This is an optimization exercise on Yosys and OpenROAD, whose aim is small area and a short achievable clock period, not a production implementation.
Where RTL was checked, it was by simulation tests only, not by an equivalence proof against the original.
Not every run is shown, and edits may drop behaviour that the tests do not exercise.
For runs 1, 9 and 10, only the layout was checked, not whether the RTL still works.

--- flow/design.v: outline only ---
// module iir: 826 lines
module iir(
    input clk,
    input rst_n,
    input [31:0] x,
    output reg [31:0] y
    );
  // ...
==> flow/flow/run.sh <==
#!/bin/bash
# Layout flow: the standard ORFS flow (standard.sh), with two changes:
#  1. the combinational logic of the standard synthesis is replaced by the
#     gate-level netlist that gen2.py writes from the same description as
#     rtl/iir.v (same registers, same names and cell types; checked by
#     swap_netlist.py, and the standard netlist is kept if they differ);
#  2. the port buffers are buf_1 cells instead of the default.
set -euo pipefail
export BUFFER_PORTS_ARGS="-buffer_cell sky130_fd_sc_hd__buf_1"
R=orfs/results/sky130hd/iir/base
bash standard.sh synth > standard_synth.log 2>&1
python3 flow/gen2.py --fay cell --fap cell --prefix hc --net custom_netlist.v > gen2.log 2>&1
if python3 flow/swap_netlist.py $R/1_2_yosys.v custom_netlist.v > swap_netlist.log 2>&1; then
  cp $R/1_2_yosys.v standard_1_2_yosys.v
  cp custom_netlist.v $R/1_2_yosys.v
  touch $R/1_2_yosys.v
  rm -f $R/1_synth.odb $R/1_synth.sdc
fi
bash standard.sh finish > standard_finish.log 2>&1
==> flow/flow/swap_netlist.py <==
#!/usr/bin/env python3
"""Check that a hand-built netlist keeps the standard synthesis's registers
(same instance names and cell types) and ports; exit 1 if not.
usage: swap_netlist.py STANDARD.v CUSTOM.v"""
import re, sys

def info(path):
    t = open(path).read()
    ffs = {}
    for cell, name in re.findall(r'\b(sky130_fd_sc_hd__df\w+)\s+(\\\S+|\S+)\s*\(', t):
        ffs[name.lstrip('\\')] = cell
    m = re.search(r'module\s+iir\s*\((.*?)\);', t, re.S)
    ports = sorted(p.strip() for p in m.group(1).split(','))
    decl = sorted(re.findall(r'^\s*(input|output)\s+(\[[^\]]*\])?\s*(\w+);', t, re.M))
    return ffs, ports, decl

a = info(sys.argv[1])
b = info(sys.argv[2])
ok = True
if a[0] != b[0]:
    ok = False
    print('registers differ:')
    for k in sorted(set(a[0]) | set(b[0])):
        if a[0].get(k) != b[0].get(k):
            print('  ', k, a[0].get(k), b[0].get(k))
if a[1] != b[1] or a[2] != b[2]:
    ok = False
    print('ports differ:', a[1:], b[1:])
print('registers:', len(a[0]), 'match' if ok else 'MISMATCH')
sys.exit(0 if ok else 1)
==> flow/standard.sh <==
#!/bin/bash
# synth_recipe.tcl (not shown) runs the flow's synth.tcl, then flattens the netlist and writes it again
# the make line also repeats each setting of config.mk as NAME=value (left out here)
make -C /OpenROAD-flow-scripts/flow DESIGN_CONFIG=/design/flow/config.mk WORK_HOME=/design/flow/orfs CLKGATE_MAP_FILE= SYNTH_SCRIPT=/design/flow/synth_recipe.tcl "${@:-finish}"
==> flow/config.mk <==
export PLATFORM = sky130hd
export DESIGN_NAME = iir
export DESIGN_NICKNAME = iir
export VERILOG_FILES = /design/flow/design.v
export SDC_FILE = /design/flow/constraint.sdc
export NUM_CORES = 4
export LEC_CHECK = 0
export CAP_MARGIN = 20
export CORE_MARGIN = 2
export CORE_UTILIZATION = 70
export CTS_BUF_LIST = sky130_fd_sc_hd__clkbuf_4 sky130_fd_sc_hd__clkbuf_8
export SETUP_SLACK_MARGIN = 4
export SLEW_MARGIN = 20
==> flow/constraint.sdc <==
create_clock -name core_clock -period 7.5 [get_ports {clk}]
set_input_delay 1.5000 -clock core_clock [delete_from_list [all_inputs] [get_ports {clk}]]
set_output_delay 1.5000 -clock core_clock [all_outputs]
set_load 0.01 [all_outputs]
Not shown: flow/flow/gen2.py
Fig. 1: run 1, the metal 1 layer
The bar under the picture is 20 um long. Supply wires on this layer in gray.
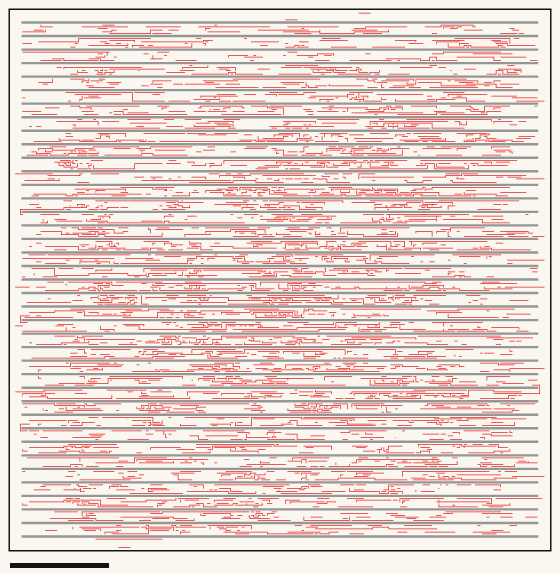
- nets with wire on the layer: 954
- longest straight run: 33.1 um
- main direction: horizontal
- share of all routed wire: 38%
- wire length on this layer: 8060 um
via count: 6123
final WL: 20960 um
GRT met1 Usage: 48.60%

Fig. 2: run 1, M2 wires
The bar under the picture is 20 um long. Cells faint in the background.
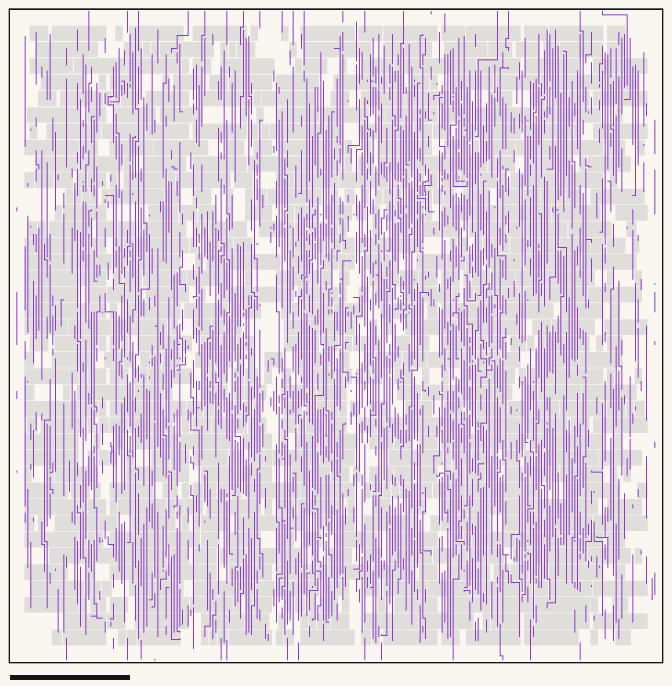
- main direction: vertical
- wire length on this layer: 10600 um
- longest straight run: 38.1 um

Fig. 3: run 1, the metal 3 layer
The bar under the picture is 20 um long. Cells faint in the background.
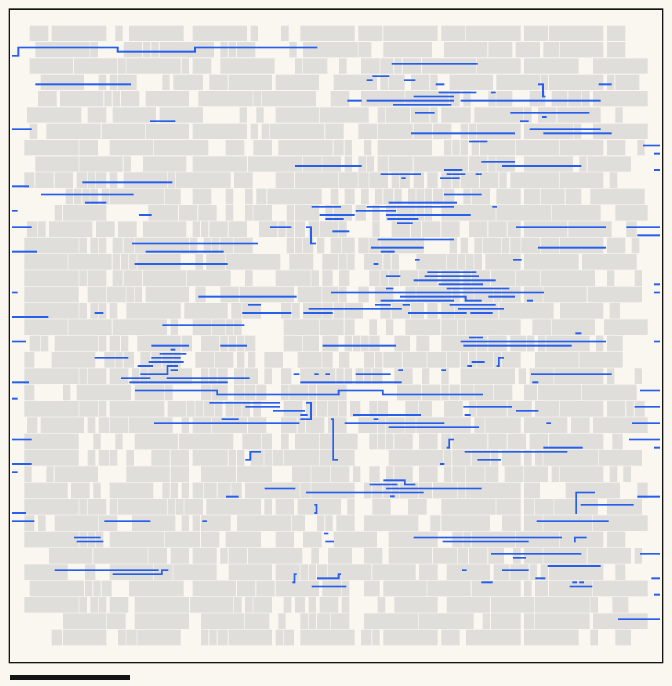
- longest straight run: 35.2 um
- wire length on this layer: 1360 um

==> reports/qor.txt, run 1 <==
Status = finished clean
Port buffer count = 65
Drt via density = 6.038
Crit Path Max Fanout = 4
Buf+Inv Stages, Crit Path = 1
Post-Place Cells = 977
Clk_skew = 11.43 ps
Cell mode on critical path = fa_1
Final setup margin = 3824 ps
Highest Signal Layer = met4
Placed Area = 0.008158 mm^2
Worst path max stage delay = 590 ps
Synth Cell Area = 0.007659 mm^2
Syn-to-layout area delta = 19.57%
Clk Tree Root Cell = clkbuf_8
NumNets Final = 1022
Post-Syn Instances = 771
FF-to-FF setup slack = 4230 ps
Critical path, cell by cell = buf_2, fa_1, fa_1, nand2_1, o21ai_4, a21oi_4, o21ai_1, a21oi_1, o21ai_2, xor2_1
Post-DRT Antenna Nets = 0
R2R depth = 11
Fin. max-slew vios = 0
Worst slew pin tran = 701.8 ps
CTS Hold Bufs = 0
H-tree depth = 3
Core area = 0.01075 mm^2
Die Area = 0.01179 mm^2
Max Clk Rate = 0.2720 GHz
DRT iter0 DRCs = 449
I/O Pins = 66
CTS Buffer Depth = 2
Worst path slowest cell = fa_1
Min-Delay Path Class = register to register
Pre-CTS WS = 2949 ps
Share of cells above drive strength 1 = 21.62%
Die height = 108.6 um
# rows = 38
Crit path max-delay family = adder cells
Initial Util = 71.27%
TritonCTS buffer count = 9
Design area = 0.009158 mm^2
Max_cap viols = 0
Initial antenna violation count = 0
Clock slew seen by the registers of the worst setup and hold paths = 100 ps
GRT Util Overall = 36.10%
Die X = 108.6 um
Fin crit period = 3676 ps
Met3 WL post-DR = 1363 um
Startpoint types = input port
CTS tree = built
Number of synthesis warnings = 1
Met1 wire length = 8063 um
Synthesized net count = 924
Hold depth = 0
Critical Path RT = 7790 ps
run 1: cell type report:
| type | instances | area, um^2 |
|---|---|---|
| timing repair buffer | 87 | 498.0 |
| fill | 590 | 1588 |
| sequential | 95 | 2377 |
| tap | 140 | 175.2 |
| clock buffer | 9 | 123.9 |
| inverter | 77 | 289.0 |
| multi-input combinational | 599 | 5637 |
| clock inverter | 7 | 57.56 |
run 1: repair_timing:
item,4_1_cts,5_1_grt
pin swaps,16,40
endpoints found under the setup margin,26,28
gates resized for setup,72,122
buffers inserted,10,11
run 1: per-layer routing:
| metal | vias up | global-route usage (%) |
|---|---|---|
| met5 | - | 0 |
| met2 | 321 | 59.51 |
| met3 | 81 | 5.124 |
| met4 | 0 | 15.20 |
| li1 | 2613 | - |
| met1 | 3108 | 48.60 |
run 1: placed cells by master, fill, tap and decap left out, types with 14 or more instances in the layout:
master   instances
fa_1           106
dfrtp_1         95
nand2_1         89
xor2_1          87
inv_1           76
nor2_1          69
o21ai_1         49
a21oi_1         42
buf_1           37
xnor2_1         33
nor2_4          24
a21oi_2         21
buf_4           21
o21ai_2         18
buf_2           16
nor2_2          14
==> run 2: a larger rewrite; changed files in full <==
removed: flow/flow/run.sh
removed: flow/flow/gen2.py
removed: flow/flow/swap_netlist.py
removed: flow/standard.sh
==> flow/design.v <==
module iir(
    input clk,
    input rst_n,
    input [31:0] x,
    output reg [31:0] y
    );
reg [31:0] x1, p;
wire s1 = 1'b1 ^ ~y[0] ^ p[2];
wire c2 = (1'b1 & ~y[0]) | (1'b1 & p[2]) | (~y[0] & p[2]);
wire s3 = s1 ^ x[0] ^ x[1];
wire c4 = (s1 & x[0]) | (s1 & x[1]) | (x[0] & x[1]);
wire s5 = ~y[1] ^ p[3] ^ c2;
wire c6 = (~y[1] & p[3]) | (~y[1] & c2) | (p[3] & c2);
wire s7 = s5 ^ x[1] ^ x[2];
wire c8 = (s5 & x[1]) | (s5 & x[2]) | (x[1] & x[2]);
wire s9 = ~y[2] ^ p[4] ^ c6;
wire c10 = (~y[2] & p[4]) | (~y[2] & c6) | (p[4] & c6);
wire s11 = x[2] ^ x[3] ^ s9;
wire c12 = (x[2] & x[3]) | (x[2] & s9) | (x[3] & s9);
wire s13 = ~y[3] ^ p[5] ^ x[3];
wire c14 = (~y[3] & p[5]) | (~y[3] & x[3]) | (p[5] & x[3]);
wire s15 = x[4] ^ c10 ^ s13;
wire c16 = (x[4] & c10) | (x[4] & s13) | (c10 & s13);
wire s17 = ~y[4] ^ p[6] ^ x[4];
wire c18 = (~y[4] & p[6]) | (~y[4] & x[4]) | (p[6] & x[4]);
wire s19 = x[5] ^ c14 ^ s17;
wire c20 = (x[5] & c14) | (x[5] & s17) | (c14 & s17);
wire s21 = ~y[5] ^ p[7] ^ x[5];
wire c22 = (~y[5] & p[7]) | (~y[5] & x[5]) | (p[7] & x[5]);
wire s23 = x[6] ^ c18 ^ s21;
wire c24 = (x[6] & c18) | (x[6] & s21) | (c18 & s21);
wire s25 = ~y[6] ^ p[8] ^ x[6];
wire c26 = (~y[6] & p[8]) | (~y[6] & x[6]) | (p[8] & x[6]);
wire s27 = x[7] ^ c22 ^ s25;
wire c28 = (x[7] & c22) | (x[7] & s25) | (c22 & s25);
wire s29 = ~y[7] ^ p[9] ^ x[7];
wire c30 = (~y[7] & p[9]) | (~y[7] & x[7]) | (p[9] & x[7]);
wire s31 = x[8] ^ c26 ^ s29;
wire c32 = (x[8] & c26) | (x[8] & s29) | (c26 & s29);
wire s33 = ~y[8] ^ p[10] ^ x[8];
wire c34 = (~y[8] & p[10]) | (~y[8] & x[8]) | (p[10] & x[8]);
wire s35 = x[9] ^ c30 ^ s33;
wire c36 = (x[9] & c30) | (x[9] & s33) | (c30 & s33);
wire s37 = ~y[9] ^ p[11] ^ x[9];
wire c38 = (~y[9] & p[11]) | (~y[9] & x[9]) | (p[11] & x[9]);
wire s39 = x[10] ^ c34 ^ s37;
wire c40 = (x[10] & c34) | (x[10] & s37) | (c34 & s37);
wire s41 = ~y[10] ^ p[12] ^ x[10];
wire c42 = (~y[10] & p[12]) | (~y[10] & x[10]) | (p[12] & x[10]);
wire s43 = x[11] ^ c38 ^ s41;
wire c44 = (x[11] & c38) | (x[11] & s41) | (c38 & s41);
wire s45 = ~y[11] ^ p[13] ^ x[11];
wire c46 = (~y[11] & p[13]) | (~y[11] & x[11]) | (p[13] & x[11]);
wire s47 = x[12] ^ c42 ^ s45;
wire c48 = (x[12] & c42) | (x[12] & s45) | (c42 & s45);
wire s49 = ~y[12] ^ p[14] ^ x[12];
wire c50 = (~y[12] & p[14]) | (~y[12] & x[12]) | (p[14] & x[12]);
wire s51 = x[13] ^ c46 ^ s49;
wire c52 = (x[13] & c46) | (x[13] & s49) | (c46 & s49);
wire s53 = ~y[13] ^ p[15] ^ x[13];
wire c54 = (~y[13] & p[15]) | (~y[13] & x[13]) | (p[15] & x[13]);
wire s55 = x[14] ^ c50 ^ s53;
wire c56 = (x[14] & c50) | (x[14] & s53) | (c50 & s53);
wire s57 = ~y[14] ^ p[16] ^ x[14];
wire c58 = (~y[14] & p[16]) | (~y[14] & x[14]) | (p[16] & x[14]);
wire s59 = x[15] ^ c54 ^ s57;
wire c60 = (x[15] & c54) | (x[15] & s57) | (c54 & s57);
wire s61 = ~y[15] ^ p[17] ^ x[15];
wire c62 = (~y[15] & p[17]) | (~y[15] & x[15]) | (p[17] & x[15]);
wire s63 = x[16] ^ c58 ^ s61;
wire c64 = (x[16] & c58) | (x[16] & s61) | (c58 & s61);
wire s65 = ~y[16] ^ p[18] ^ x[16];
wire c66 = (~y[16] & p[18]) | (~y[16] & x[16]) | (p[18] & x[16]);
wire s67 = x[17] ^ c62 ^ s65;
wire c68 = (x[17] & c62) | (x[17] & s65) | (c62 & s65);
wire s69 = ~y[17] ^ p[19] ^ x[17];
wire c70 = (~y[17] & p[19]) | (~y[17] & x[17]) | (p[19] & x[17]);
wire s71 = x[18] ^ c66 ^ s69;
wire c72 = (x[18] & c66) | (x[18] & s69) | (c66 & s69);
wire s73 = ~y[18] ^ p[20] ^ x[18];
wire c74 = (~y[18] & p[20]) | (~y[18] & x[18]) | (p[20] & x[18]);
wire s75 = x[19] ^ c70 ^ s73;
wire c76 = (x[19] & c70) | (x[19] & s73) | (c70 & s73);
wire s77 = ~y[19] ^ p[21] ^ x[19];
wire c78 = (~y[19] & p[21]) | (~y[19] & x[19]) | (p[21] & x[19]);
wire s79 = x[20] ^ c74 ^ s77;
wire c80 = (x[20] & c74) | (x[20] & s77) | (c74 & s77);
wire s81 = ~y[20] ^ p[22] ^ x[20];
wire c82 = (~y[20] & p[22]) | (~y[20] & x[20]) | (p[22] & x[20]);
wire s83 = x[21] ^ c78 ^ s81;
wire c84 = (x[21] & c78) | (x[21] & s81) | (c78 & s81);
wire s85 = ~y[21] ^ p[23] ^ x[21];
wire c86 = (~y[21] & p[23]) | (~y[21] & x[21]) | (p[23] & x[21]);
wire s87 = x[22] ^ c82 ^ s85;
wire c88 = (x[22] & c82) | (x[22] & s85) | (c82 & s85);
wire s89 = ~y[22] ^ p[24] ^ x[22];
wire c90 = (~y[22] & p[24]) | (~y[22] & x[22]) | (p[24] & x[22]);
wire s91 = x[23] ^ c86 ^ s89;
wire c92 = (x[23] & c86) | (x[23] & s89) | (c86 & s89);
wire s93 = ~y[23] ^ p[25] ^ x[23];
wire c94 = (~y[23] & p[25]) | (~y[23] & x[23]) | (p[25] & x[23]);
wire s95 = x[24] ^ c90 ^ s93;
wire c96 = (x[24] & c90) | (x[24] & s93) | (c90 & s93);
wire s97 = ~y[24] ^ p[26] ^ x[24];
wire c98 = (~y[24] & p[26]) | (~y[24] & x[24]) | (p[26] & x[24]);
wire s99 = x[25] ^ c94 ^ s97;
wire c100 = (x[25] & c94) | (x[25] & s97) | (c94 & s97);
wire s101 = ~y[25] ^ p[27] ^ x[25];
wire c102 = (~y[25] & p[27]) | (~y[25] & x[25]) | (p[27] & x[25]);
wire s103 = x[26] ^ c98 ^ s101;
wire c104 = (x[26] & c98) | (x[26] & s101) | (c98 & s101);
wire s105 = ~y[26] ^ p[28] ^ x[26];
wire c106 = (~y[26] & p[28]) | (~y[26] & x[26]) | (p[28] & x[26]);
wire s107 = x[27] ^ c102 ^ s105;
wire c108 = (x[27] & c102) | (x[27] & s105) | (c102 & s105);
wire s109 = ~y[27] ^ p[29] ^ x[27];
wire c110 = (~y[27] & p[29]) | (~y[27] & x[27]) | (p[29] & x[27]);
wire s111 = x[28] ^ c106 ^ s109;
wire c112 = (x[28] & c106) | (x[28] & s109) | (c106 & s109);
wire s113 = ~y[28] ^ p[30] ^ x[28];
wire c114 = (~y[28] & p[30]) | (~y[28] & x[28]) | (p[30] & x[28]);
wire s115 = x[29] ^ c110 ^ s113;
wire c116 = (x[29] & c110) | (x[29] & s113) | (c110 & s113);
wire s117 = ~y[29] ^ p[31] ^ x[29];
wire c118 = (~y[29] & p[31]) | (~y[29] & x[29]) | (p[31] & x[29]);
wire s119 = x[30] ^ c114 ^ s117;
wire c120 = (x[30] & c114) | (x[30] & s117) | (c114 & s117);
wire g121 = p[0] & 1'b0;
wire g122 = p[1] & x[0];
wire g123 = s3 & 1'b0;
wire g124 = c4 & s7;
wire g125 = c8 & s11;
wire g126 = c12 & s15;
wire g127 = c16 & s19;
wire g128 = c20 & s23;
wire g129 = c24 & s27;
wire g130 = c28 & s31;
wire g131 = c32 & s35;
wire g132 = c36 & s39;
wire g133 = c40 & s43;
wire g134 = c44 & s47;
wire g135 = c48 & s51;
wire g136 = c52 & s55;
wire g137 = c56 & s59;
wire g138 = c60 & s63;
wire g139 = c64 & s67;
wire g140 = c68 & s71;
wire g141 = c72 & s75;
wire g142 = c76 & s79;
wire g143 = c80 & s83;
wire g144 = c84 & s87;
wire g145 = c88 & s91;
wire g146 = c92 & s95;
wire g147 = c96 & s99;
wire g148 = c100 & s103;
wire g149 = c104 & s107;
wire g150 = c108 & s111;
wire g151 = c112 & s115;
wire g152 = c116 & s119;
wire p153 = p[0] ^ 1'b0;
wire p154 = p[1] ^ x[0];
wire p155 = s3 ^ 1'b0;
wire p156 = c4 ^ s7;
wire p157 = c8 ^ s11;
wire p158 = c12 ^ s15;
wire p159 = c16 ^ s19;
wire p160 = c20 ^ s23;
wire p161 = c24 ^ s27;
wire p162 = c28 ^ s31;
wire p163 = c32 ^ s35;
wire p164 = c36 ^ s39;
wire p165 = c40 ^ s43;
wire p166 = c44 ^ s47;
wire p167 = c48 ^ s51;
wire p168 = c52 ^ s55;
wire p169 = c56 ^ s59;
wire p170 = c60 ^ s63;
wire p171 = c64 ^ s67;
wire p172 = c68 ^ s71;
wire p173 = c72 ^ s75;
wire p174 = c76 ^ s79;
wire p175 = c80 ^ s83;
wire p176 = c84 ^ s87;
wire p177 = c88 ^ s91;
wire p178 = c92 ^ s95;
wire p179 = c96 ^ s99;
wire p180 = c100 ^ s103;
wire p181 = c104 ^ s107;
wire p182 = c108 ^ s111;
wire p183 = c112 ^ s115;
wire p184 = c116 ^ s119;
wire G185 = g122 | (p154 & g121);
wire P186 = p154 & p153;
wire G187 = g124 | (p156 & g123);
wire P188 = p156 & p155;
wire G189 = g126 | (p158 & g125);
wire P190 = p158 & p157;
wire G191 = g128 | (p160 & g127);
wire P192 = p160 & p159;
wire G193 = g130 | (p162 & g129);
wire P194 = p162 & p161;
wire G195 = g132 | (p164 & g131);
wire P196 = p164 & p163;
wire G197 = g134 | (p166 & g133);
wire P198 = p166 & p165;
wire G199 = g136 | (p168 & g135);
wire P200 = p168 & p167;
wire G201 = g138 | (p170 & g137);
wire P202 = p170 & p169;
wire G203 = g140 | (p172 & g139);
wire P204 = p172 & p171;
wire G205 = g142 | (p174 & g141);
wire P206 = p174 & p173;
wire G207 = g144 | (p176 & g143);
wire P208 = p176 & p175;
wire G209 = g146 | (p178 & g145);
wire P210 = p178 & p177;
wire G211 = g148 | (p180 & g147);
wire P212 = p180 & p179;
wire G213 = g150 | (p182 & g149);
wire P214 = p182 & p181;
wire G215 = g123 | (p155 & G185);
wire P216 = p155 & P186;
wire G217 = G187 | (P188 & G185);
wire P218 = P188 & P186;
wire G219 = g127 | (p159 & G189);
wire P220 = p159 & P190;
wire G221 = G191 | (P192 & G189);
wire P222 = P192 & P190;
wire G223 = g131 | (p163 & G193);
wire P224 = p163 & P194;
wire G225 = G195 | (P196 & G193);
wire P226 = P196 & P194;
wire G227 = g135 | (p167 & G197);
wire P228 = p167 & P198;
wire G229 = G199 | (P200 & G197);
wire P230 = P200 & P198;
wire G231 = g139 | (p171 & G201);
wire P232 = p171 & P202;
wire G233 = G203 | (P204 & G201);
wire P234 = P204 & P202;
wire G235 = g143 | (p175 & G205);
wire P236 = p175 & P206;
wire G237 = G207 | (P208 & G205);
wire P238 = P208 & P206;
wire G239 = g147 | (p179 & G209);
wire P240 = p179 & P210;
wire G241 = G211 | (P212 & G209);
wire P242 = P212 & P210;
wire G243 = g151 | (p183 & G213);
wire P244 = p183 & P214;
wire G245 = g125 | (p157 & G217);
wire P246 = p157 & P218;
wire G247 = G189 | (P190 & G217);
wire P248 = P190 & P218;
wire G249 = G219 | (P220 & G217);
wire P250 = P220 & P218;
wire G251 = G221 | (P222 & G217);
wire P252 = P222 & P218;
wire G253 = g133 | (p165 & G225);
wire P254 = p165 & P226;
wire G255 = G197 | (P198 & G225);
wire P256 = P198 & P226;
wire G257 = G227 | (P228 & G225);
wire P258 = P228 & P226;
wire G259 = G229 | (P230 & G225);
wire P260 = P230 & P226;
wire G261 = g141 | (p173 & G233);
wire P262 = p173 & P234;
wire G263 = G205 | (P206 & G233);
wire P264 = P206 & P234;
wire G265 = G235 | (P236 & G233);
wire P266 = P236 & P234;
wire G267 = G237 | (P238 & G233);
wire P268 = P238 & P234;
wire G269 = g149 | (p181 & G241);
wire P270 = p181 & P242;
wire G271 = G213 | (P214 & G241);
wire P272 = P214 & P242;
wire G273 = G243 | (P244 & G241);
wire P274 = P244 & P242;
wire G275 = g129 | (p161 & G251);
wire P276 = p161 & P252;
wire G277 = G193 | (P194 & G251);
wire P278 = P194 & P252;
wire G279 = G223 | (P224 & G251);
wire P280 = P224 & P252;
wire G281 = G225 | (P226 & G251);
wire P282 = P226 & P252;
wire G283 = G253 | (P254 & G251);
wire P284 = P254 & P252;
wire G285 = G255 | (P256 & G251);
wire P286 = P256 & P252;
wire G287 = G257 | (P258 & G251);
wire P288 = P258 & P252;
wire G289 = G259 | (P260 & G251);
wire P290 = P260 & P252;
wire G291 = g145 | (p177 & G267);
wire P292 = p177 & P268;
wire G293 = G209 | (P210 & G267);
wire P294 = P210 & P268;
wire G295 = G239 | (P240 & G267);
wire P296 = P240 & P268;
wire G297 = G241 | (P242 & G267);
wire P298 = P242 & P268;
wire G299 = G269 | (P270 & G267);
wire P300 = P270 & P268;
wire G301 = G271 | (P272 & G267);
wire P302 = P272 & P268;
wire G303 = G273 | (P274 & G267);
wire P304 = P274 & P268;
wire G305 = g137 | (p169 & G289);
wire P306 = p169 & P290;
wire G307 = G201 | (P202 & G289);
wire P308 = P202 & P290;
wire G309 = G231 | (P232 & G289);
wire P310 = P232 & P290;
wire G311 = G233 | (P234 & G289);
wire P312 = P234 & P290;
wire G313 = G261 | (P262 & G289);
wire P314 = P262 & P290;
wire G315 = G263 | (P264 & G289);
wire P316 = P264 & P290;
wire G317 = G265 | (P266 & G289);
wire P318 = P266 & P290;
wire G319 = G267 | (P268 & G289);
wire P320 = P268 & P290;
wire G321 = G291 | (P292 & G289);
wire P322 = P292 & P290;
wire G323 = G293 | (P294 & G289);
wire P324 = P294 & P290;
wire G325 = G295 | (P296 & G289);
wire P326 = P296 & P290;
wire G327 = G297 | (P298 & G289);
wire P328 = P298 & P290;
wire G329 = G299 | (P300 & G289);
wire P330 = P300 & P290;
wire G331 = G301 | (P302 & G289);
wire P332 = P302 & P290;
wire G333 = G303 | (P304 & G289);
wire P334 = P304 & P290;
wire sum335 = p153 ^ 1'b0;
wire sum336 = p154 ^ g121;
wire sum337 = p155 ^ G185;
wire sum338 = p156 ^ G215;
wire sum339 = p157 ^ G217;
wire sum340 = p158 ^ G245;
wire sum341 = p159 ^ G247;
wire sum342 = p160 ^ G249;
wire sum343 = p161 ^ G251;
wire sum344 = p162 ^ G275;
wire sum345 = p163 ^ G277;
wire sum346 = p164 ^ G279;
wire sum347 = p165 ^ G281;
wire sum348 = p166 ^ G283;
wire sum349 = p167 ^ G285;
wire sum350 = p168 ^ G287;
wire sum351 = p169 ^ G289;
wire sum352 = p170 ^ G305;
wire sum353 = p171 ^ G307;
wire sum354 = p172 ^ G309;
wire sum355 = p173 ^ G311;
wire sum356 = p174 ^ G313;
wire sum357 = p175 ^ G315;
wire sum358 = p176 ^ G317;
wire sum359 = p177 ^ G319;
wire sum360 = p178 ^ G321;
wire sum361 = p179 ^ G323;
wire sum362 = p180 ^ G325;
wire sum363 = p181 ^ G327;
wire sum364 = p182 ^ G329;
wire sum365 = p183 ^ G331;
wire sum366 = p184 ^ G333;
wire s367 = 1'b1 ^ ~y[0] ^ x[0];
wire c368 = (1'b1 & ~y[0]) | (1'b1 & x[0]) | (~y[0] & x[0]);
wire s369 = 1'b1 ^ x1[0] ^ ~y[0];
wire c370 = (1'b1 & x1[0]) | (1'b1 & ~y[0]) | (x1[0] & ~y[0]);
wire s371 = ~y[1] ^ s369 ^ x[1];
wire c372 = (~y[1] & s369) | (~y[1] & x[1]) | (s369 & x[1]);
wire s373 = x1[1] ^ ~y[1] ^ ~y[2];
wire c374 = (x1[1] & ~y[1]) | (x1[1] & ~y[2]) | (~y[1] & ~y[2]);
wire s375 = c370 ^ s373 ^ x[2];
wire c376 = (c370 & s373) | (c370 & x[2]) | (s373 & x[2]);
wire s377 = x1[2] ^ ~y[2] ^ ~y[3];
wire c378 = (x1[2] & ~y[2]) | (x1[2] & ~y[3]) | (~y[2] & ~y[3]);
wire s379 = c374 ^ s377 ^ x[3];
wire c380 = (c374 & s377) | (c374 & x[3]) | (s377 & x[3]);
wire s381 = x1[3] ^ ~y[3] ^ ~y[4];
wire c382 = (x1[3] & ~y[3]) | (x1[3] & ~y[4]) | (~y[3] & ~y[4]);
wire s383 = c378 ^ s381 ^ x[4];
wire c384 = (c378 & s381) | (c378 & x[4]) | (s381 & x[4]);
wire s385 = x1[4] ^ ~y[4] ^ ~y[5];
wire c386 = (x1[4] & ~y[4]) | (x1[4] & ~y[5]) | (~y[4] & ~y[5]);
wire s387 = c382 ^ s385 ^ x[5];
wire c388 = (c382 & s385) | (c382 & x[5]) | (s385 & x[5]);
wire s389 = x1[5] ^ ~y[5] ^ ~y[6];
wire c390 = (x1[5] & ~y[5]) | (x1[5] & ~y[6]) | (~y[5] & ~y[6]);
wire s391 = c386 ^ s389 ^ x[6];
wire c392 = (c386 & s389) | (c386 & x[6]) | (s389 & x[6]);
wire s393 = x1[6] ^ ~y[6] ^ ~y[7];
wire c394 = (x1[6] & ~y[6]) | (x1[6] & ~y[7]) | (~y[6] & ~y[7]);
wire s395 = c390 ^ s393 ^ x[7];
wire c396 = (c390 & s393) | (c390 & x[7]) | (s393 & x[7]);
wire s397 = x1[7] ^ ~y[7] ^ ~y[8];
wire c398 = (x1[7] & ~y[7]) | (x1[7] & ~y[8]) | (~y[7] & ~y[8]);
wire s399 = c394 ^ s397 ^ x[8];
wire c400 = (c394 & s397) | (c394 & x[8]) | (s397 & x[8]);
wire s401 = x1[8] ^ ~y[8] ^ ~y[9];
wire c402 = (x1[8] & ~y[8]) | (x1[8] & ~y[9]) | (~y[8] & ~y[9]);
wire s403 = c398 ^ s401 ^ x[9];
wire c404 = (c398 & s401) | (c398 & x[9]) | (s401 & x[9]);
wire s405 = x1[9] ^ ~y[9] ^ ~y[10];
wire c406 = (x1[9] & ~y[9]) | (x1[9] & ~y[10]) | (~y[9] & ~y[10]);
wire s407 = c402 ^ s405 ^ x[10];
wire c408 = (c402 & s405) | (c402 & x[10]) | (s405 & x[10]);
wire s409 = x1[10] ^ ~y[10] ^ ~y[11];
wire c410 = (x1[10] & ~y[10]) | (x1[10] & ~y[11]) | (~y[10] & ~y[11]);
wire s411 = c406 ^ s409 ^ x[11];
wire c412 = (c406 & s409) | (c406 & x[11]) | (s409 & x[11]);
wire s413 = x1[11] ^ ~y[11] ^ ~y[12];
wire c414 = (x1[11] & ~y[11]) | (x1[11] & ~y[12]) | (~y[11] & ~y[12]);
wire s415 = c410 ^ s413 ^ x[12];
wire c416 = (c410 & s413) | (c410 & x[12]) | (s413 & x[12]);
wire s417 = x1[12] ^ ~y[12] ^ ~y[13];
wire c418 = (x1[12] & ~y[12]) | (x1[12] & ~y[13]) | (~y[12] & ~y[13]);
wire s419 = c414 ^ s417 ^ x[13];
wire c420 = (c414 & s417) | (c414 & x[13]) | (s417 & x[13]);
wire s421 = x1[13] ^ ~y[13] ^ ~y[14];
wire c422 = (x1[13] & ~y[13]) | (x1[13] & ~y[14]) | (~y[13] & ~y[14]);
wire s423 = c418 ^ s421 ^ x[14];
wire c424 = (c418 & s421) | (c418 & x[14]) | (s421 & x[14]);
wire s425 = x1[14] ^ ~y[14] ^ ~y[15];
wire c426 = (x1[14] & ~y[14]) | (x1[14] & ~y[15]) | (~y[14] & ~y[15]);
wire s427 = c422 ^ s425 ^ x[15];
wire c428 = (c422 & s425) | (c422 & x[15]) | (s425 & x[15]);
wire s429 = x1[15] ^ ~y[15] ^ ~y[16];
wire c430 = (x1[15] & ~y[15]) | (x1[15] & ~y[16]) | (~y[15] & ~y[16]);
wire s431 = c426 ^ s429 ^ x[16];
wire c432 = (c426 & s429) | (c426 & x[16]) | (s429 & x[16]);
wire s433 = x1[16] ^ ~y[16] ^ ~y[17];
wire c434 = (x1[16] & ~y[16]) | (x1[16] & ~y[17]) | (~y[16] & ~y[17]);
wire s435 = c430 ^ s433 ^ x[17];
wire c436 = (c430 & s433) | (c430 & x[17]) | (s433 & x[17]);
wire s437 = x1[17] ^ ~y[17] ^ ~y[18];
wire c438 = (x1[17] & ~y[17]) | (x1[17] & ~y[18]) | (~y[17] & ~y[18]);
wire s439 = c434 ^ s437 ^ x[18];
wire c440 = (c434 & s437) | (c434 & x[18]) | (s437 & x[18]);
wire s441 = x1[18] ^ ~y[18] ^ ~y[19];
wire c442 = (x1[18] & ~y[18]) | (x1[18] & ~y[19]) | (~y[18] & ~y[19]);
wire s443 = c438 ^ s441 ^ x[19];
wire c444 = (c438 & s441) | (c438 & x[19]) | (s441 & x[19]);
wire s445 = x1[19] ^ ~y[19] ^ ~y[20];
wire c446 = (x1[19] & ~y[19]) | (x1[19] & ~y[20]) | (~y[19] & ~y[20]);
wire s447 = c442 ^ s445 ^ x[20];
wire c448 = (c442 & s445) | (c442 & x[20]) | (s445 & x[20]);
wire s449 = x1[20] ^ ~y[20] ^ ~y[21];
wire c450 = (x1[20] & ~y[20]) | (x1[20] & ~y[21]) | (~y[20] & ~y[21]);
wire s451 = c446 ^ s449 ^ x[21];
wire c452 = (c446 & s449) | (c446 & x[21]) | (s449 & x[21]);
wire s453 = x1[21] ^ ~y[21] ^ ~y[22];
wire c454 = (x1[21] & ~y[21]) | (x1[21] & ~y[22]) | (~y[21] & ~y[22]);
wire s455 = c450 ^ s453 ^ x[22];
wire c456 = (c450 & s453) | (c450 & x[22]) | (s453 & x[22]);
wire s457 = x1[22] ^ ~y[22] ^ ~y[23];
wire c458 = (x1[22] & ~y[22]) | (x1[22] & ~y[23]) | (~y[22] & ~y[23]);
wire s459 = c454 ^ s457 ^ x[23];
wire c460 = (c454 & s457) | (c454 & x[23]) | (s457 & x[23]);
wire s461 = x1[23] ^ ~y[23] ^ ~y[24];
wire c462 = (x1[23] & ~y[23]) | (x1[23] & ~y[24]) | (~y[23] & ~y[24]);
wire s463 = c458 ^ s461 ^ x[24];
wire c464 = (c458 & s461) | (c458 & x[24]) | (s461 & x[24]);
wire s465 = x1[24] ^ ~y[24] ^ ~y[25];
wire c466 = (x1[24] & ~y[24]) | (x1[24] & ~y[25]) | (~y[24] & ~y[25]);
wire s467 = c462 ^ s465 ^ x[25];
wire c468 = (c462 & s465) | (c462 & x[25]) | (s465 & x[25]);
wire s469 = x1[25] ^ ~y[25] ^ ~y[26];
wire c470 = (x1[25] & ~y[25]) | (x1[25] & ~y[26]) | (~y[25] & ~y[26]);
wire s471 = c466 ^ s469 ^ x[26];
wire c472 = (c466 & s469) | (c466 & x[26]) | (s469 & x[26]);
wire s473 = x1[26] ^ ~y[26] ^ ~y[27];
wire c474 = (x1[26] & ~y[26]) | (x1[26] & ~y[27]) | (~y[26] & ~y[27]);
wire s475 = c470 ^ s473 ^ x[27];
wire c476 = (c470 & s473) | (c470 & x[27]) | (s473 & x[27]);
wire s477 = x1[27] ^ ~y[27] ^ ~y[28];
wire c478 = (x1[27] & ~y[27]) | (x1[27] & ~y[28]) | (~y[27] & ~y[28]);
wire s479 = c474 ^ s477 ^ x[28];
wire c480 = (c474 & s477) | (c474 & x[28]) | (s477 & x[28]);
wire s481 = x1[28] ^ ~y[28] ^ ~y[29];
wire c482 = (x1[28] & ~y[28]) | (x1[28] & ~y[29]) | (~y[28] & ~y[29]);
wire s483 = c478 ^ s481 ^ x[29];
wire c484 = (c478 & s481) | (c478 & x[29]) | (s481 & x[29]);
wire s485 = x1[29] ^ ~y[29] ^ ~y[30];
wire c486 = (x1[29] & ~y[29]) | (x1[29] & ~y[30]) | (~y[29] & ~y[30]);
wire s487 = c482 ^ s485 ^ x[30];
wire c488 = (c482 & s485) | (c482 & x[30]) | (s485 & x[30]);
wire s489 = x1[30] ^ ~y[30] ^ ~y[31];
wire c490 = (x1[30] & ~y[30]) | (x1[30] & ~y[31]) | (~y[30] & ~y[31]);
wire s491 = c486 ^ s489 ^ x[31];
wire c492 = (c486 & s489) | (c486 & x[31]) | (s489 & x[31]);
wire g493 = s367 & 1'b0;
wire g494 = c368 & s371;
wire g495 = c372 & s375;
wire g496 = c376 & s379;
wire g497 = c380 & s383;
wire g498 = c384 & s387;
wire g499 = c388 & s391;
wire g500 = c392 & s395;
wire g501 = c396 & s399;
wire g502 = c400 & s403;
wire g503 = c404 & s407;
wire g504 = c408 & s411;
wire g505 = c412 & s415;
wire g506 = c416 & s419;
wire g507 = c420 & s423;
wire g508 = c424 & s427;
wire g509 = c428 & s431;
wire g510 = c432 & s435;
wire g511 = c436 & s439;
wire g512 = c440 & s443;
wire g513 = c444 & s447;
wire g514 = c448 & s451;
wire g515 = c452 & s455;
wire g516 = c456 & s459;
wire g517 = c460 & s463;
wire g518 = c464 & s467;
wire g519 = c468 & s471;
wire g520 = c472 & s475;
wire g521 = c476 & s479;
wire g522 = c480 & s483;
wire g523 = c484 & s487;
wire g524 = c488 & s491;
wire p525 = s367 ^ 1'b0;
wire p526 = c368 ^ s371;
wire p527 = c372 ^ s375;
wire p528 = c376 ^ s379;
wire p529 = c380 ^ s383;
wire p530 = c384 ^ s387;
wire p531 = c388 ^ s391;
wire p532 = c392 ^ s395;
wire p533 = c396 ^ s399;
wire p534 = c400 ^ s403;
wire p535 = c404 ^ s407;
wire p536 = c408 ^ s411;
wire p537 = c412 ^ s415;
wire p538 = c416 ^ s419;
wire p539 = c420 ^ s423;
wire p540 = c424 ^ s427;
wire p541 = c428 ^ s431;
wire p542 = c432 ^ s435;
wire p543 = c436 ^ s439;
wire p544 = c440 ^ s443;
wire p545 = c444 ^ s447;
wire p546 = c448 ^ s451;
wire p547 = c452 ^ s455;
wire p548 = c456 ^ s459;
wire p549 = c460 ^ s463;
wire p550 = c464 ^ s467;
wire p551 = c468 ^ s471;
wire p552 = c472 ^ s475;
wire p553 = c476 ^ s479;
wire p554 = c480 ^ s483;
wire p555 = c484 ^ s487;
wire p556 = c488 ^ s491;
wire G557 = g494 | (p526 & g493);
wire P558 = p526 & p525;
wire G559 = g496 | (p528 & g495);
wire P560 = p528 & p527;
wire G561 = g498 | (p530 & g497);
wire P562 = p530 & p529;
wire G563 = g500 | (p532 & g499);
wire P564 = p532 & p531;
wire G565 = g502 | (p534 & g501);
wire P566 = p534 & p533;
wire G567 = g504 | (p536 & g503);
wire P568 = p536 & p535;
wire G569 = g506 | (p538 & g505);
wire P570 = p538 & p537;
wire G571 = g508 | (p540 & g507);
wire P572 = p540 & p539;
wire G573 = g510 | (p542 & g509);
wire P574 = p542 & p541;
wire G575 = g512 | (p544 & g511);
wire P576 = p544 & p543;
wire G577 = g514 | (p546 & g513);
wire P578 = p546 & p545;
wire G579 = g516 | (p548 & g515);
wire P580 = p548 & p547;
wire G581 = g518 | (p550 & g517);
wire P582 = p550 & p549;
wire G583 = g520 | (p552 & g519);
wire P584 = p552 & p551;
wire G585 = g522 | (p554 & g521);
wire P586 = p554 & p553;
wire G587 = g495 | (p527 & G557);
wire P588 = p527 & P558;
wire G589 = G559 | (P560 & G557);
wire P590 = P560 & P558;
wire G591 = g499 | (p531 & G561);
wire P592 = p531 & P562;
wire G593 = G563 | (P564 & G561);
wire P594 = P564 & P562;
wire G595 = g503 | (p535 & G565);
wire P596 = p535 & P566;
wire G597 = G567 | (P568 & G565);
wire P598 = P568 & P566;
wire G599 = g507 | (p539 & G569);
wire P600 = p539 & P570;
wire G601 = G571 | (P572 & G569);
wire P602 = P572 & P570;
wire G603 = g511 | (p543 & G573);
wire P604 = p543 & P574;
wire G605 = G575 | (P576 & G573);
wire P606 = P576 & P574;
wire G607 = g515 | (p547 & G577);
wire P608 = p547 & P578;
wire G609 = G579 | (P580 & G577);
wire P610 = P580 & P578;
wire G611 = g519 | (p551 & G581);
wire P612 = p551 & P582;
wire G613 = G583 | (P584 & G581);
wire P614 = P584 & P582;
wire G615 = g523 | (p555 & G585);
wire P616 = p555 & P586;
wire G617 = g497 | (p529 & G589);
wire P618 = p529 & P590;
wire G619 = G561 | (P562 & G589);
wire P620 = P562 & P590;
wire G621 = G591 | (P592 & G589);
wire P622 = P592 & P590;
wire G623 = G593 | (P594 & G589);
wire P624 = P594 & P590;
wire G625 = g505 | (p537 & G597);
wire P626 = p537 & P598;
wire G627 = G569 | (P570 & G597);
wire P628 = P570 & P598;
wire G629 = G599 | (P600 & G597);
wire P630 = P600 & P598;
wire G631 = G601 | (P602 & G597);
wire P632 = P602 & P598;
wire G633 = g513 | (p545 & G605);
wire P634 = p545 & P606;
wire G635 = G577 | (P578 & G605);
wire P636 = P578 & P606;
wire G637 = G607 | (P608 & G605);
wire P638 = P608 & P606;
wire G639 = G609 | (P610 & G605);
wire P640 = P610 & P606;
wire G641 = g521 | (p553 & G613);
wire P642 = p553 & P614;
wire G643 = G585 | (P586 & G613);
wire P644 = P586 & P614;
wire G645 = G615 | (P616 & G613);
wire P646 = P616 & P614;
wire G647 = g501 | (p533 & G623);
wire P648 = p533 & P624;
wire G649 = G565 | (P566 & G623);
wire P650 = P566 & P624;
wire G651 = G595 | (P596 & G623);
wire P652 = P596 & P624;
wire G653 = G597 | (P598 & G623);
wire P654 = P598 & P624;
wire G655 = G625 | (P626 & G623);
wire P656 = P626 & P624;
wire G657 = G627 | (P628 & G623);
wire P658 = P628 & P624;
wire G659 = G629 | (P630 & G623);
wire P660 = P630 & P624;
wire G661 = G631 | (P632 & G623);
wire P662 = P632 & P624;
wire G663 = g517 | (p549 & G639);
wire P664 = p549 & P640;
wire G665 = G581 | (P582 & G639);
wire P666 = P582 & P640;
wire G667 = G611 | (P612 & G639);
wire P668 = P612 & P640;
wire G669 = G613 | (P614 & G639);
wire P670 = P614 & P640;
wire G671 = G641 | (P642 & G639);
wire P672 = P642 & P640;
wire G673 = G643 | (P644 & G639);
wire P674 = P644 & P640;
wire G675 = G645 | (P646 & G639);
wire P676 = P646 & P640;
wire G677 = g509 | (p541 & G661);
wire P678 = p541 & P662;
wire G679 = G573 | (P574 & G661);
wire P680 = P574 & P662;
wire G681 = G603 | (P604 & G661);
wire P682 = P604 & P662;
wire G683 = G605 | (P606 & G661);
wire P684 = P606 & P662;
wire G685 = G633 | (P634 & G661);
wire P686 = P634 & P662;
wire G687 = G635 | (P636 & G661);
wire P688 = P636 & P662;
wire G689 = G637 | (P638 & G661);
wire P690 = P638 & P662;
wire G691 = G639 | (P640 & G661);
wire P692 = P640 & P662;
wire G693 = G663 | (P664 & G661);
wire P694 = P664 & P662;
wire G695 = G665 | (P666 & G661);
wire P696 = P666 & P662;
wire G697 = G667 | (P668 & G661);
wire P698 = P668 & P662;
wire G699 = G669 | (P670 & G661);
wire P700 = P670 & P662;
wire G701 = G671 | (P672 & G661);
wire P702 = P672 & P662;
wire G703 = G673 | (P674 & G661);
wire P704 = P674 & P662;
wire G705 = G675 | (P676 & G661);
wire P706 = P676 & P662;
wire sum707 = p525 ^ 1'b0;
wire sum708 = p526 ^ g493;
wire sum709 = p527 ^ G557;
wire sum710 = p528 ^ G587;
wire sum711 = p529 ^ G589;
wire sum712 = p530 ^ G617;
wire sum713 = p531 ^ G619;
wire sum714 = p532 ^ G621;
wire sum715 = p533 ^ G623;
wire sum716 = p534 ^ G647;
wire sum717 = p535 ^ G649;
wire sum718 = p536 ^ G651;
wire sum719 = p537 ^ G653;
wire sum720 = p538 ^ G655;
wire sum721 = p539 ^ G657;
wire sum722 = p540 ^ G659;
wire sum723 = p541 ^ G661;
wire sum724 = p542 ^ G677;
wire sum725 = p543 ^ G679;
wire sum726 = p544 ^ G681;
wire sum727 = p545 ^ G683;
wire sum728 = p546 ^ G685;
wire sum729 = p547 ^ G687;
wire sum730 = p548 ^ G689;
wire sum731 = p549 ^ G691;
wire sum732 = p550 ^ G693;
wire sum733 = p551 ^ G695;
wire sum734 = p552 ^ G697;
wire sum735 = p553 ^ G699;
wire sum736 = p554 ^ G701;
wire sum737 = p555 ^ G703;
wire sum738 = p556 ^ G705;
wire [31:0] y_next = {sum366, sum365, sum364, sum363, sum362, sum361, sum360, sum359, sum358, sum357, sum356, sum355, sum354, sum353, sum352, sum351, sum350, sum349, sum348, sum347, sum346, sum345, sum344, sum343, sum342, sum341, sum340, sum339, sum338, sum337, sum336, sum335};
wire [31:0] p_next = {sum738, sum737, sum736, sum735, sum734, sum733, sum732, sum731, sum730, sum729, sum728, sum727, sum726, sum725, sum724, sum723, sum722, sum721, sum720, sum719, sum718, sum717, sum716, sum715, sum714, sum713, sum712, sum711, sum710, sum709, sum708, sum707};
always @(posedge clk or negedge rst_n)
begin
    if (!rst_n)
    begin
        x1 <= 32'd0;
        p  <= 32'd0;
        y  <= 32'd0;
    end
    else
    begin
        x1 <= x;
        p  <= p_next;
        y  <= y_next;
    end
end
endmodule
==> flow/run.sh <==
#!/bin/bash
# synth_recipe.tcl (not shown) runs the flow's synth.tcl, then flattens the netlist and writes it again
# the make line also repeats each setting of config.mk as NAME=value (left out here)
make -C /OpenROAD-flow-scripts/flow DESIGN_CONFIG=/design/flow/config.mk WORK_HOME=/design/flow/orfs CLKGATE_MAP_FILE= SYNTH_SCRIPT=/design/flow/synth_recipe.tcl finish
==> flow/config.mk <==
export PLATFORM = sky130hd
export DESIGN_NAME = iir
export DESIGN_NICKNAME = iir
export VERILOG_FILES = /design/flow/design.v
export SDC_FILE = /design/flow/constraint.sdc
export NUM_CORES = 4
export LEC_CHECK = 0
export CAP_MARGIN = 20
export CORE_MARGIN = 2
export CORE_UTILIZATION = 40
export SLEW_MARGIN = 20
Fig. 4: run 2, clock nets
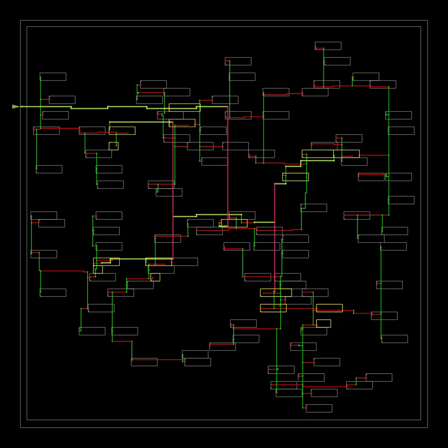
clk sink count: 95
TritonCTS buffer count: 9
FF+latch count: 95
number of clock buffers in the layout: 10

Fig. 5: run 2, sequential cells colored by netlist name
The bar under the picture is 50 um long.
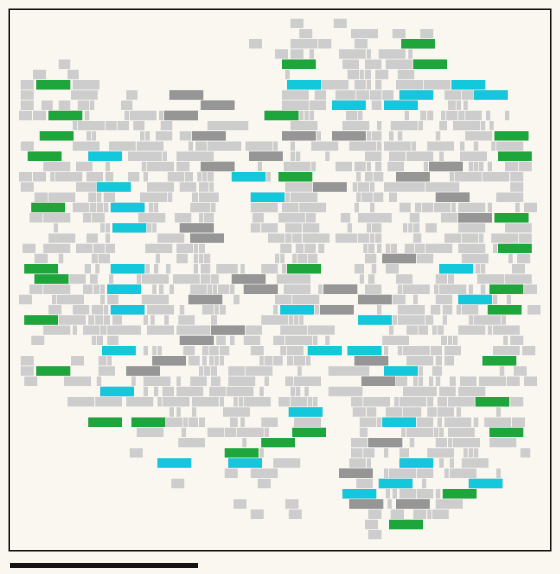
- green: x1 (sequential cells 31; where widely spread)
- cyan: p (sequential cells 32; where widely spread)
Seq/total area: 26.00%

==> run 2 against run 1 <==
Net effect:
- sequential cell count unchanged
- synthesized area up 1.8%
- first-iteration DRC count down 63%
- critical endpoint is now y[23]
- wire length down 28%
==> reports/qor.txt, run 2 <==
Critical Path AT = 5410 ps
CTS Buffer Depth = 2 (unchanged)
Met1 wire length = 6634 um (-18%)
Drt via density = 4.622 (-23%)
Fin. max-slew vios = 0 (unchanged)
Post-CTS Setup Bufs = 0 (-10)
GRT Util Overall = 16.48% (-20 points)
Top cells by area, synth = fa_1, dfrtp_1, ha_1
Highest Signal Layer = met4
Clk Tree Root Cell = clkbuf_16
Final count of negative-setup-slack endpoints = 0
Worst-skew pair later-pin latency = 350 ps
Worst slew pin tran = 793.6 ps (+91.87 ps)
Clock slew seen by the registers of the worst setup and hold paths = 70 ps (-30 ps)
Vias in the first global route = 5540
Critical Path End Type = register
Die X = 143.6 um (+32%)
Initial antenna violation count = 0 (unchanged)
Most frequent cell after synthesis = inv_1
Final HPWL DP = 12550 um
Area leader, netlist = fa_1
Fin. Hold Viols = 0
Clk_skew = 10.41 ps (-1.025 ps)
DRT iter0 DRCs = 164 (-63%)
Fin crit period = 5141 ps (+1464 ps)
Number of synthesis warnings = 1 (unchanged)
Die Area = 0.02063 mm^2 (+75%)
Routability cong. = 0.8396
Status = finished clean
Gates resized, CTS repair = 0 (-100%)
FF-to-FF setup slack = 3190 ps (-1040 ps)
Min-Delay Path Class = register to register
Met3 WL post-DR = 430 um (-68%)
CTS tree = built
Wirelength per Cell = 14.65 um
Post-synth EDFFs = 0
FF/Latch Area = 0.002377 mm^2 (unchanged)
Mean Syn Cell Area = 11.40 um^2
Die height = 143.6 um (+32%)
Startpoint types = input port
R2R depth = 13 (+2)
Synth Cell Area = 0.007800 mm^2 (+1.8%)
First-pass GRT wire length = 26250 um
Critical Path RT = 7770 ps (-20 ps)
Yosys top cell area share = 31.57%
1st-pass router iterations = 7
I/O Pins = 66 (unchanged)
Largest net degree at the start of global routing = 61
Syn-to-layout area delta = 17.21%
Commonest non-fill, non-tap cell in the layout = inv_1
Crit path kind = input port to register
# diodes = 0
Cell variety after synth = 49
Via count = 4765 (-22%)
Unrepaired setup endpoints after global routing = no
Post-synthesis sequential area ratio = 30.48%
Filler cells = 1796 (+200%)
Slew Limit Headroom = 47.09%
Met2 WL = 7894 um
Tcrit/Tclk final = 68.55%
Max_cap viols = 0 (unchanged)
Share of cells above drive strength 1 = 4.700% (-17 points)
Footprint of the multi-input gates = 0.004743 mm^2 (-16%)
CTS Hold Bufs = 0 (unchanged)
Port buffer count = 65 (unchanged)
Synthesized net count = 904 (-2.2%)
Share of flip-flops with an asynchronous set or reset = 100.0%
Crit Path Max Fanout = 5 (+1)
Post-Syn Instances = 684 (-11%)
Synthesized flop and latch total = 95
Hold depth = 0 (unchanged)
DRC errors left = 0
Final WL = 15100 um (-28%)
H-tree depth = 3 (unchanged)
Sum Neg Setup Slack = 0 ps
Initial Util = 40.48% (-31 points)
Core area = 0.01927 mm^2 (+79%)
# rows = 51 (+34%)
GR Overflow Total = 0
Most frequent cells in the layout = inv_1, fa_1, dfrtp_1
Post-DRT Antenna Nets = 0 (unchanged)
Main synth FF type = dfrtp_1
NumNets Final = 981 (-4.0%)
Max Clk Rate = 0.1945 GHz (-28%)
Post-synth top cells = inv_1, fa_1, dfrtp_1, ha_1, nor2_1
-- run 2: per-layer routing --
metal / track usage (%) / up-vias
met5: 0 / -
met4: 3.354 / 0
met3: 3.266 / 12
met2: 30.18 / 74
met1: 20.19 / 2422
li1: - / 2257
-- run 2: cell type report --
| class | count | area share [%] |
|---|---|---|
| Clock buffer | 10 | 2.614 |
| Clock inverter | 6 | 1.273 |
| Inverter | 181 | 7.431 |
| Multi-Input combinational cell | 408 | 51.88 |
| Sequential cell | 95 | 26.00 |
| Tap cell | 265 | 3.627 |
| Timing Repair Buffer | 66 | 7.171 |
-- run 2: kinds of logic after synthesis --
| kind of cell | Yosys count | synth area share [%] |
|---|---|---|
| XOR/XNOR | 47 | 5.278 |
| AND/OR/NAND/NOR | 94 | 5.695 |
| buffers and inverters | 181 | 8.710 |
| AO/OA/AOI/OAI | 81 | 8.165 |
| flip-flops | 95 | 30.48 |
| adder cells (fa/ha/maj) | 186 | 41.67 |
-- run 2: through the flow --
step / setup WS (ps) / hold WS, ps / utilization (%) / std cells / area [um^2]
6_report: 2359 / 358.4 / 47.44 / 1031 / 9143
3_3_place_gp: 2036 / 332.8 / 45.60 / 1015 / 8787
2_1_floorplan: 2943 / 331.2 / - / 684 / 7800
3_5_place_dp: 1997 / 345.7 / 45.60 / 1015 / 8787
5_1_grt: 2018 / 366.9 / 47.44 / 1031 / 9143
4_1_cts: 2325 / 363.1 / 47.44 / 1031 / 9143
-- run 2: critical path, stage by stage --
cell and delay (ps):
clkdlybuf4s50_1 570, inv_1 120, fa_1 520, inv_1 50
fa_1 440, ha_1 360, a21oi_1 190, nor2_1 80
o31ai_1 310, a41oi_2 260, o21ai_0 350, a21boi_0 200
o21a_1 220, nor2_1 110, xnor2_1 130
==> inputs of run 3 (changes only) <==
--- a/flow/config.mk
+++ b/flow/config.mk
@@ -9,3 +9,4 @@
 export CORE_MARGIN = 2
 export CORE_UTILIZATION = 40
+export SETUP_SLACK_MARGIN = 2
 export SLEW_MARGIN = 20
==> run 3 against run 2 <==
Net effect:
- utilization did not move
- wire length stayed put
- cell area did not move
- critical path depth unchanged
- highest routed layer unchanged
==> reports/qor.txt, run 3 <==
Post-synthesis sequential area ratio = 30.48% (unchanged)
Clock slew seen by the registers of the worst setup and hold paths = 70 ps (about the same)
Share of flip-flops with an asynchronous set or reset = 100.0% (unchanged)
Die X = 143.6 um (unchanged)
Post-Syn Instances = 684 (unchanged)
Hold depth = 0 (unchanged)
TritonCTS buffer count = 9 (unchanged)
Post-synth top cells = inv_1, fa_1, dfrtp_1, ha_1, nor2_1
Fin. Hold Viols = 0 (unchanged)
Drt via density = 4.622 (unchanged)
Share of cells above drive strength 1 = 4.700% (unchanged)
Fin. max-slew vios = 0 (unchanged)
First-pass GRT wire length = 26250 um (unchanged)
Port buffer count = 65 (unchanged)
Top cells by area, synth = fa_1, dfrtp_1, ha_1
Die Area = 0.02063 mm^2 (unchanged)
DRT iter0 DRCs = 164 (unchanged)
Vias in the first global route = 5540 (unchanged)
CTS Buffer Depth = 2 (unchanged)
Critical Path RT = 7770 ps (about the same)
Max Clk Rate = 0.1945 GHz (unchanged)
Number of synthesis warnings = 1 (unchanged)
Mean Syn Cell Area = 11.40 um^2 (unchanged)
GRT Util Overall = 16.48% (unchanged)
CTS Hold Bufs = 0 (unchanged)
Commonest non-fill, non-tap cell in the layout = inv_1
Most frequent cell after synthesis = inv_1
1st-pass router iterations = 7 (unchanged)
Min-Delay Path Class = register to register
Final WL = 15100 um (unchanged)
# diodes = 0 (unchanged)
Unrepaired setup endpoints after global routing = no
Post-DRT Antenna Nets = 0 (unchanged)
I/O Pins = 66 (unchanged)
Crit path kind = input port to register
Wirelength per Cell = 14.65 um (unchanged)
Startpoint types = input port
Core area = 0.01927 mm^2 (unchanged)
Gates resized, CTS repair = 0 (unchanged)
NumNets Final = 981 (unchanged)
Synth Cell Area = 0.007800 mm^2 (unchanged)
Main synth FF type = dfrtp_1
Worst-skew pair later-pin latency = 350 ps (about the same)
DRC errors left = 0 (unchanged)
Status = finished clean
Routability cong. = 0.8396 (unchanged)
Yosys top cell area share = 31.57% (unchanged)
Slew Limit Headroom = 47.09% (unchanged)
Max_cap viols = 0 (unchanged)
Area leader, netlist = fa_1
CTS tree = built
Syn-to-layout area delta = 17.21% (unchanged)
R2R depth = 13 (unchanged)
Cell variety after synth = 49 (unchanged)
Final count of negative-setup-slack endpoints = 0 (unchanged)
# rows = 51 (unchanged)
Initial antenna violation count = 0 (unchanged)
Post-CTS Setup Bufs = 0 (unchanged)
Synthesized net count = 904 (unchanged)
H-tree depth = 3 (unchanged)
Post-synth EDFFs = 0 (unchanged)
Die height = 143.6 um (unchanged)
Crit Path Max Fanout = 5 (unchanged)
## run 3: critical path, stage by stage
cell and delay [ps]:
clkdlybuf4s50_1 570, inv_1 120, fa_1 520, inv_1 50, fa_1 440, ha_1 360
a21oi_1 190, nor2_1 80, o31ai_1 310, a41oi_2 260, o21ai_0 350, a21boi_0 200
o21a_1 220, nor2_1 110, xnor2_1 130
## run 3: stage by stage
| step | cell area, um^2 | utilization, % | setup slack [ps] | hold WS [ps] | std cells |
|---|---|---|---|---|---|
| after detailed placement | 8787 | 45.60 | 1997 | 345.7 | 1015 |
| after global placement | 8787 | 45.60 | 2036 | 332.8 | 1015 |
| after global routing | 9143 | 47.44 | 2018 | 366.9 | 1031 |
| final | 9143 | 47.44 | 2359 | 358.4 | 1031 |
| after floorplan | 7800 | - | 2943 | 331.2 | 684 |
| after CTS | 9143 | 47.44 | 2325 | 363.1 | 1031 |
## run 3: layout make-up
cell class | count | area (um^2)
Tap cell | 265 | 331.6
Clock inverter | 6 | 116.4
Sequential cell | 95 | 2377
Timing Repair Buffer | 66 | 655.6
Clock buffer | 10 | 239.0
Inverter | 181 | 679.4
Fill cell | 1796 | 10130
Multi-Input combinational cell | 408 | 4743
## run 3: cells by family after synthesis
kind of cell	Yosys count	synth area share [%]
simple gates	94	5.695
fa+ha+maj	186	41.67
compound gates	81	8.165
flops	95	30.48
buf+inv	181	8.710
xor+xnor	47	5.278
## run 3: per-layer routing
layer  track usage [%]  vias up  share of wire, %
met4             3.354        0              0.94
li1                  -     2257                 -
met3             3.266       12               2.8
met5                 0        -                 0
met2             30.18       74                52
met1             20.19     2422                44
Fig. 6: run 3, critical path on the layout
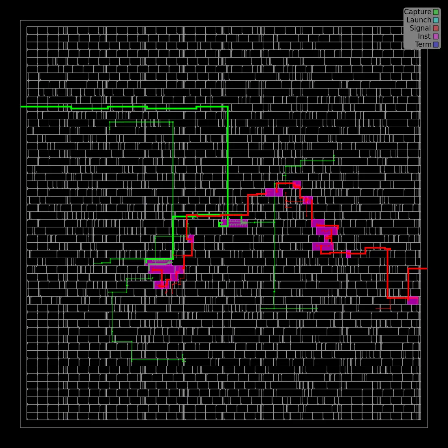
Sum Neg Setup Slack: 0 ps
fin util: 47.44%
fin crit period: 5141 ps
final setup margin: 2359 ps

Fig. 7: run 3, the metal 1 layer
The bar under the picture is 50 um long. Supply wires on this layer in gray.
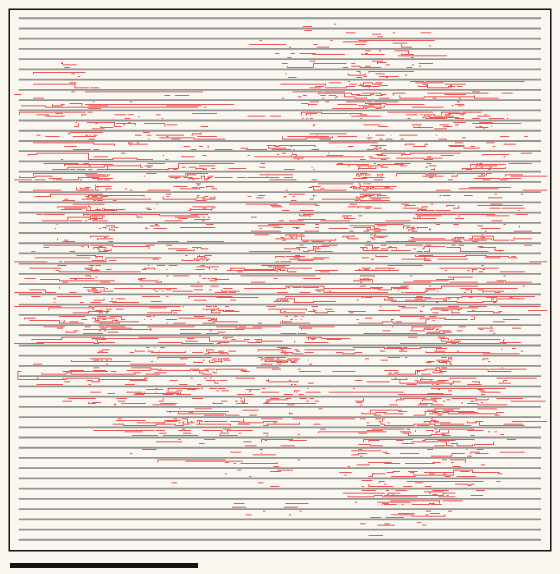
- nets with wire on the layer: 916
- main direction: horizontal

==> inputs of run 4 (changes only) <==
--- a/flow/config.mk
+++ b/flow/config.mk
@@ -9,4 +9,4 @@
 export CORE_MARGIN = 2
 export CORE_UTILIZATION = 40
-export SETUP_SLACK_MARGIN = 2
+export SETUP_SLACK_MARGIN = 3
 export SLEW_MARGIN = 20
==> run 4 against run 3 <==
Net effect:
- cell count rose by 2.1%
- cell area rose by 5.3%
- sequential cell count did not move
- critical endpoint is now y[29]
- highest routed layer unchanged
==> reports/qor.txt, run 4 <==
First-pass GRT wire length = 27510 um (+4.8%)
TritonCTS buffer count = 9 (unchanged)
Final count of negative-setup-slack endpoints = 0 (unchanged)
Min-Delay Path Class = register to register
Number of synthesis warnings = 1 (unchanged)
Most frequent cell after synthesis = inv_1
Share of flip-flops with an asynchronous set or reset = 100.0% (unchanged)
Core area = 0.01927 mm^2 (unchanged)
1st-pass router iterations = 4 (-3)
Post-synthesis sequential area ratio = 30.48% (unchanged)
Die Area = 0.02063 mm^2 (unchanged)
Clock slew seen by the registers of the worst setup and hold paths = 70 ps (about the same)
Yosys top cell area share = 31.57% (unchanged)
Post-synth top cells = inv_1, fa_1, dfrtp_1, ha_1, nor2_1
I/O Pins = 66 (unchanged)
Synth Cell Area = 0.007800 mm^2 (unchanged)
Unrepaired setup endpoints after global routing = yes
Area leader, netlist = fa_1
Clk_skew = 12.61 ps
Worst slew pin tran = 747.6 ps
Port buffer count = 65 (unchanged)
Slew Limit Headroom = 50.16% (+3.1 points)
Initial Util = 40.48%
# rows = 51 (unchanged)
Fin. max-slew vios = 0 (unchanged)
Post-Syn Instances = 684 (unchanged)
Main synth FF type = dfrtp_1
Post-Place Cells = 1015 (unchanged)
Mean Syn Cell Area = 11.40 um^2 (unchanged)
DRC errors left = 0 (unchanged)
Crit Path Max Fanout = 4 (-1)
CTS Hold Bufs = 0 (unchanged)
Final setup margin = 3039 ps (+680.0 ps)
Critical Path AT = 4700 ps
NumNets Final = 1004 (+2.3%)
Largest net degree at the start of global routing = 57
Top cells by area, synth = fa_1, dfrtp_1, ha_1
Max Clk Rate = 0.2242 GHz (+15%)
Startpoint types = input port
Tcrit/Tclk final = 59.48%
Fin. Hold Viols = 0 (unchanged)
Cell variety after synth = 49 (unchanged)
Drt via density = 4.649 (+0.58%)
GR Overflow Total = 0
Non-filler cells, final = 1053 (+2.1%)
Sum Neg Setup Slack = 0 ps (unchanged)
Wirelength per Cell = 15.01 um (+2.5%)
Status = finished clean
Hold depth = 0 (unchanged)
CTS Buffer Depth = 2 (unchanged)
H-tree depth = 3 (unchanged)
Via count = 4895
Share of cells above drive strength 1 = 15.48% (+11 points)
CTS tree = built
# diodes = 0 (unchanged)
Die height = 143.6 um (unchanged)
Fin util = 49.94% (+2.5 points)
Fin crit period = 4461 ps (-680.0 ps)
Max_cap viols = 0 (unchanged)
Filler cells = 1764 (-1.8%)
Commonest non-fill, non-tap cell in the layout = inv_1
Synthesized net count = 904 (unchanged)
Crit path kind = input port to register
Hold slack = 354.0 ps (-4.445 ps)
GRT Util Overall = 17.35% (+0.87 points)
Post-synth EDFFs = 0 (unchanged)
Die X = 143.6 um (unchanged)
Initial antenna violation count = 0 (unchanged)
Post-DRT Antenna Nets = 0 (unchanged)
DRT iter0 DRCs = 259 (+58%)
R2R depth = 13 (unchanged)
Vias in the first global route = 5672 (+2.4%)
Routability cong. = 0.8001 (-4.7%)
Pre-CTS WS = 2050 ps (+52.08 ps)
Worst-skew pair later-pin latency = 360 ps (about the same)
Critical Path RT = 7740 ps (-30 ps)
Syn-to-layout area delta = 23.39%
==> run 4: per-layer routing <==
layer | share of wire, % | wire [um] | GRT usage [%] | vias to the layer above
li1 | - | - | - | 2300
met1 | 43 | 6785 | 21.72 | 2525
met2 | 54 | 8494 | 31.58 | 57
met3 | 2.1 | 338 | 2.366 | 13
met4 | 1.2 | 184 | 4.489 | 0
met5 | 0 | 0 | 0 | -
==> run 4: cells by family (layout without fill, tap and decap cells) <==
kind of cell	count (synthesis)	after routing	share of synthesized area, %
adders and majority gates	186	186	41.67
buffers and inverters	181	285	8.710
DFF	95	95	30.48
and+or+nand+nor	94	94	5.695
AOI/OAI and AO/OA	81	81	8.165
xor gates and xnor gates	47	47	5.278
==> run 4: what timing repair did <==
| item | CTS | global route |
|---|---|---|
| gates resized for setup | 112 | 35 |
| cloned | 0 | 0 |
| endpoints found under the setup margin | 27 | 18 |
| pin swaps | 36 | 25 |
| setup buffers | 17 | 6 |
==> run 4: cell type report <==
| type | count | area (um^2) | area share, % |
|---|---|---|---|
| multi-input combinational | 408 | 5086 | 52.85 |
| sequential | 95 | 2377 | 24.70 |
| timing repair buffer | 89 | 817.0 | 8.489 |
| inverter | 181 | 684.4 | 7.111 |
| tap | 265 | 331.6 | 3.445 |
| clock buffer | 11 | 232.7 | 2.418 |
| clock inverter | 4 | 95.09 | 0.9880 |
==> run 4: critical path, cell delays in order <==
cell	delay, ps
buf_8	80
inv_2	30
fa_1	490
inv_2	50
fa_1	520
ha_4	300
nand4_1	170
nor2_2	230
o31ai_4	110
a41oi_4	290
a21oi_4	120
buf_12	140
a2111oi_4	300
o21a_1	170
nor2_1	60
xnor2_1	120
==> run 4: stage by stage <==
stage                     instance area (um^2)
after CTS                                 9452
after detailed placement                  8825
after global placement                    8825
final                                     9624
after global routing                      9624
after floorplan                           7838
Fig. 8: run 4, metal 4
Supply wires on this layer in gray. Cells faint in the background.
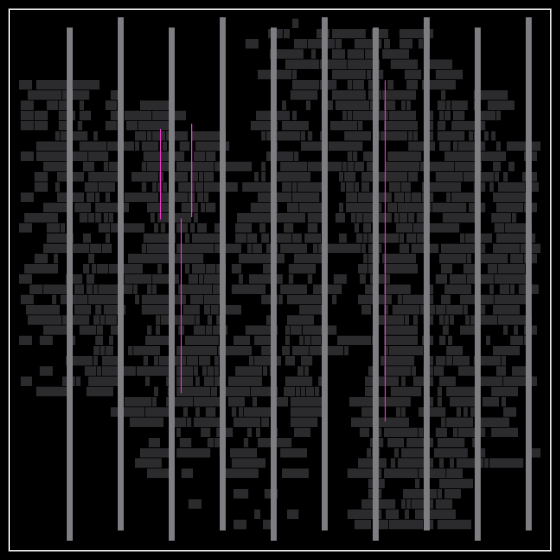
- nets with wire on the layer: 2
- longest straight run: 90.4 um
- wire length on this layer: 185 um
- share of all routed wire: 1.2%

Fig. 9: run 4, the metal 1 layer
The bar under the picture is 50 um long. Supply wires on this layer in gray.
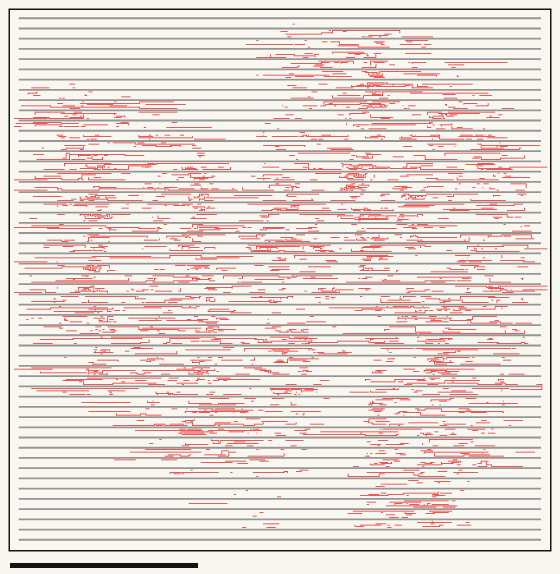
- wire length on this layer: 6790 um
- main direction: horizontal
final WL: 15800 um
GRT met1 Usage: 21.72%

==> inputs of run 5 (changes only) <==
--- a/flow/config.mk
+++ b/flow/config.mk
@@ -9,4 +9,4 @@
 export CORE_MARGIN = 2
 export CORE_UTILIZATION = 40
-export SETUP_SLACK_MARGIN = 3
+export SETUP_SLACK_MARGIN = 4
 export SLEW_MARGIN = 20
==> run 5 against run 4 <==
Net effect:
- sequential share of layout area fell by 1.8 points
- synthesized cell count did not move
- still clean on timing, DRC and antenna
- non-clock buffer count rose by 42
- maximum frequency rose by 2.8%
- sequential cell count did not move
- die area did not move
==> reports/qor.txt, run 5 <==
Post-DRT Antenna Nets = 0 (unchanged)
Clock slew seen by the registers of the worst setup and hold paths = 70 ps (about the same)
Main synth FF type = dfrtp_1
Buf+Inv Stages, Crit Path = 5 (+1)
Post-synth top cells = inv_1, fa_1, dfrtp_1, ha_1, nor2_1
DRC errors left = 0 (unchanged)
Hold slack = 355.8 ps (+1.761 ps)
Crit path max-delay family = adder cells
Port buffer count = 65 (unchanged)
Top cells by area, synth = fa_1, dfrtp_1, ha_1
I/O Pins = 66 (unchanged)
Critical Path AT = 4580 ps (-120 ps)
NumNets Final = 1046 (+4.2%)
Unrepaired setup endpoints after global routing = yes
Die X = 143.6 um (unchanged)
Share of flip-flops with an asynchronous set or reset = 100.0% (unchanged)
Status = finished clean
Final count of negative-setup-slack endpoints = 0 (unchanged)
Max Clk Rate = 0.2305 GHz (+2.8%)
Cell mode on critical path = fa_1
Synth Cell Area = 0.007800 mm^2 (unchanged)
Die Area = 0.02063 mm^2 (unchanged)
Die height = 143.6 um (unchanged)
Synthesized net count = 904 (unchanged)
Slew Limit Headroom = 55.54% (+5.4 points)
Initial Util = 40.48% (unchanged)
H-tree depth = 3 (unchanged)
Mean Syn Cell Area = 11.40 um^2 (unchanged)
Initial antenna violation count = 0 (unchanged)
Wirelength per Cell = 14.83 um (-1.2%)
Crit path kind = input port to register
Fin. max-slew vios = 0 (unchanged)
Routability cong. = 0.7844 (-2.0%)
TritonCTS buffer count = 9 (unchanged)
CTS Hold Bufs = 0 (unchanged)
Hold depth = 0 (unchanged)
Worst slew pin tran = 666.9 ps (-80.62 ps)
Area leader, netlist = fa_1
DRT iter0 DRCs = 104 (-60%)
Worst path max stage delay = 500 ps (-20 ps)
Startpoint types = input port
Fin crit period = 4339 ps (-121.8 ps)
CTS Buffer Depth = 2 (unchanged)
Commonest non-fill, non-tap cell in the layout = inv_1
Drt via density = 4.647 (about the same)
Critical Path RT = 7740 ps (about the same)
Final setup margin = 3161 ps (+121.8 ps)
First-pass GRT wire length = 27680 um (+0.60%)
Share of cells above drive strength 1 = 26.99% (+12 points)
Clk_skew = 7.556 ps (-5.055 ps)
# rows = 51 (unchanged)
Largest net degree at the start of global routing = 51 (-11%)
Fin util = 53.93% (+4.0 points)
Pre-CTS WS = 2086 ps (+36.50 ps)
Core area = 0.01927 mm^2 (unchanged)
Sum Neg Setup Slack = 0 ps (unchanged)
[run 5: cell count changes in the layout (fill, tap and decap cells not counted), sizes merged]
cell          change
buf              +45
bufinv            -2
clkbuf            +1
clkinv            +2
dlygate4sd2       -2
dlymetal6s2s      -2
[run 5: cell type report]
| class | instances | area, um^2 |
|---|---|---|
| Fill cell | 1696 | 8879 |
| Multi-Input combinational cell | 408 | 5435 |
| Sequential cell | 95 | 2377 |
| Timing Repair Buffer | 131 | 1231 |
| Inverter | 181 | 719.4 |
| Tap cell | 265 | 331.6 |
| Clock buffer | 11 | 252.7 |
| Clock inverter | 4 | 45.04 |
[run 5: repair_timing]
| item | in CTS | in global routing |
|---|---|---|
| setup buffers | 44 | 21 |
| gates resized for setup | 180 | 41 |
| endpoints found under the hold margin | 0 | 0 |
| pin swaps | 70 | 53 |
| endpoints found under the setup margin | 53 | 48 |
[run 5: per-stage QoR]
| step | area, um^2 | instances |
|---|---|---|
| after global routing | 10390 | 1095 |
| after global placement | 9131 | 1015 |
| after detailed placement | 9131 | 1015 |
| after CTS | 10100 | 1074 |
| after floorplan | 8144 | 684 |
| final | 10390 | 1095 |
[run 5: worst reg2reg max path: cells and delay by family (launching register included)]
family | cells | cell delay (ps)
AOI/OAI and AO/OA | 6 | 1200
adders and majority gates | 5 | 1810
DFF | 1 | 410
xor gates and xnor gates | 1 | 120
buffers and inverters | 4 | 320
and+or+nand+nor | 1 | 50
[run 5: logic make-up after synthesis]
logic type               share of synthesized area, %
adder cells (fa/ha/maj)                         41.67
buffers and inverters                           8.710
flip-flops                                      30.48
AND/OR/NAND/NOR                                 5.695
AO/OA/AOI/OAI                                   8.165
XOR/XNOR                                        5.278
[run 5: layer usage]
metal | global-route usage (%) | vias up | wire length (um)
li1 | - | 2383 | -
met1 | 22.29 | 2629 | 7161
met2 | 29.85 | 62 | 8507
met3 | 2.666 | 15 | 341
met4 | 5.108 | 0 | 233
met5 | 0 | - | 0
Fig. 10: run 5, the metal 3 layer
The bar under the picture is 50 um long. Cells faint in the background.
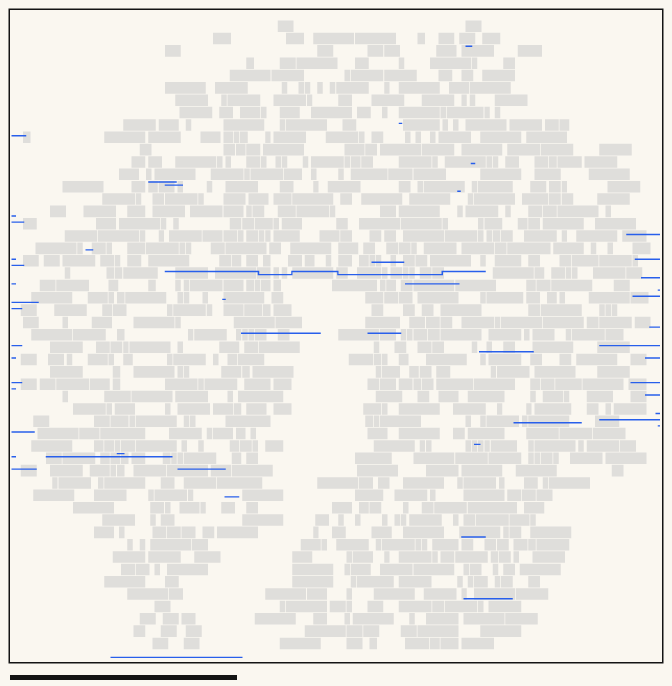
- wire length on this layer: 342 um
- main direction: horizontal
- longest straight run: 28.8 um
via count: 5089
final WL: 16240 um
GR Util met3: 2.666%

Fig. 11: run 5, the metal 1 layer
The bar under the picture is 50 um long. Supply wires on this layer in gray.
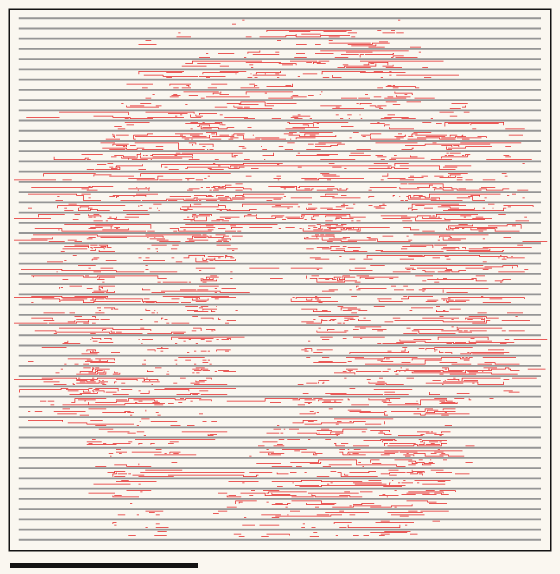
- longest straight run: 42.8 um
- nets with wire on the layer: 996

==> inputs of run 6 (changes only) <==
==> flow/flow/run.sh (new file) <==
#!/bin/bash
# Standard ORFS layout (standard.sh, standard synthesis unchanged); the
# only change is the cell used for the input/output port buffers.
set -euo pipefail
export BUFFER_PORTS_ARGS="-buffer_cell sky130_fd_sc_hd__buf_2"
bash standard.sh finish > standard_flow.log 2>&1
==> flow/standard.sh (new file) <==
#!/bin/bash
# synth_recipe.tcl (not shown) runs the flow's synth.tcl, then flattens the netlist and writes it again
# the make line also repeats each setting of config.mk as NAME=value (left out here)
make -C /OpenROAD-flow-scripts/flow DESIGN_CONFIG=/design/flow/config.mk WORK_HOME=/design/flow/orfs CLKGATE_MAP_FILE= SYNTH_SCRIPT=/design/flow/synth_recipe.tcl "${@:-finish}"
--- a/flow/config.mk
+++ b/flow/config.mk
@@ -9,4 +9,4 @@
 export CORE_MARGIN = 2
 export CORE_UTILIZATION = 40
-export SETUP_SLACK_MARGIN = 4
+export SETUP_SLACK_MARGIN = 3
 export SLEW_MARGIN = 20
removed: flow/run.sh
Fig. 12: run 6, the metal 1 layer
The bar under the picture is 50 um long. Supply wires on this layer in gray.
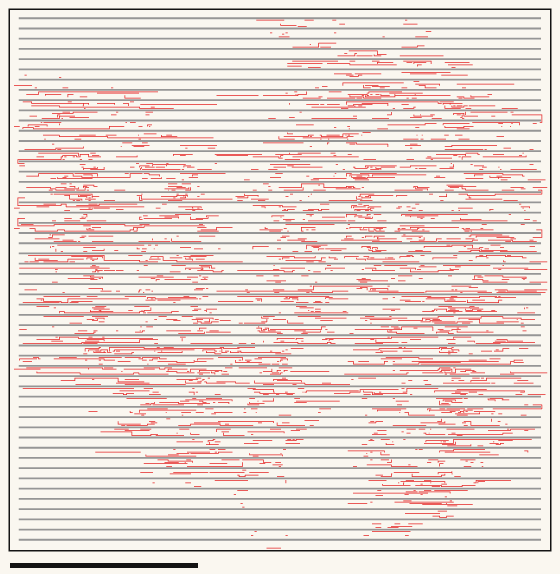
- nets with wire on the layer: 934
- longest straight run: 31.7 um
- main direction: horizontal
- share of all routed wire: 44%
final WL: 14850 um
GRT met1 Usage: 20.12%
via count: 4772

==> run 6 against run 5 <==
Net effect:
- still clean
- wire length down 8.6%
- sequential share of layout area grew 3.0 points
- worst setup slack lost 160 ps
- critical endpoint unchanged
- largest cell class unchanged
==> reports/qor.txt, run 6 <==
NumNets Final = 993 (-5.1%)
CTS Hold Bufs = 0 (unchanged)
Clk_skew = 7.459 ps (-0.09712 ps)
Routability cong. = 0.7897 (+0.68%)
Non-filler cells, final = 1043 (-4.7%)
Hold slack = 363.0 ps (+7.214 ps)
Fin. Hold Viols = 0
Critical path, cell by cell = buf_8, inv_1, fa_1, inv_1, fa_1, ha_4, nand4_1, nor2_1, o2111ai_2, a41oi_2, buf_6, a21oi_4, buf_6, a2111oi_4, o21a_1, nor2_2, xnor2_1
Syn-to-layout area delta = 17.63%
Core area = 0.01927 mm^2 (unchanged)
Critical Path RT = 7740 ps (about the same)
CP Depth = 17
Die Area = 0.02063 mm^2 (unchanged)
1st-pass router iterations = 4
R2R depth = 18
FF/Latch Area = 0.002377 mm^2 (unchanged)
Fin crit period = 4501 ps (+162.1 ps)
Most frequent cells in the layout = inv_1, fa_1, dfrtp_1
Filler cells = 1825 (+7.6%)
Yosys top cell area share = 31.57%
Most frequent cell after synthesis = inv_1
Post-synth EDFFs = 0
Drt via density = 4.575 (-1.6%)
# diodes = 0
Max Clk Rate = 0.2222 GHz (-3.6%)
Design area = 0.009175 mm^2 (-12%)
Hold depth = 0 (unchanged)
Placed Area = 0.008504 mm^2 (-6.9%)
Pre-CTS WS = 2546 ps (+460.3 ps)
DRC errors left = 0 (unchanged)
Post-DRT Antenna Nets = 0 (unchanged)
Clk Tree Root Cell = clkbuf_16
Initial Util = 40.48% (unchanged)
Clk sink count = 95
Synth Cell Area = 0.007800 mm^2 (unchanged)
Worst path max stage delay = 510 ps (about the same)
Tcrit/Tclk final = 60.02%
Worst slew pin tran = 816.7 ps (+149.8 ps)
Final HPWL DP = 12160 um
Largest net degree at the start of global routing = 61 (+20%)
Wirelength per Cell = 14.24 um (-4.0%)
Critical Path AT = 4740 ps (+160 ps)
Post-synth top cells = inv_1, fa_1, dfrtp_1, ha_1, nor2_1
Main synth FF type = dfrtp_1
CTS tree = built
Commonest non-fill, non-tap cell in the layout = inv_1
Fin. max-slew vios = 0 (unchanged)
CTS Buffer Depth = 2 (unchanged)
Crit path max-delay family = adder cells
Vias in the first global route = 5184
# rows = 51 (unchanged)
Initial antenna violation count = 0 (unchanged)
GRT Util Overall = 15.76%
Synthesized flop and latch total = 95
Buf+Inv Stages, Crit Path = 5 (unchanged)
TritonCTS buffer count = 9 (unchanged)
Final setup margin = 2999 ps (-162.1 ps)
Post-Place Cells = 1015 (unchanged)
Slew Limit Headroom = 45.55% (-10 points)
Share of flip-flops with an asynchronous set or reset = 100.0% (unchanged)
Clock slew seen by the registers of the worst setup and hold paths = 70 ps (about the same)
Worst path slowest cell = fa_1
DRT iter0 DRCs = 136 (+31%)
I/O Pins = 66 (unchanged)
Port buffer count = 65 (unchanged)
Top cells by area, synth = fa_1, dfrtp_1, ha_1
Area leader, netlist = fa_1
Die height = 143.6 um (unchanged)
Post-synthesis sequential area ratio = 30.48%
GR Overflow Total = 0
Share of cells above drive strength 1 = 18.64% (-8.4 points)
First-pass GRT wire length = 24940 um (-9.9%)
Mean Syn Cell Area = 11.40 um^2 (unchanged)
Footprint of the multi-input gates = 0.004994 mm^2 (-8.1%)
H-tree depth = 3 (unchanged)
Synthesized net count = 904 (unchanged)
Status = finished clean
Number of synthesis warnings = 1
Final count of negative-setup-slack endpoints = 0 (unchanged)
Critical Path End Type = register
Die X = 143.6 um (unchanged)
Max_cap viols = 0
Crit path kind = input port to register
Unrepaired setup endpoints after global routing = yes
Startpoint types = input port
Sum Neg Setup Slack = 0 ps (unchanged)
Fig. 13: run 6, metal 4
Supply wires on this layer in gray. Cells faint in the background.
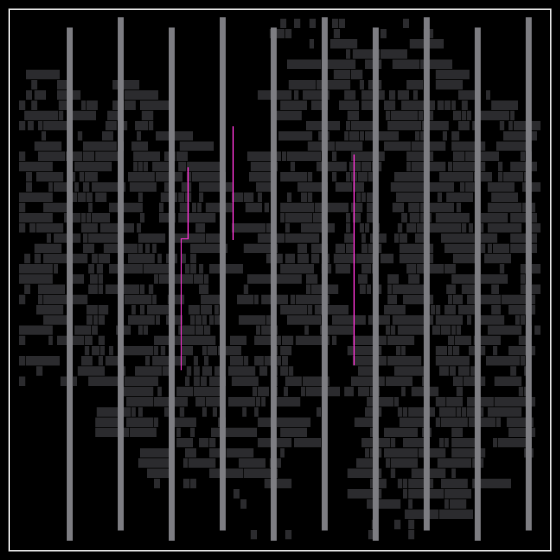
- nets with wire on the layer: 2
- main direction: vertical
- longest straight run: 55.8 um
- share of all routed wire: 0.95%

==> run 6: what timing repair did <==
action                     4_1_cts  5_1_grt
gates cloned                     0        0
setup buffers                    2       10
pin swaps                        3       28
gates resized for setup          4       59
setup endpoints to repair        4        8
==> run 6: per-stage QoR <==
step / utilization [%]
after floorplan: -
after global placement: 44.13
after detailed placement: 44.13
after CTS: 45.83
after global routing: 47.61
final: 47.61
==> run 6: area by class of cell <==
type	count	area share, %
tap	265	3.614
timing repair buffer	78	5.359
sequential	95	25.91
multi-input combinational	408	54.43
inverter	181	7.487
clock inverter	4	0.4091
clock buffer	12	2.796
==> run 6: routing by layer <==
layer	vias to the layer above	track usage, %	part of all wire, %
met4	0	3.406	0.95
met1	2426	20.12	44
met5	-	0	0
met3	10	2.666	2.2
li1	2283	-	-
met2	53	28.17	53
==> run 6: logic make-up after synthesis <==
| family | share of synthesized area, % |
|---|---|
| adders and majority gates | 41.67 |
| buffers and inverters | 8.710 |
| DFF | 30.48 |
| and+or+nand+nor | 5.695 |
| AOI/OAI and AO/OA | 8.165 |
| xor gates and xnor gates | 5.278 |
==> inputs of run 7 (changes only) <==
--- a/flow/config.mk
+++ b/flow/config.mk
@@ -8,5 +8,5 @@
 export CAP_MARGIN = 20
 export CORE_MARGIN = 2
-export CORE_UTILIZATION = 40
+export CORE_UTILIZATION = 75
 export SETUP_SLACK_MARGIN = 3
 export SLEW_MARGIN = 20
==> run 7 against run 6 <==
Net effect:
- still clean
- register-to-register slack lost 140 ps
- critical endpoint is now y[30]
- largest cell class unchanged
==> reports/qor.txt, run 7 <==
# diodes = 0 (unchanged)
GR Overflow Total = 0 (unchanged)
Commonest non-fill, non-tap cell in the layout = inv_1
Max Clk Rate = 0.2235 GHz (+0.61%)
Filler cells = 485 (-73%)
Fin crit period = 4474 ps (-27.08 ps)
Synthesized flop and latch total = 95 (unchanged)
1st-pass router iterations = 4 (unchanged)
Post-synth EDFFs = 0 (unchanged)
Hold slack = 379.2 ps (+16.18 ps)
Crit path max-delay family = adder cells
DRT iter0 DRCs = 262 (+93%)
Pre-CTS WS = 2560 ps (+14.00 ps)
First-pass GRT wire length = 26610 um (+6.7%)
Placed Area = 0.008343 mm^2 (-1.9%)
GRT Util Overall = 31.38% (+16 points)
Die Area = 0.01123 mm^2 (-46%)
Die height = 106.0 um (-26%)
Post-synth top cells = inv_1, fa_1, dfrtp_1, ha_1, nor2_1
Final count of negative-setup-slack endpoints = 0 (unchanged)
Final HPWL DP = 12170 um (about the same)
Yosys top cell area share = 31.57% (unchanged)
Max_cap viols = 0 (unchanged)
Syn-to-layout area delta = 14.40%
Post-synthesis sequential area ratio = 30.48% (unchanged)
Main synth FF type = dfrtp_1
Post-DRT Antenna Nets = 0 (unchanged)
CTS Buffer Depth = 2 (unchanged)
Critical Path End Type = register
Met1 wire length = 6721 um (+2.0%)
Drt via density = 5.520 (+21%)
H-tree depth = 3 (unchanged)
Mean Syn Cell Area = 11.40 um^2 (unchanged)
Routability cong. = 0.8583 (+8.7%)
TritonCTS buffer count = 9 (unchanged)
Core area = 0.01023 mm^2 (-47%)
CTS Hold Bufs = 0 (unchanged)
Highest Signal Layer = met4
Vias in the first global route = 5655 (+9.1%)
Wirelength per Cell = 17.92 um (+26%)
Design area = 0.008924 mm^2 (-2.7%)
Fin util = 87.22% (+40 points)
Buf+Inv Stages, Crit Path = 4 (-1)
Area leader, netlist = fa_1
Non-filler cells, final = 914 (-12%)
Tcrit/Tclk final = 59.66% (-0.36 points)
Most frequent cells in the layout = inv_1, fa_1, dfrtp_1
Slew Limit Headroom = 53.66% (+8.1 points)
# rows = 37 (-27%)
Worst path slowest cell = fa_2
R2R depth = 16 (-2)
Final setup margin = 3026 ps (+27.08 ps)
Top cells by area, synth = fa_1, dfrtp_1, ha_1
Largest net degree at the start of global routing = 53 (-13%)
Initial Util = 76.24% (+36 points)
CTS tree = built
Fin. max-slew vios = 0 (unchanged)
FF/Latch Area = 0.002377 mm^2 (unchanged)
Critical path, cell by cell = buf_2, inv_1, fa_1, inv_1, fa_2, ha_4, a21o_1, a21o_1, nand2_1, a41oi_2, a21oi_4, a2111oi_4, a2111oi_4, buf_4, xnor2_1
Clk sink count = 95 (unchanged)
Synthesized net count = 904 (unchanged)
Clk Tree Root Cell = clkbuf_8
Footprint of the multi-input gates = 0.004995 mm^2 (about the same)
Fin. Hold Viols = 0 (unchanged)
I/O Pins = 66 (unchanged)
Die X = 106.0 um (-26%)
Most frequent cell after synthesis = inv_1
Clk_skew = 10.48 ps (+3.024 ps)
Share of cells above drive strength 1 = 18.89% (+0.26 points)
Sum Neg Setup Slack = 0 ps (unchanged)
Unrepaired setup endpoints after global routing = no
Crit path kind = input port to register
Status = finished clean
Synth Cell Area = 0.007800 mm^2 (unchanged)
Critical Path RT = 7810 ps (+70 ps)
NumNets Final = 993 (unchanged)
-- run 7: cell families (layout without fill, tap and decap cells) --
| group | count (synthesis) | after routing | synth area share (%) |
|---|---|---|---|
| adder cells (fa/ha/maj) | 186 | 186 | 41.67 |
| buffers and inverters | 181 | 275 | 8.710 |
| AO/OA/AOI/OAI | 81 | 81 | 8.165 |
| flip-flops | 95 | 95 | 30.48 |
| AND/OR/NAND/NOR | 94 | 94 | 5.695 |
| XOR/XNOR | 47 | 47 | 5.278 |
-- run 7: timing repair --
action | in CTS | in global routing
resized for setup | 18 | 39
gates cloned | 0 | 0
setup buffers | 5 | 7
setup endpoints to repair | 3 | 11
pin swaps | 15 | 27
-- run 7: metal layers --
layer	vias to the layer above	global-route usage [%]
met3	34	7.235
met4	0	10.24
met1	2595	39.89
li1	2281	-
met2	135	53.96
met5	-	0
-- run 7: worst reg2reg max path, delay by kind of cell, from the launching register on --
| family | cells | cell delay [ps] |
|---|---|---|
| buffers and inverters | 4 | 390 |
| flip-flops | 1 | 350 |
| AO/OA/AOI/OAI | 6 | 1450 |
| adder cells (fa/ha/maj) | 3 | 1460 |
| XOR/XNOR | 1 | 120 |
| AND/OR/NAND/NOR | 2 | 380 |
-- run 7: layout make-up --
class                   instances  share of cell area [%]
multi-input cells             408                   55.97
repair buffers                 78                   5.244
flip-flops and latches         95                   26.64
inverters                     181                   7.642
well taps                     136                   1.907
clock buffers                  11                   1.697
clock inverters                 5                  0.8974
Fig. 14: run 7, the metal 3 layer
The bar under the picture is 20 um long. Cells faint in the background.
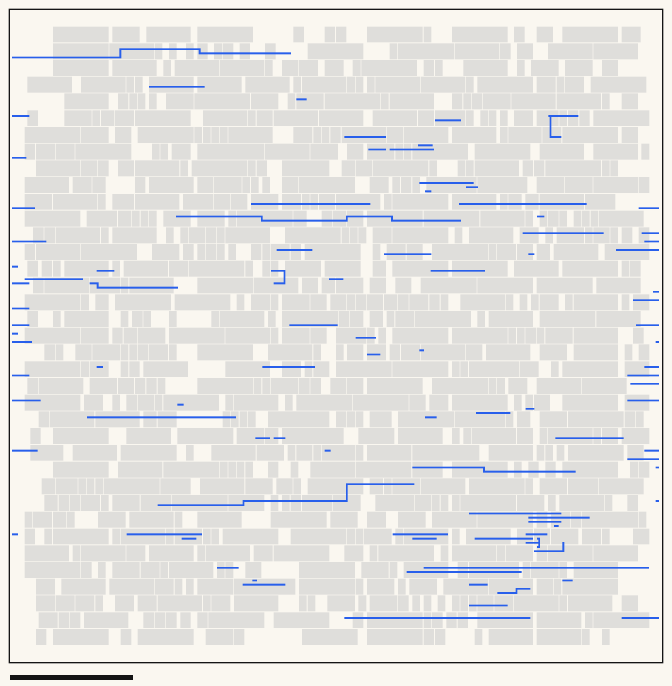
- longest straight run: 36.3 um
- nets with wire on the layer: 76
- wire length on this layer: 676 um
final WL: 16380 um
via count: 5045

Fig. 15: run 7, the metal 1 layer
The bar under the picture is 20 um long. Supply wires on this layer in gray.
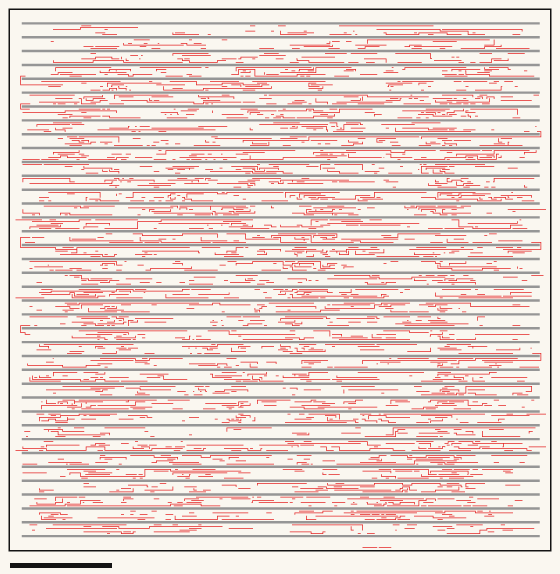
- share of all routed wire: 41%
- wire length on this layer: 6720 um
- longest straight run: 27.8 um
- main direction: horizontal
GRT met1 Usage: 39.89%

==> inputs of run 8 (changes only) <==
--- a/flow/config.mk
+++ b/flow/config.mk
@@ -8,5 +8,5 @@
 export CAP_MARGIN = 20
 export CORE_MARGIN = 2
-export CORE_UTILIZATION = 75
+export CORE_UTILIZATION = 60
 export SETUP_SLACK_MARGIN = 3
 export SLEW_MARGIN = 20
==> run 8 against run 7 <==
Net effect:
- cell area grew 0.55%
- maximum frequency up 2.0%
- cell count rose by 3.8%
- worst setup slack gained 87 ps
- critical path type unchanged
- critical endpoint is now y[29]
- largest cell class unchanged
==> reports/qor.txt, run 8 <==
Status = finished clean
Initial Util = 61.56% (-15 points)
Filler cells = 952 (+96%)
Sum Neg Setup Slack = 0 ps (unchanged)
Unrepaired setup endpoints after global routing = no
Mux cell area share after synthesis = 0% (unchanged)
Die height = 118.0 um (+11%)
Critical path, cell by cell = buf_4, inv_2, fa_1, inv_1, fa_1, ha_4, nand4_1, nor2_2, o2111ai_2, a41oi_2, a21oi_4, buf_6, a2111oi_4, o21a_1, nor2_1, xnor2_1
Fin. Hold Viols = 0 (unchanged)
Die Area = 0.01393 mm^2 (+24%)
Via count = 4793 (-5.0%)
Post-synth EDFFs = 0 (unchanged)
Fin. max-slew vios = 0 (unchanged)
Non-filler cells, final = 949 (+3.8%)
CTS Buffer Depth = 2 (unchanged)
Area leader, netlist = fa_1
Fin crit period = 4388 ps (-86.55 ps)
Crit path max-delay family = adder cells
Fin util = 70.81% (-16 points)
Placed Area = 0.008388 mm^2 (+0.54%)
Tcrit/Tclk final = 58.50% (-1.2 points)
Share of cells above drive strength 1 = 17.76% (-1.1 points)
Final setup margin = 3112 ps (+86.55 ps)
Vias in the first global route = 5385 (-4.8%)
Most frequent cells in the layout = inv_1, fa_1, dfrtp_1
# rows = 41 (+11%)
Critical Path End Type = register
Buf+Inv Stages, Crit Path = 4 (unchanged)
Routability cong. = 0.8798 (+2.5%)
Slew Limit Headroom = 38.38% (-15 points)
DRT iter0 DRCs = 182 (-31%)
Post-synth top cells = inv_1, fa_1, dfrtp_1, ha_1, nor2_1
# diodes = 0 (unchanged)
Yosys top cell area share = 31.57% (unchanged)
Final WL = 14480 um (-12%)
Synth Cell Area = 0.007800 mm^2 (unchanged)
Hold slack = 351.0 ps (-28.12 ps)
Synthesized flop and latch total = 95 (unchanged)
[run 8: cells by family (layout without fill, tap and decap cells)]
kind of cell    after synthesis  after routing
compound gates               81             81
fa+ha+maj                   186            186
xor+xnor                     47             47
buf+inv                     181            274
simple gates                 94             94
flops                        95             95
[run 8: repair_timing]
action	in CTS	in global routing
endpoints found under the setup margin	4	10
pin swaps	14	24
hold buffers	0	0
cloned	0	0
endpoints found under the hold margin	0	0
buffers inserted	8	3
gates resized for setup	14	27
[run 8: final cells by class]
cell class,count,area (um^2),share of cell area (%)
Inverter,181,679.4,7.572
Timing Repair Buffer,77,440.4,4.909
Clock buffer,10,239.0,2.664
Multi-Input combinational cell,408,4961,55.29
Clock inverter,6,60.06,0.6694
Tap cell,172,215.2,2.399
Sequential cell,95,2377,26.50
[run 8: per-layer routing]
layer / GRT usage (%) / vias up / part of all wire, %
met5: 0 / - / 0
met4: 7.304 / 0 / 1.3
met3: 2.810 / 11 / 2.0
met2: 38.99 / 55 / 50
met1: 31.03 / 2445 / 46
li1: - / 2282 / -
Fig. 16: run 8, clock nets
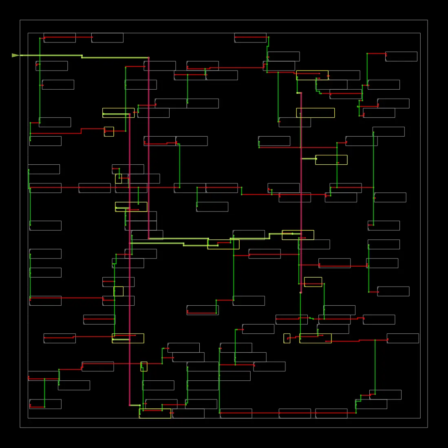
worst-skew pair later-pin latency: 350 ps
clk_skew: 8.703 ps

Fig. 17: run 8, the metal 3 layer
The bar under the picture is 20 um long. Cells faint in the background.
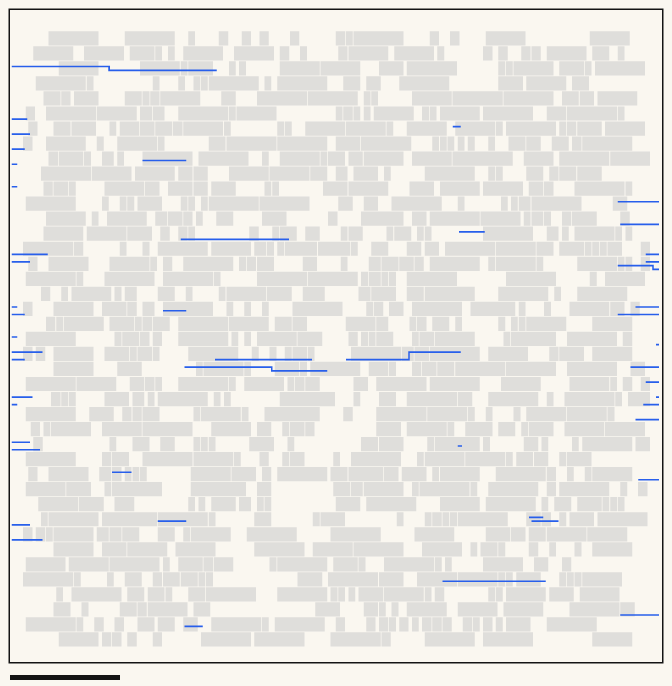
- share of all routed wire: 2.0%
- nets with wire on the layer: 40
- longest straight run: 19.3 um

## Run 9: large edit since run 8, in outline
flow/design.v: 763 -> 892 lines; modules unchanged: 0
  iir: edited, 763 -> 892 lines
changed, not shown: flow/flow/run.sh
new, not shown: flow/flow/gen2.py
new, not shown: flow/flow/swap_netlist.py
--- a/flow/config.mk
+++ b/flow/config.mk
@@ -8,5 +8,6 @@
 export CAP_MARGIN = 20
 export CORE_MARGIN = 2
-export CORE_UTILIZATION = 60
-export SETUP_SLACK_MARGIN = 3
+export CORE_UTILIZATION = 70
+export CTS_BUF_LIST = sky130_fd_sc_hd__clkbuf_4 sky130_fd_sc_hd__clkbuf_8
+export SETUP_SLACK_MARGIN = 4
 export SLEW_MARGIN = 20
Fig. 18: run 9, the metal 1 layer
The bar under the picture is 20 um long. Supply wires on this layer in gray.
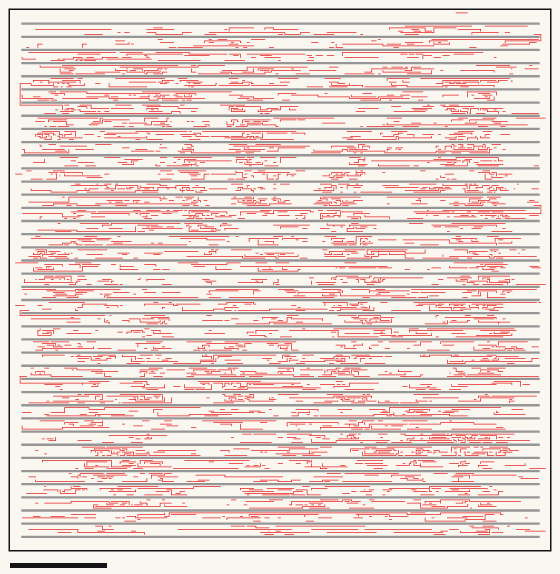
- main direction: horizontal
- share of all routed wire: 40%

Fig. 19: run 9, metal 4
Supply wires on this layer in gray. Cells faint in the background.
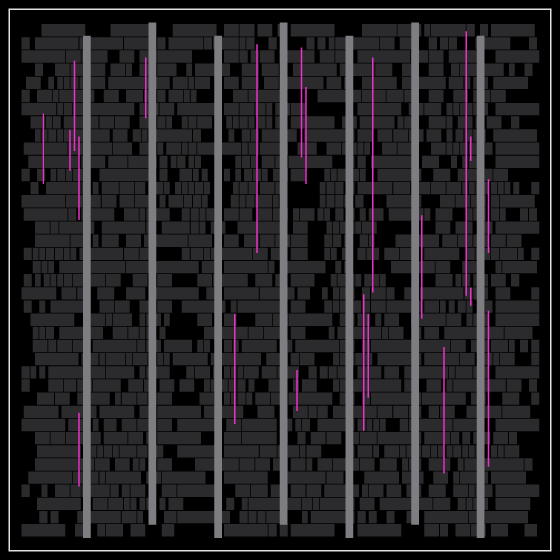
- wire length on this layer: 450 um
- longest straight run: 54.4 um
- nets with wire on the layer: 21
- share of all routed wire: 2.3%
- main direction: vertical
via count: 6429
final WL: 19230 um

==> run 9 against run 8 <==
Net effect:
- still clean
- first-iteration DRC count rose to 2.6 times the previous value
- register-to-register slack better by 930 ps
- worst hold slack better by 20 ps
- critical endpoint is now y[31]
==> reports/qor.txt, run 9 <==
Status = finished clean
Fin. max-slew vios = 0 (unchanged)
Clk sink count = 95
Slew Limit Headroom = 48.64% (+10 points)
Fin. Hold Viols = 0 (unchanged)
Post-DRT Antenna Nets = 0
Max_cap viols = 0
DRC errors left = 0
Non-filler cells, final = 1128 (+19%)
NumNets Final = 1074
Synth Cell Area = 0.008108 mm^2 (+3.9%)
Footprint of the multi-input gates = 0.005638 mm^2 (+14%)
Sum Neg Setup Slack = 0 ps (unchanged)
1st-pass router iterations = 8
Tcrit/Tclk final = 46.27% (-12 points)
Fin crit period = 3470 ps (-917.7 ps)
Fin util = 80.80% (+10 points)
Clk Tree Root Cell = clkbuf_8
Unrepaired setup endpoints after global routing = yes
FF/Latch Area = 0.002377 mm^2 (unchanged)
# diodes = 0 (unchanged)
Most frequent cells in the layout = xor2_1, nor2_1, dfrtp_1
DRT iter0 DRCs = 465 (+160%)
Die Area = 0.01246 mm^2 (-11%)
Largest net degree at the start of global routing = 59
Initial Util = 71.31% (+9.8 points)
Die height = 111.6 um (-5.4%)
CTS Buffer Depth = 2 (unchanged)
Critical Path End Type = register
Clk_skew = 13.11 ps (+4.411 ps)
Post-Place Cells = 1103
Routability cong. = 0.8617 (-2.1%)
Crit path kind = input port to register
Final HPWL DP = 14270 um
H-tree depth = 3
First-pass GRT wire length = 31750 um
Drt via density = 5.699
Die X = 111.6 um
Wirelength per Cell = 17.05 um
Hold slack = 370.9 ps (+19.90 ps)
Post-Syn Instances = 894
Hold depth = 0
Share of cells above drive strength 1 = 14.11% (-3.6 points)
GR Overflow Total = 0
Critical Path AT = 3780 ps
Worst-skew pair later-pin latency = 380 ps (+30 ps)
Filler cells = 743 (-22%)
Core area = 0.01137 mm^2
Vias in the first global route = 6897 (+28%)
Syn-to-layout area delta = 13.30%
Min-Delay Path Class = register to register
# rows = 39 (-4.9%)
TritonCTS buffer count = 9
==> run 9: changes by cell type in the layout (fill, tap and decap cells not counted), sizes merged, moves of 10 or more <==
| cell | previous run | this run |
|---|---|---|
| nor3 | 10 | 0 |
| ha | 63 | 0 |
| nand2 | 11 | 88 |
| a21oi | 20 | 54 |
| maj3 | 0 | 57 |
| inv | 181 | 85 |
| a21o | 12 | 0 |
| xor2 | 14 | 211 |
| fa | 123 | 60 |
| o21ai | 10 | 92 |
| nor2 | 44 | 120 |
==> run 9: critical path, stage by stage <==
cell and delay (ps):
buf_2 170, maj3_1 400, maj3_1 420, nor2_1 170
o21ai_1 170, a21oi_2 250, inv_1 90, a21oi_1 230
o21ai_1 120, a21oi_2 130, xnor2_1 120
==> run 9: area by class of cell <==
| class | instances | share of cell area (%) |
|---|---|---|
| well taps | 143 | 1.948 |
| repair buffers | 75 | 4.427 |
| clock buffers | 9 | 1.348 |
| multi-input cells | 715 | 61.37 |
| clock inverters | 7 | 1.566 |
| flip-flops and latches | 95 | 25.88 |
| inverters | 84 | 3.460 |
==> run 9: per-stage QoR <==
| step | worst slack (ps) | instance area, um^2 |
|---|---|---|
| 2_1_floorplan | 4004 | 8175 |
| 3_3_place_gp | 3482 | 8690 |
| 3_5_place_dp | 3372 | 8690 |
| 4_1_cts | 4063 | 9031 |
| 5_1_grt | 3949 | 9186 |
| 6_report | 4030 | 9186 |
==> run 9: what timing repair did <==
item / 4_1_cts / 5_1_grt
hold buffers: 0 / 0
setup buffers: 6 / 3
gates resized for setup: 7 / 28
pin swaps: 3 / 12
setup endpoints to repair: 31 / 26
==> run 9: layer usage <==
metal	wire length, um	track usage (%)
met1	7597	36.89
met2	10370	59.23
met3	808	6.315
met5	0	0
met4	450	11.85
==> inputs of run 10 (changes only) <==
--- a/flow/config.mk
+++ b/flow/config.mk
@@ -10,4 +10,4 @@
 export CORE_UTILIZATION = 70
 export CTS_BUF_LIST = sky130_fd_sc_hd__clkbuf_4 sky130_fd_sc_hd__clkbuf_8
-export SETUP_SLACK_MARGIN = 4
+export SETUP_SLACK_MARGIN = 3.5
 export SLEW_MARGIN = 20
==> run 10 against run 9 <==
Net effect:
- maximum frequency is 9.8% lower
- largest cell class unchanged
- worst hold slack worse by 13 ps
- worst setup slack worse by 380 ps
- critical endpoint is now y[21]
- sequential share of layout area is 0.94 points higher
==> reports/qor.txt, run 10 <==
Status = finished clean
Port buffer count = 65
Drt via density = 5.507 (-3.4%)
Fin. Hold Viols = 0 (unchanged)
Critical Path End Type = register
Final count of negative-setup-slack endpoints = 0
Crit Path Max Fanout = 7
I/O Pins = 66
Die X = 111.6 um (unchanged)
Met3 WL post-DR = 513 um (-37%)
Largest net degree at the start of global routing = 49 (-17%)
Commonest non-fill, non-tap cell in the layout = xor2_1
Synth Cell Area = 0.008108 mm^2 (unchanged)
1st-pass router iterations = 5 (-3)
Post-Syn Instances = 894 (unchanged)
Initial antenna violation count = 0
Post-DRT Antenna Nets = 0 (unchanged)
H-tree depth = 3 (unchanged)
Clk_skew = 9.582 ps (-3.532 ps)
Wirelength per Cell = 15.60 um (-8.5%)
FF/Latch Area = 0.002377 mm^2 (unchanged)
Crit path max-delay family = compound AO/OA/AOI/OAI gates
Initial Util = 71.31% (unchanged)
Worst path slowest cell = maj3_1
Mean Syn Cell Area = 9.069 um^2
Clk sink count = 95 (unchanged)
Most frequent cells in the layout = xor2_1, nor2_1, dfrtp_1
TritonCTS buffer count = 9 (unchanged)
Vias in the first global route = 6594 (-4.4%)
Post-Place Cells = 1105 (+0.18%)
FF-to-FF setup slack = 3980 ps
R2R depth = 12
Max_cap viols = 0 (unchanged)
# diodes = 0 (unchanged)
GR Overflow Total = 0 (unchanged)
Fin. max-slew vios = 0 (unchanged)
DRC errors left = 0 (unchanged)
Max Clk Rate = 0.2600 GHz
Startpoint types = input port
Met2 WL = 9199 um (-11%)
Final HPWL DP = 14090 um (-1.2%)
# rows = 39 (unchanged)
NumNets Final = 1069 (-0.47%)
Min-Delay Path Class = register to register
Footprint of the multi-input gates = 0.005430 mm^2 (-3.7%)
Clk Tree Root Cell = clkbuf_8
Sum Neg Setup Slack = 0 ps (unchanged)
Share of cells above drive strength 1 = 8.980% (-5.1 points)
Critical Path AT = 4150 ps (+370 ps)
Worst-skew pair later-pin latency = 380 ps (about the same)
Critical path, cell by cell = buf_2, maj3_1, maj3_1, nor2_1, o21ai_1, a21oi_1, o21ai_1, a21oi_4, inv_1, a21oi_1, xnor2_1
Die height = 111.6 um (unchanged)
Crit path kind = input port to register
Die Area = 0.01246 mm^2 (unchanged)
Hold depth = 0 (unchanged)
Critical Path RT = 7810 ps
CTS Buffer Depth = 2 (unchanged)
Clock slew seen by the registers of the worst setup and hold paths = 90 ps
Filler cells = 773 (+4.0%)
Unrepaired setup endpoints after global routing = no
CTS Hold Bufs = 0 (unchanged)
First-pass GRT wire length = 30400 um (-4.2%)
Buf+Inv Stages, Crit Path = 2 (unchanged)
Met1 wire length = 7317 um (-3.7%)
Worst slew pin tran = 665.0 ps
CTS tree = built
Number of synthesis warnings = 1
Slew Limit Headroom = 55.67% (+7.0 points)
Syn-to-layout area delta = 9.336%
Tcrit/Tclk final = 51.28% (+5.0 points)
DRT iter0 DRCs = 384 (-17%)
Synthesized net count = 988
GRT Util Overall = 30.47%
CP Depth = 11 (unchanged)
Core area = 0.01137 mm^2 (unchanged)
Highest Signal Layer = met4
Routability cong. = 0.8607 (-0.12%)
Worst path max stage delay = 420 ps (about the same)
-- run 10: repair_timing --
action | 4_1_cts | 5_1_grt
endpoints found under the setup margin | 5 | 10
gates cloned | 0 | 0
gates resized for setup | 1 | 1
pin swaps | 0 | 0
buffers inserted | 0 | 2
-- run 10: through the flow --
stage                     utilization (%)  cell area, um^2  worst slack [ps]  hold WS (ps)
after global placement              76.00             8641              3138         335.2
after CTS                           77.80             8846              3607         362.3
after detailed placement            76.00             8641              3005         351.0
final                               77.97             8865              3654         358.2
after global routing                77.97             8865              3496         369.6
after floorplan                         -             8112              3601         331.2
-- run 10: layout make-up --
class	count	share of cell area, %
Sequential cell	95	26.82
Clock inverter	6	0.6775
Inverter	84	3.557
Clock buffer	10	1.553
Tap cell	143	2.018
Timing Repair Buffer	70	4.121
Multi-Input combinational cell	715	61.26
-- run 10: worst reg2reg max path, stage by stage (launching register included) --
cell,delay (ps)
dfrtp_1,420
inv_1,140
fa_1,450
fa_1,520
nor2_1,170
o21ai_1,110
a21oi_2,270
o21ai_1,270
a21oi_1,210
buf_4,240
inv_1,160
a21oi_1,320
xnor2_1,160
-- run 10: routing by layer --
layer / vias to the layer above / GRT usage (%)
met5: - / 0
met4: 0 / 12.02
met3: 45 / 4.028
met2: 143 / 54.87
met1: 3001 / 37.22
li1: 2995 / -
Fig. 20: run 10, metal 4
Supply wires on this layer in gray. Cells faint in the background.
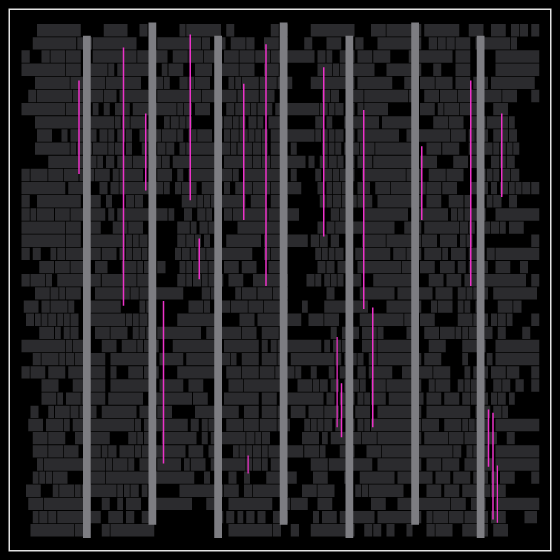
- main direction: vertical
- share of all routed wire: 2.8%
- longest straight run: 53.0 um
final WL: 17520 um
via count: 6184

Fig. 21: run 10, critical path on the layout
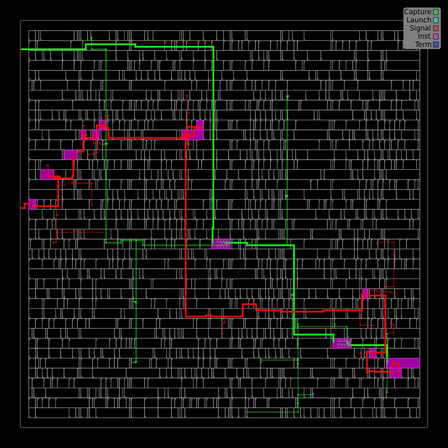
fin crit period: 3846 ps
non-filler cells, final: 1123
final setup margin: 3654 ps


==> layout pictures side by side <==
M2 wires.
image #1
The bar under the picture is 50 um long. Cells faint in the background.
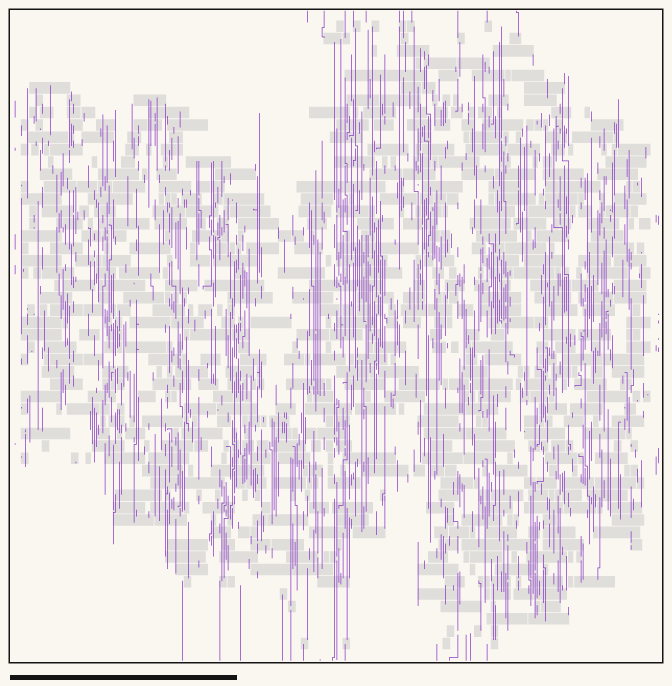
image #2
The bar under the picture is 50 um long. Cells faint in the background.
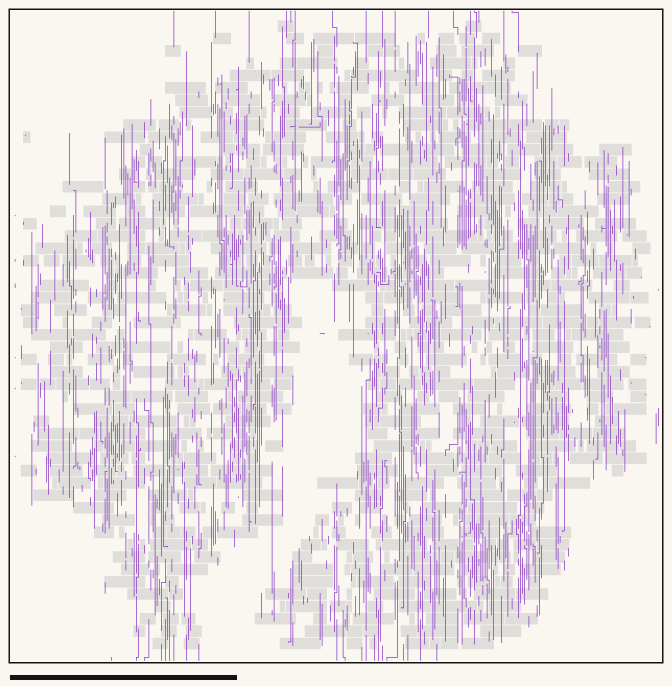
image #3
The bar under the picture is 20 um long. Cells faint in the background.
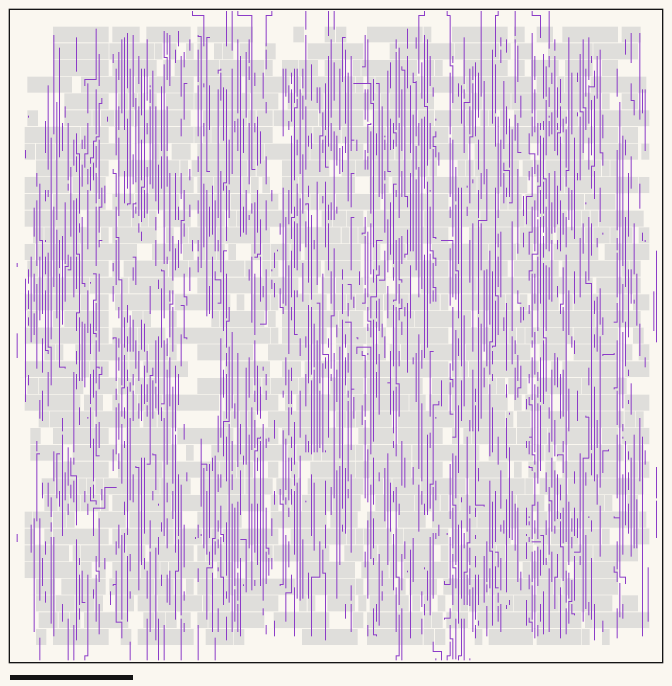
image #4
The bar under the picture is 20 um long. Cells faint in the background.
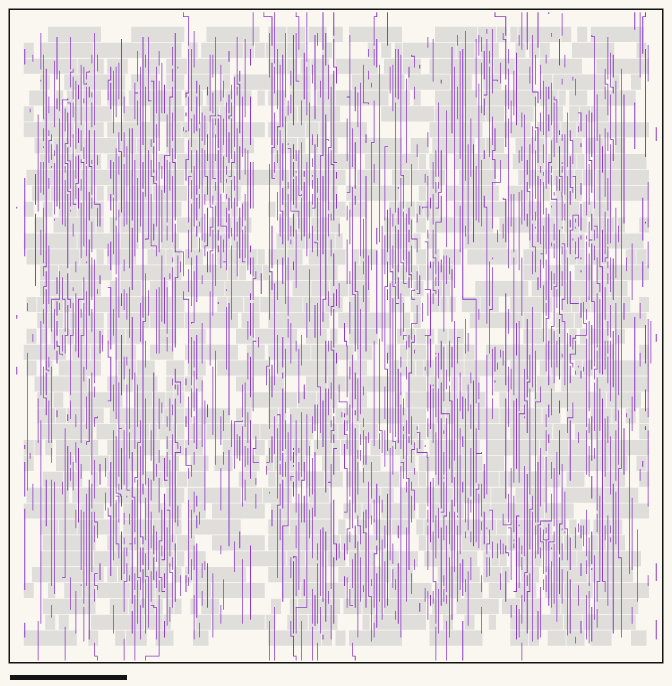
image #5
The bar under the picture is 20 um long. Cells faint in the background.
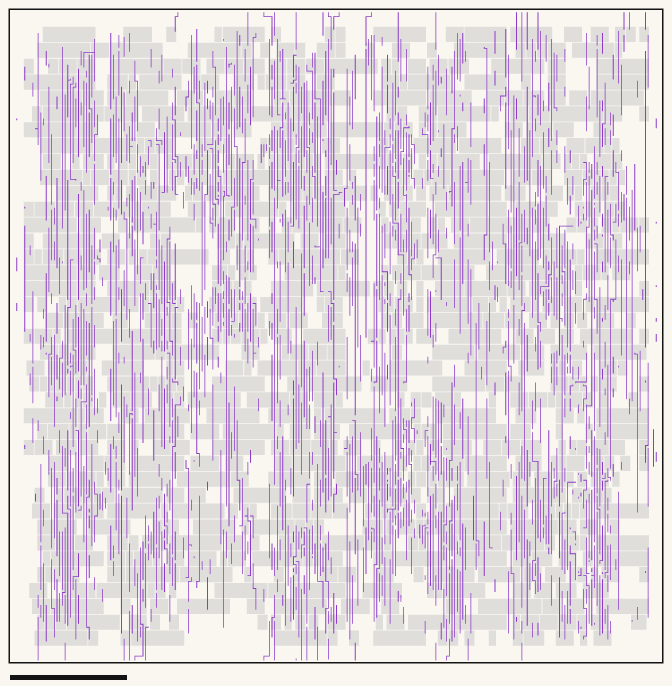
image #6
The bar under the picture is 20 um long. Cells faint in the background.
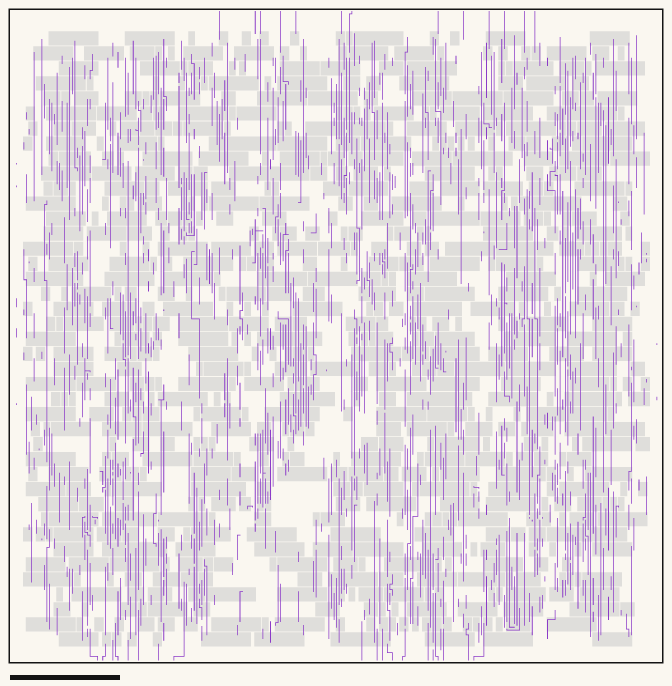
run 5: image #2
run 8: image #6
run 6: image #1
run 10: image #5
run 9: image #4
run 7: image #3

Key to image #3:
- longest straight run: 77.1 um
- wire length on this layer: 8580 um


==> screenshots <==
Metal 4.
Supply wires on this layer in gray. Cells faint in the background.
picture 1
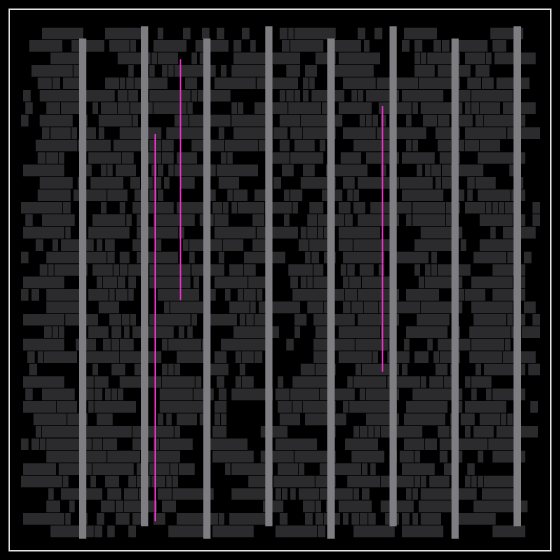
picture 2
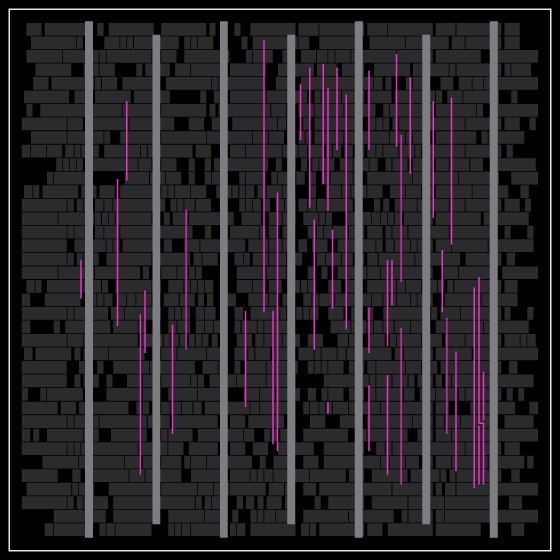
picture 3
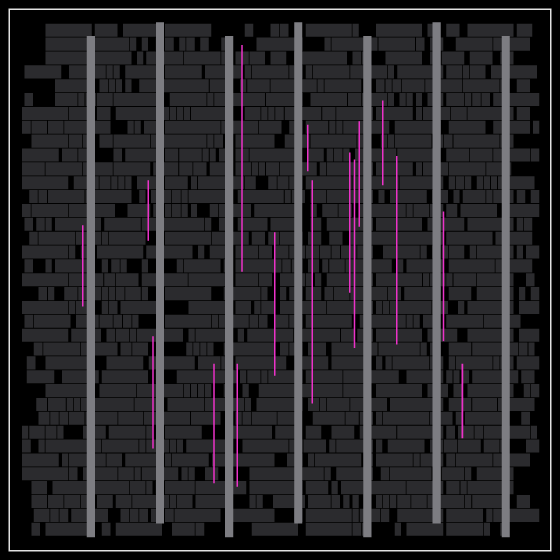
picture 4
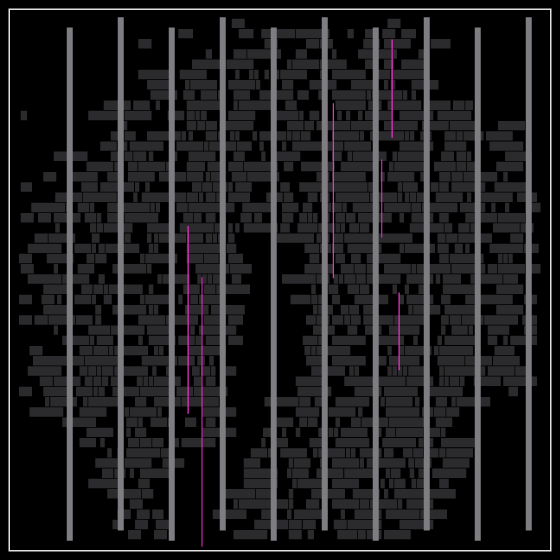
run 7 -> picture 3
run 1 -> picture 2
run 8 -> picture 1
run 5 -> picture 4

[what the ideal ports hide]
The results above use ideal ports. As a check the final layouts listed here were re-extracted and re-timed, cells and wires unchanged. Step 1 assumes that a clkbuf_16 drives the clock port and a buf_2 every other input. Step 2 times the ports against the registers' clock, not the clock port: input delays grow and output delays shrink by t, the midpoint of the rising clock arrivals with the driver on. Three values: no drivers, after step 1, after step 2; two values: the first two.
run	shift t [ns]	slack for setup (ns)	worst setup path at the end	worst register clock-pin slew, ns	pins driven straight from the clock port
run 1	0.425	3.824 / 3.841 / 3.415	input to register	0.10 / 0.10	1
run 2	0.393	2.359 / 2.372 / 1.979	input to register	0.08 / 0.08	1
run 3	0.393	2.359 / 2.372 / 1.979	input to register	0.08 / 0.08	1
run 4	0.396	3.039 / 3.025 / 2.630	input to register	0.08 / 0.08	1
run 5	0.394	3.161 / 3.138 / 2.744	input to register	0.07 / 0.07	1
run 6	0.389	2.999 / 2.984 / 2.596	input to register	0.07 / 0.07	1
run 7	0.423	3.026 / 3.041 / 2.618	input to register	0.10 / 0.10	1
run 8	0.388	3.112 / 3.125 / 2.737	input to register	0.07 / 0.07	1
run 9	0.415	4.030 / 4.046 / 3.631	input to register	0.10 / 0.10	1
run 10	0.411	3.654 / 3.673 / 3.262	input to register	0.09 / 0.09	1
After both steps every run listed still meets setup and hold. The setup slack of run 5, which loses most, moves by -0.023 ns with the drivers and by -0.417 ns with both steps.
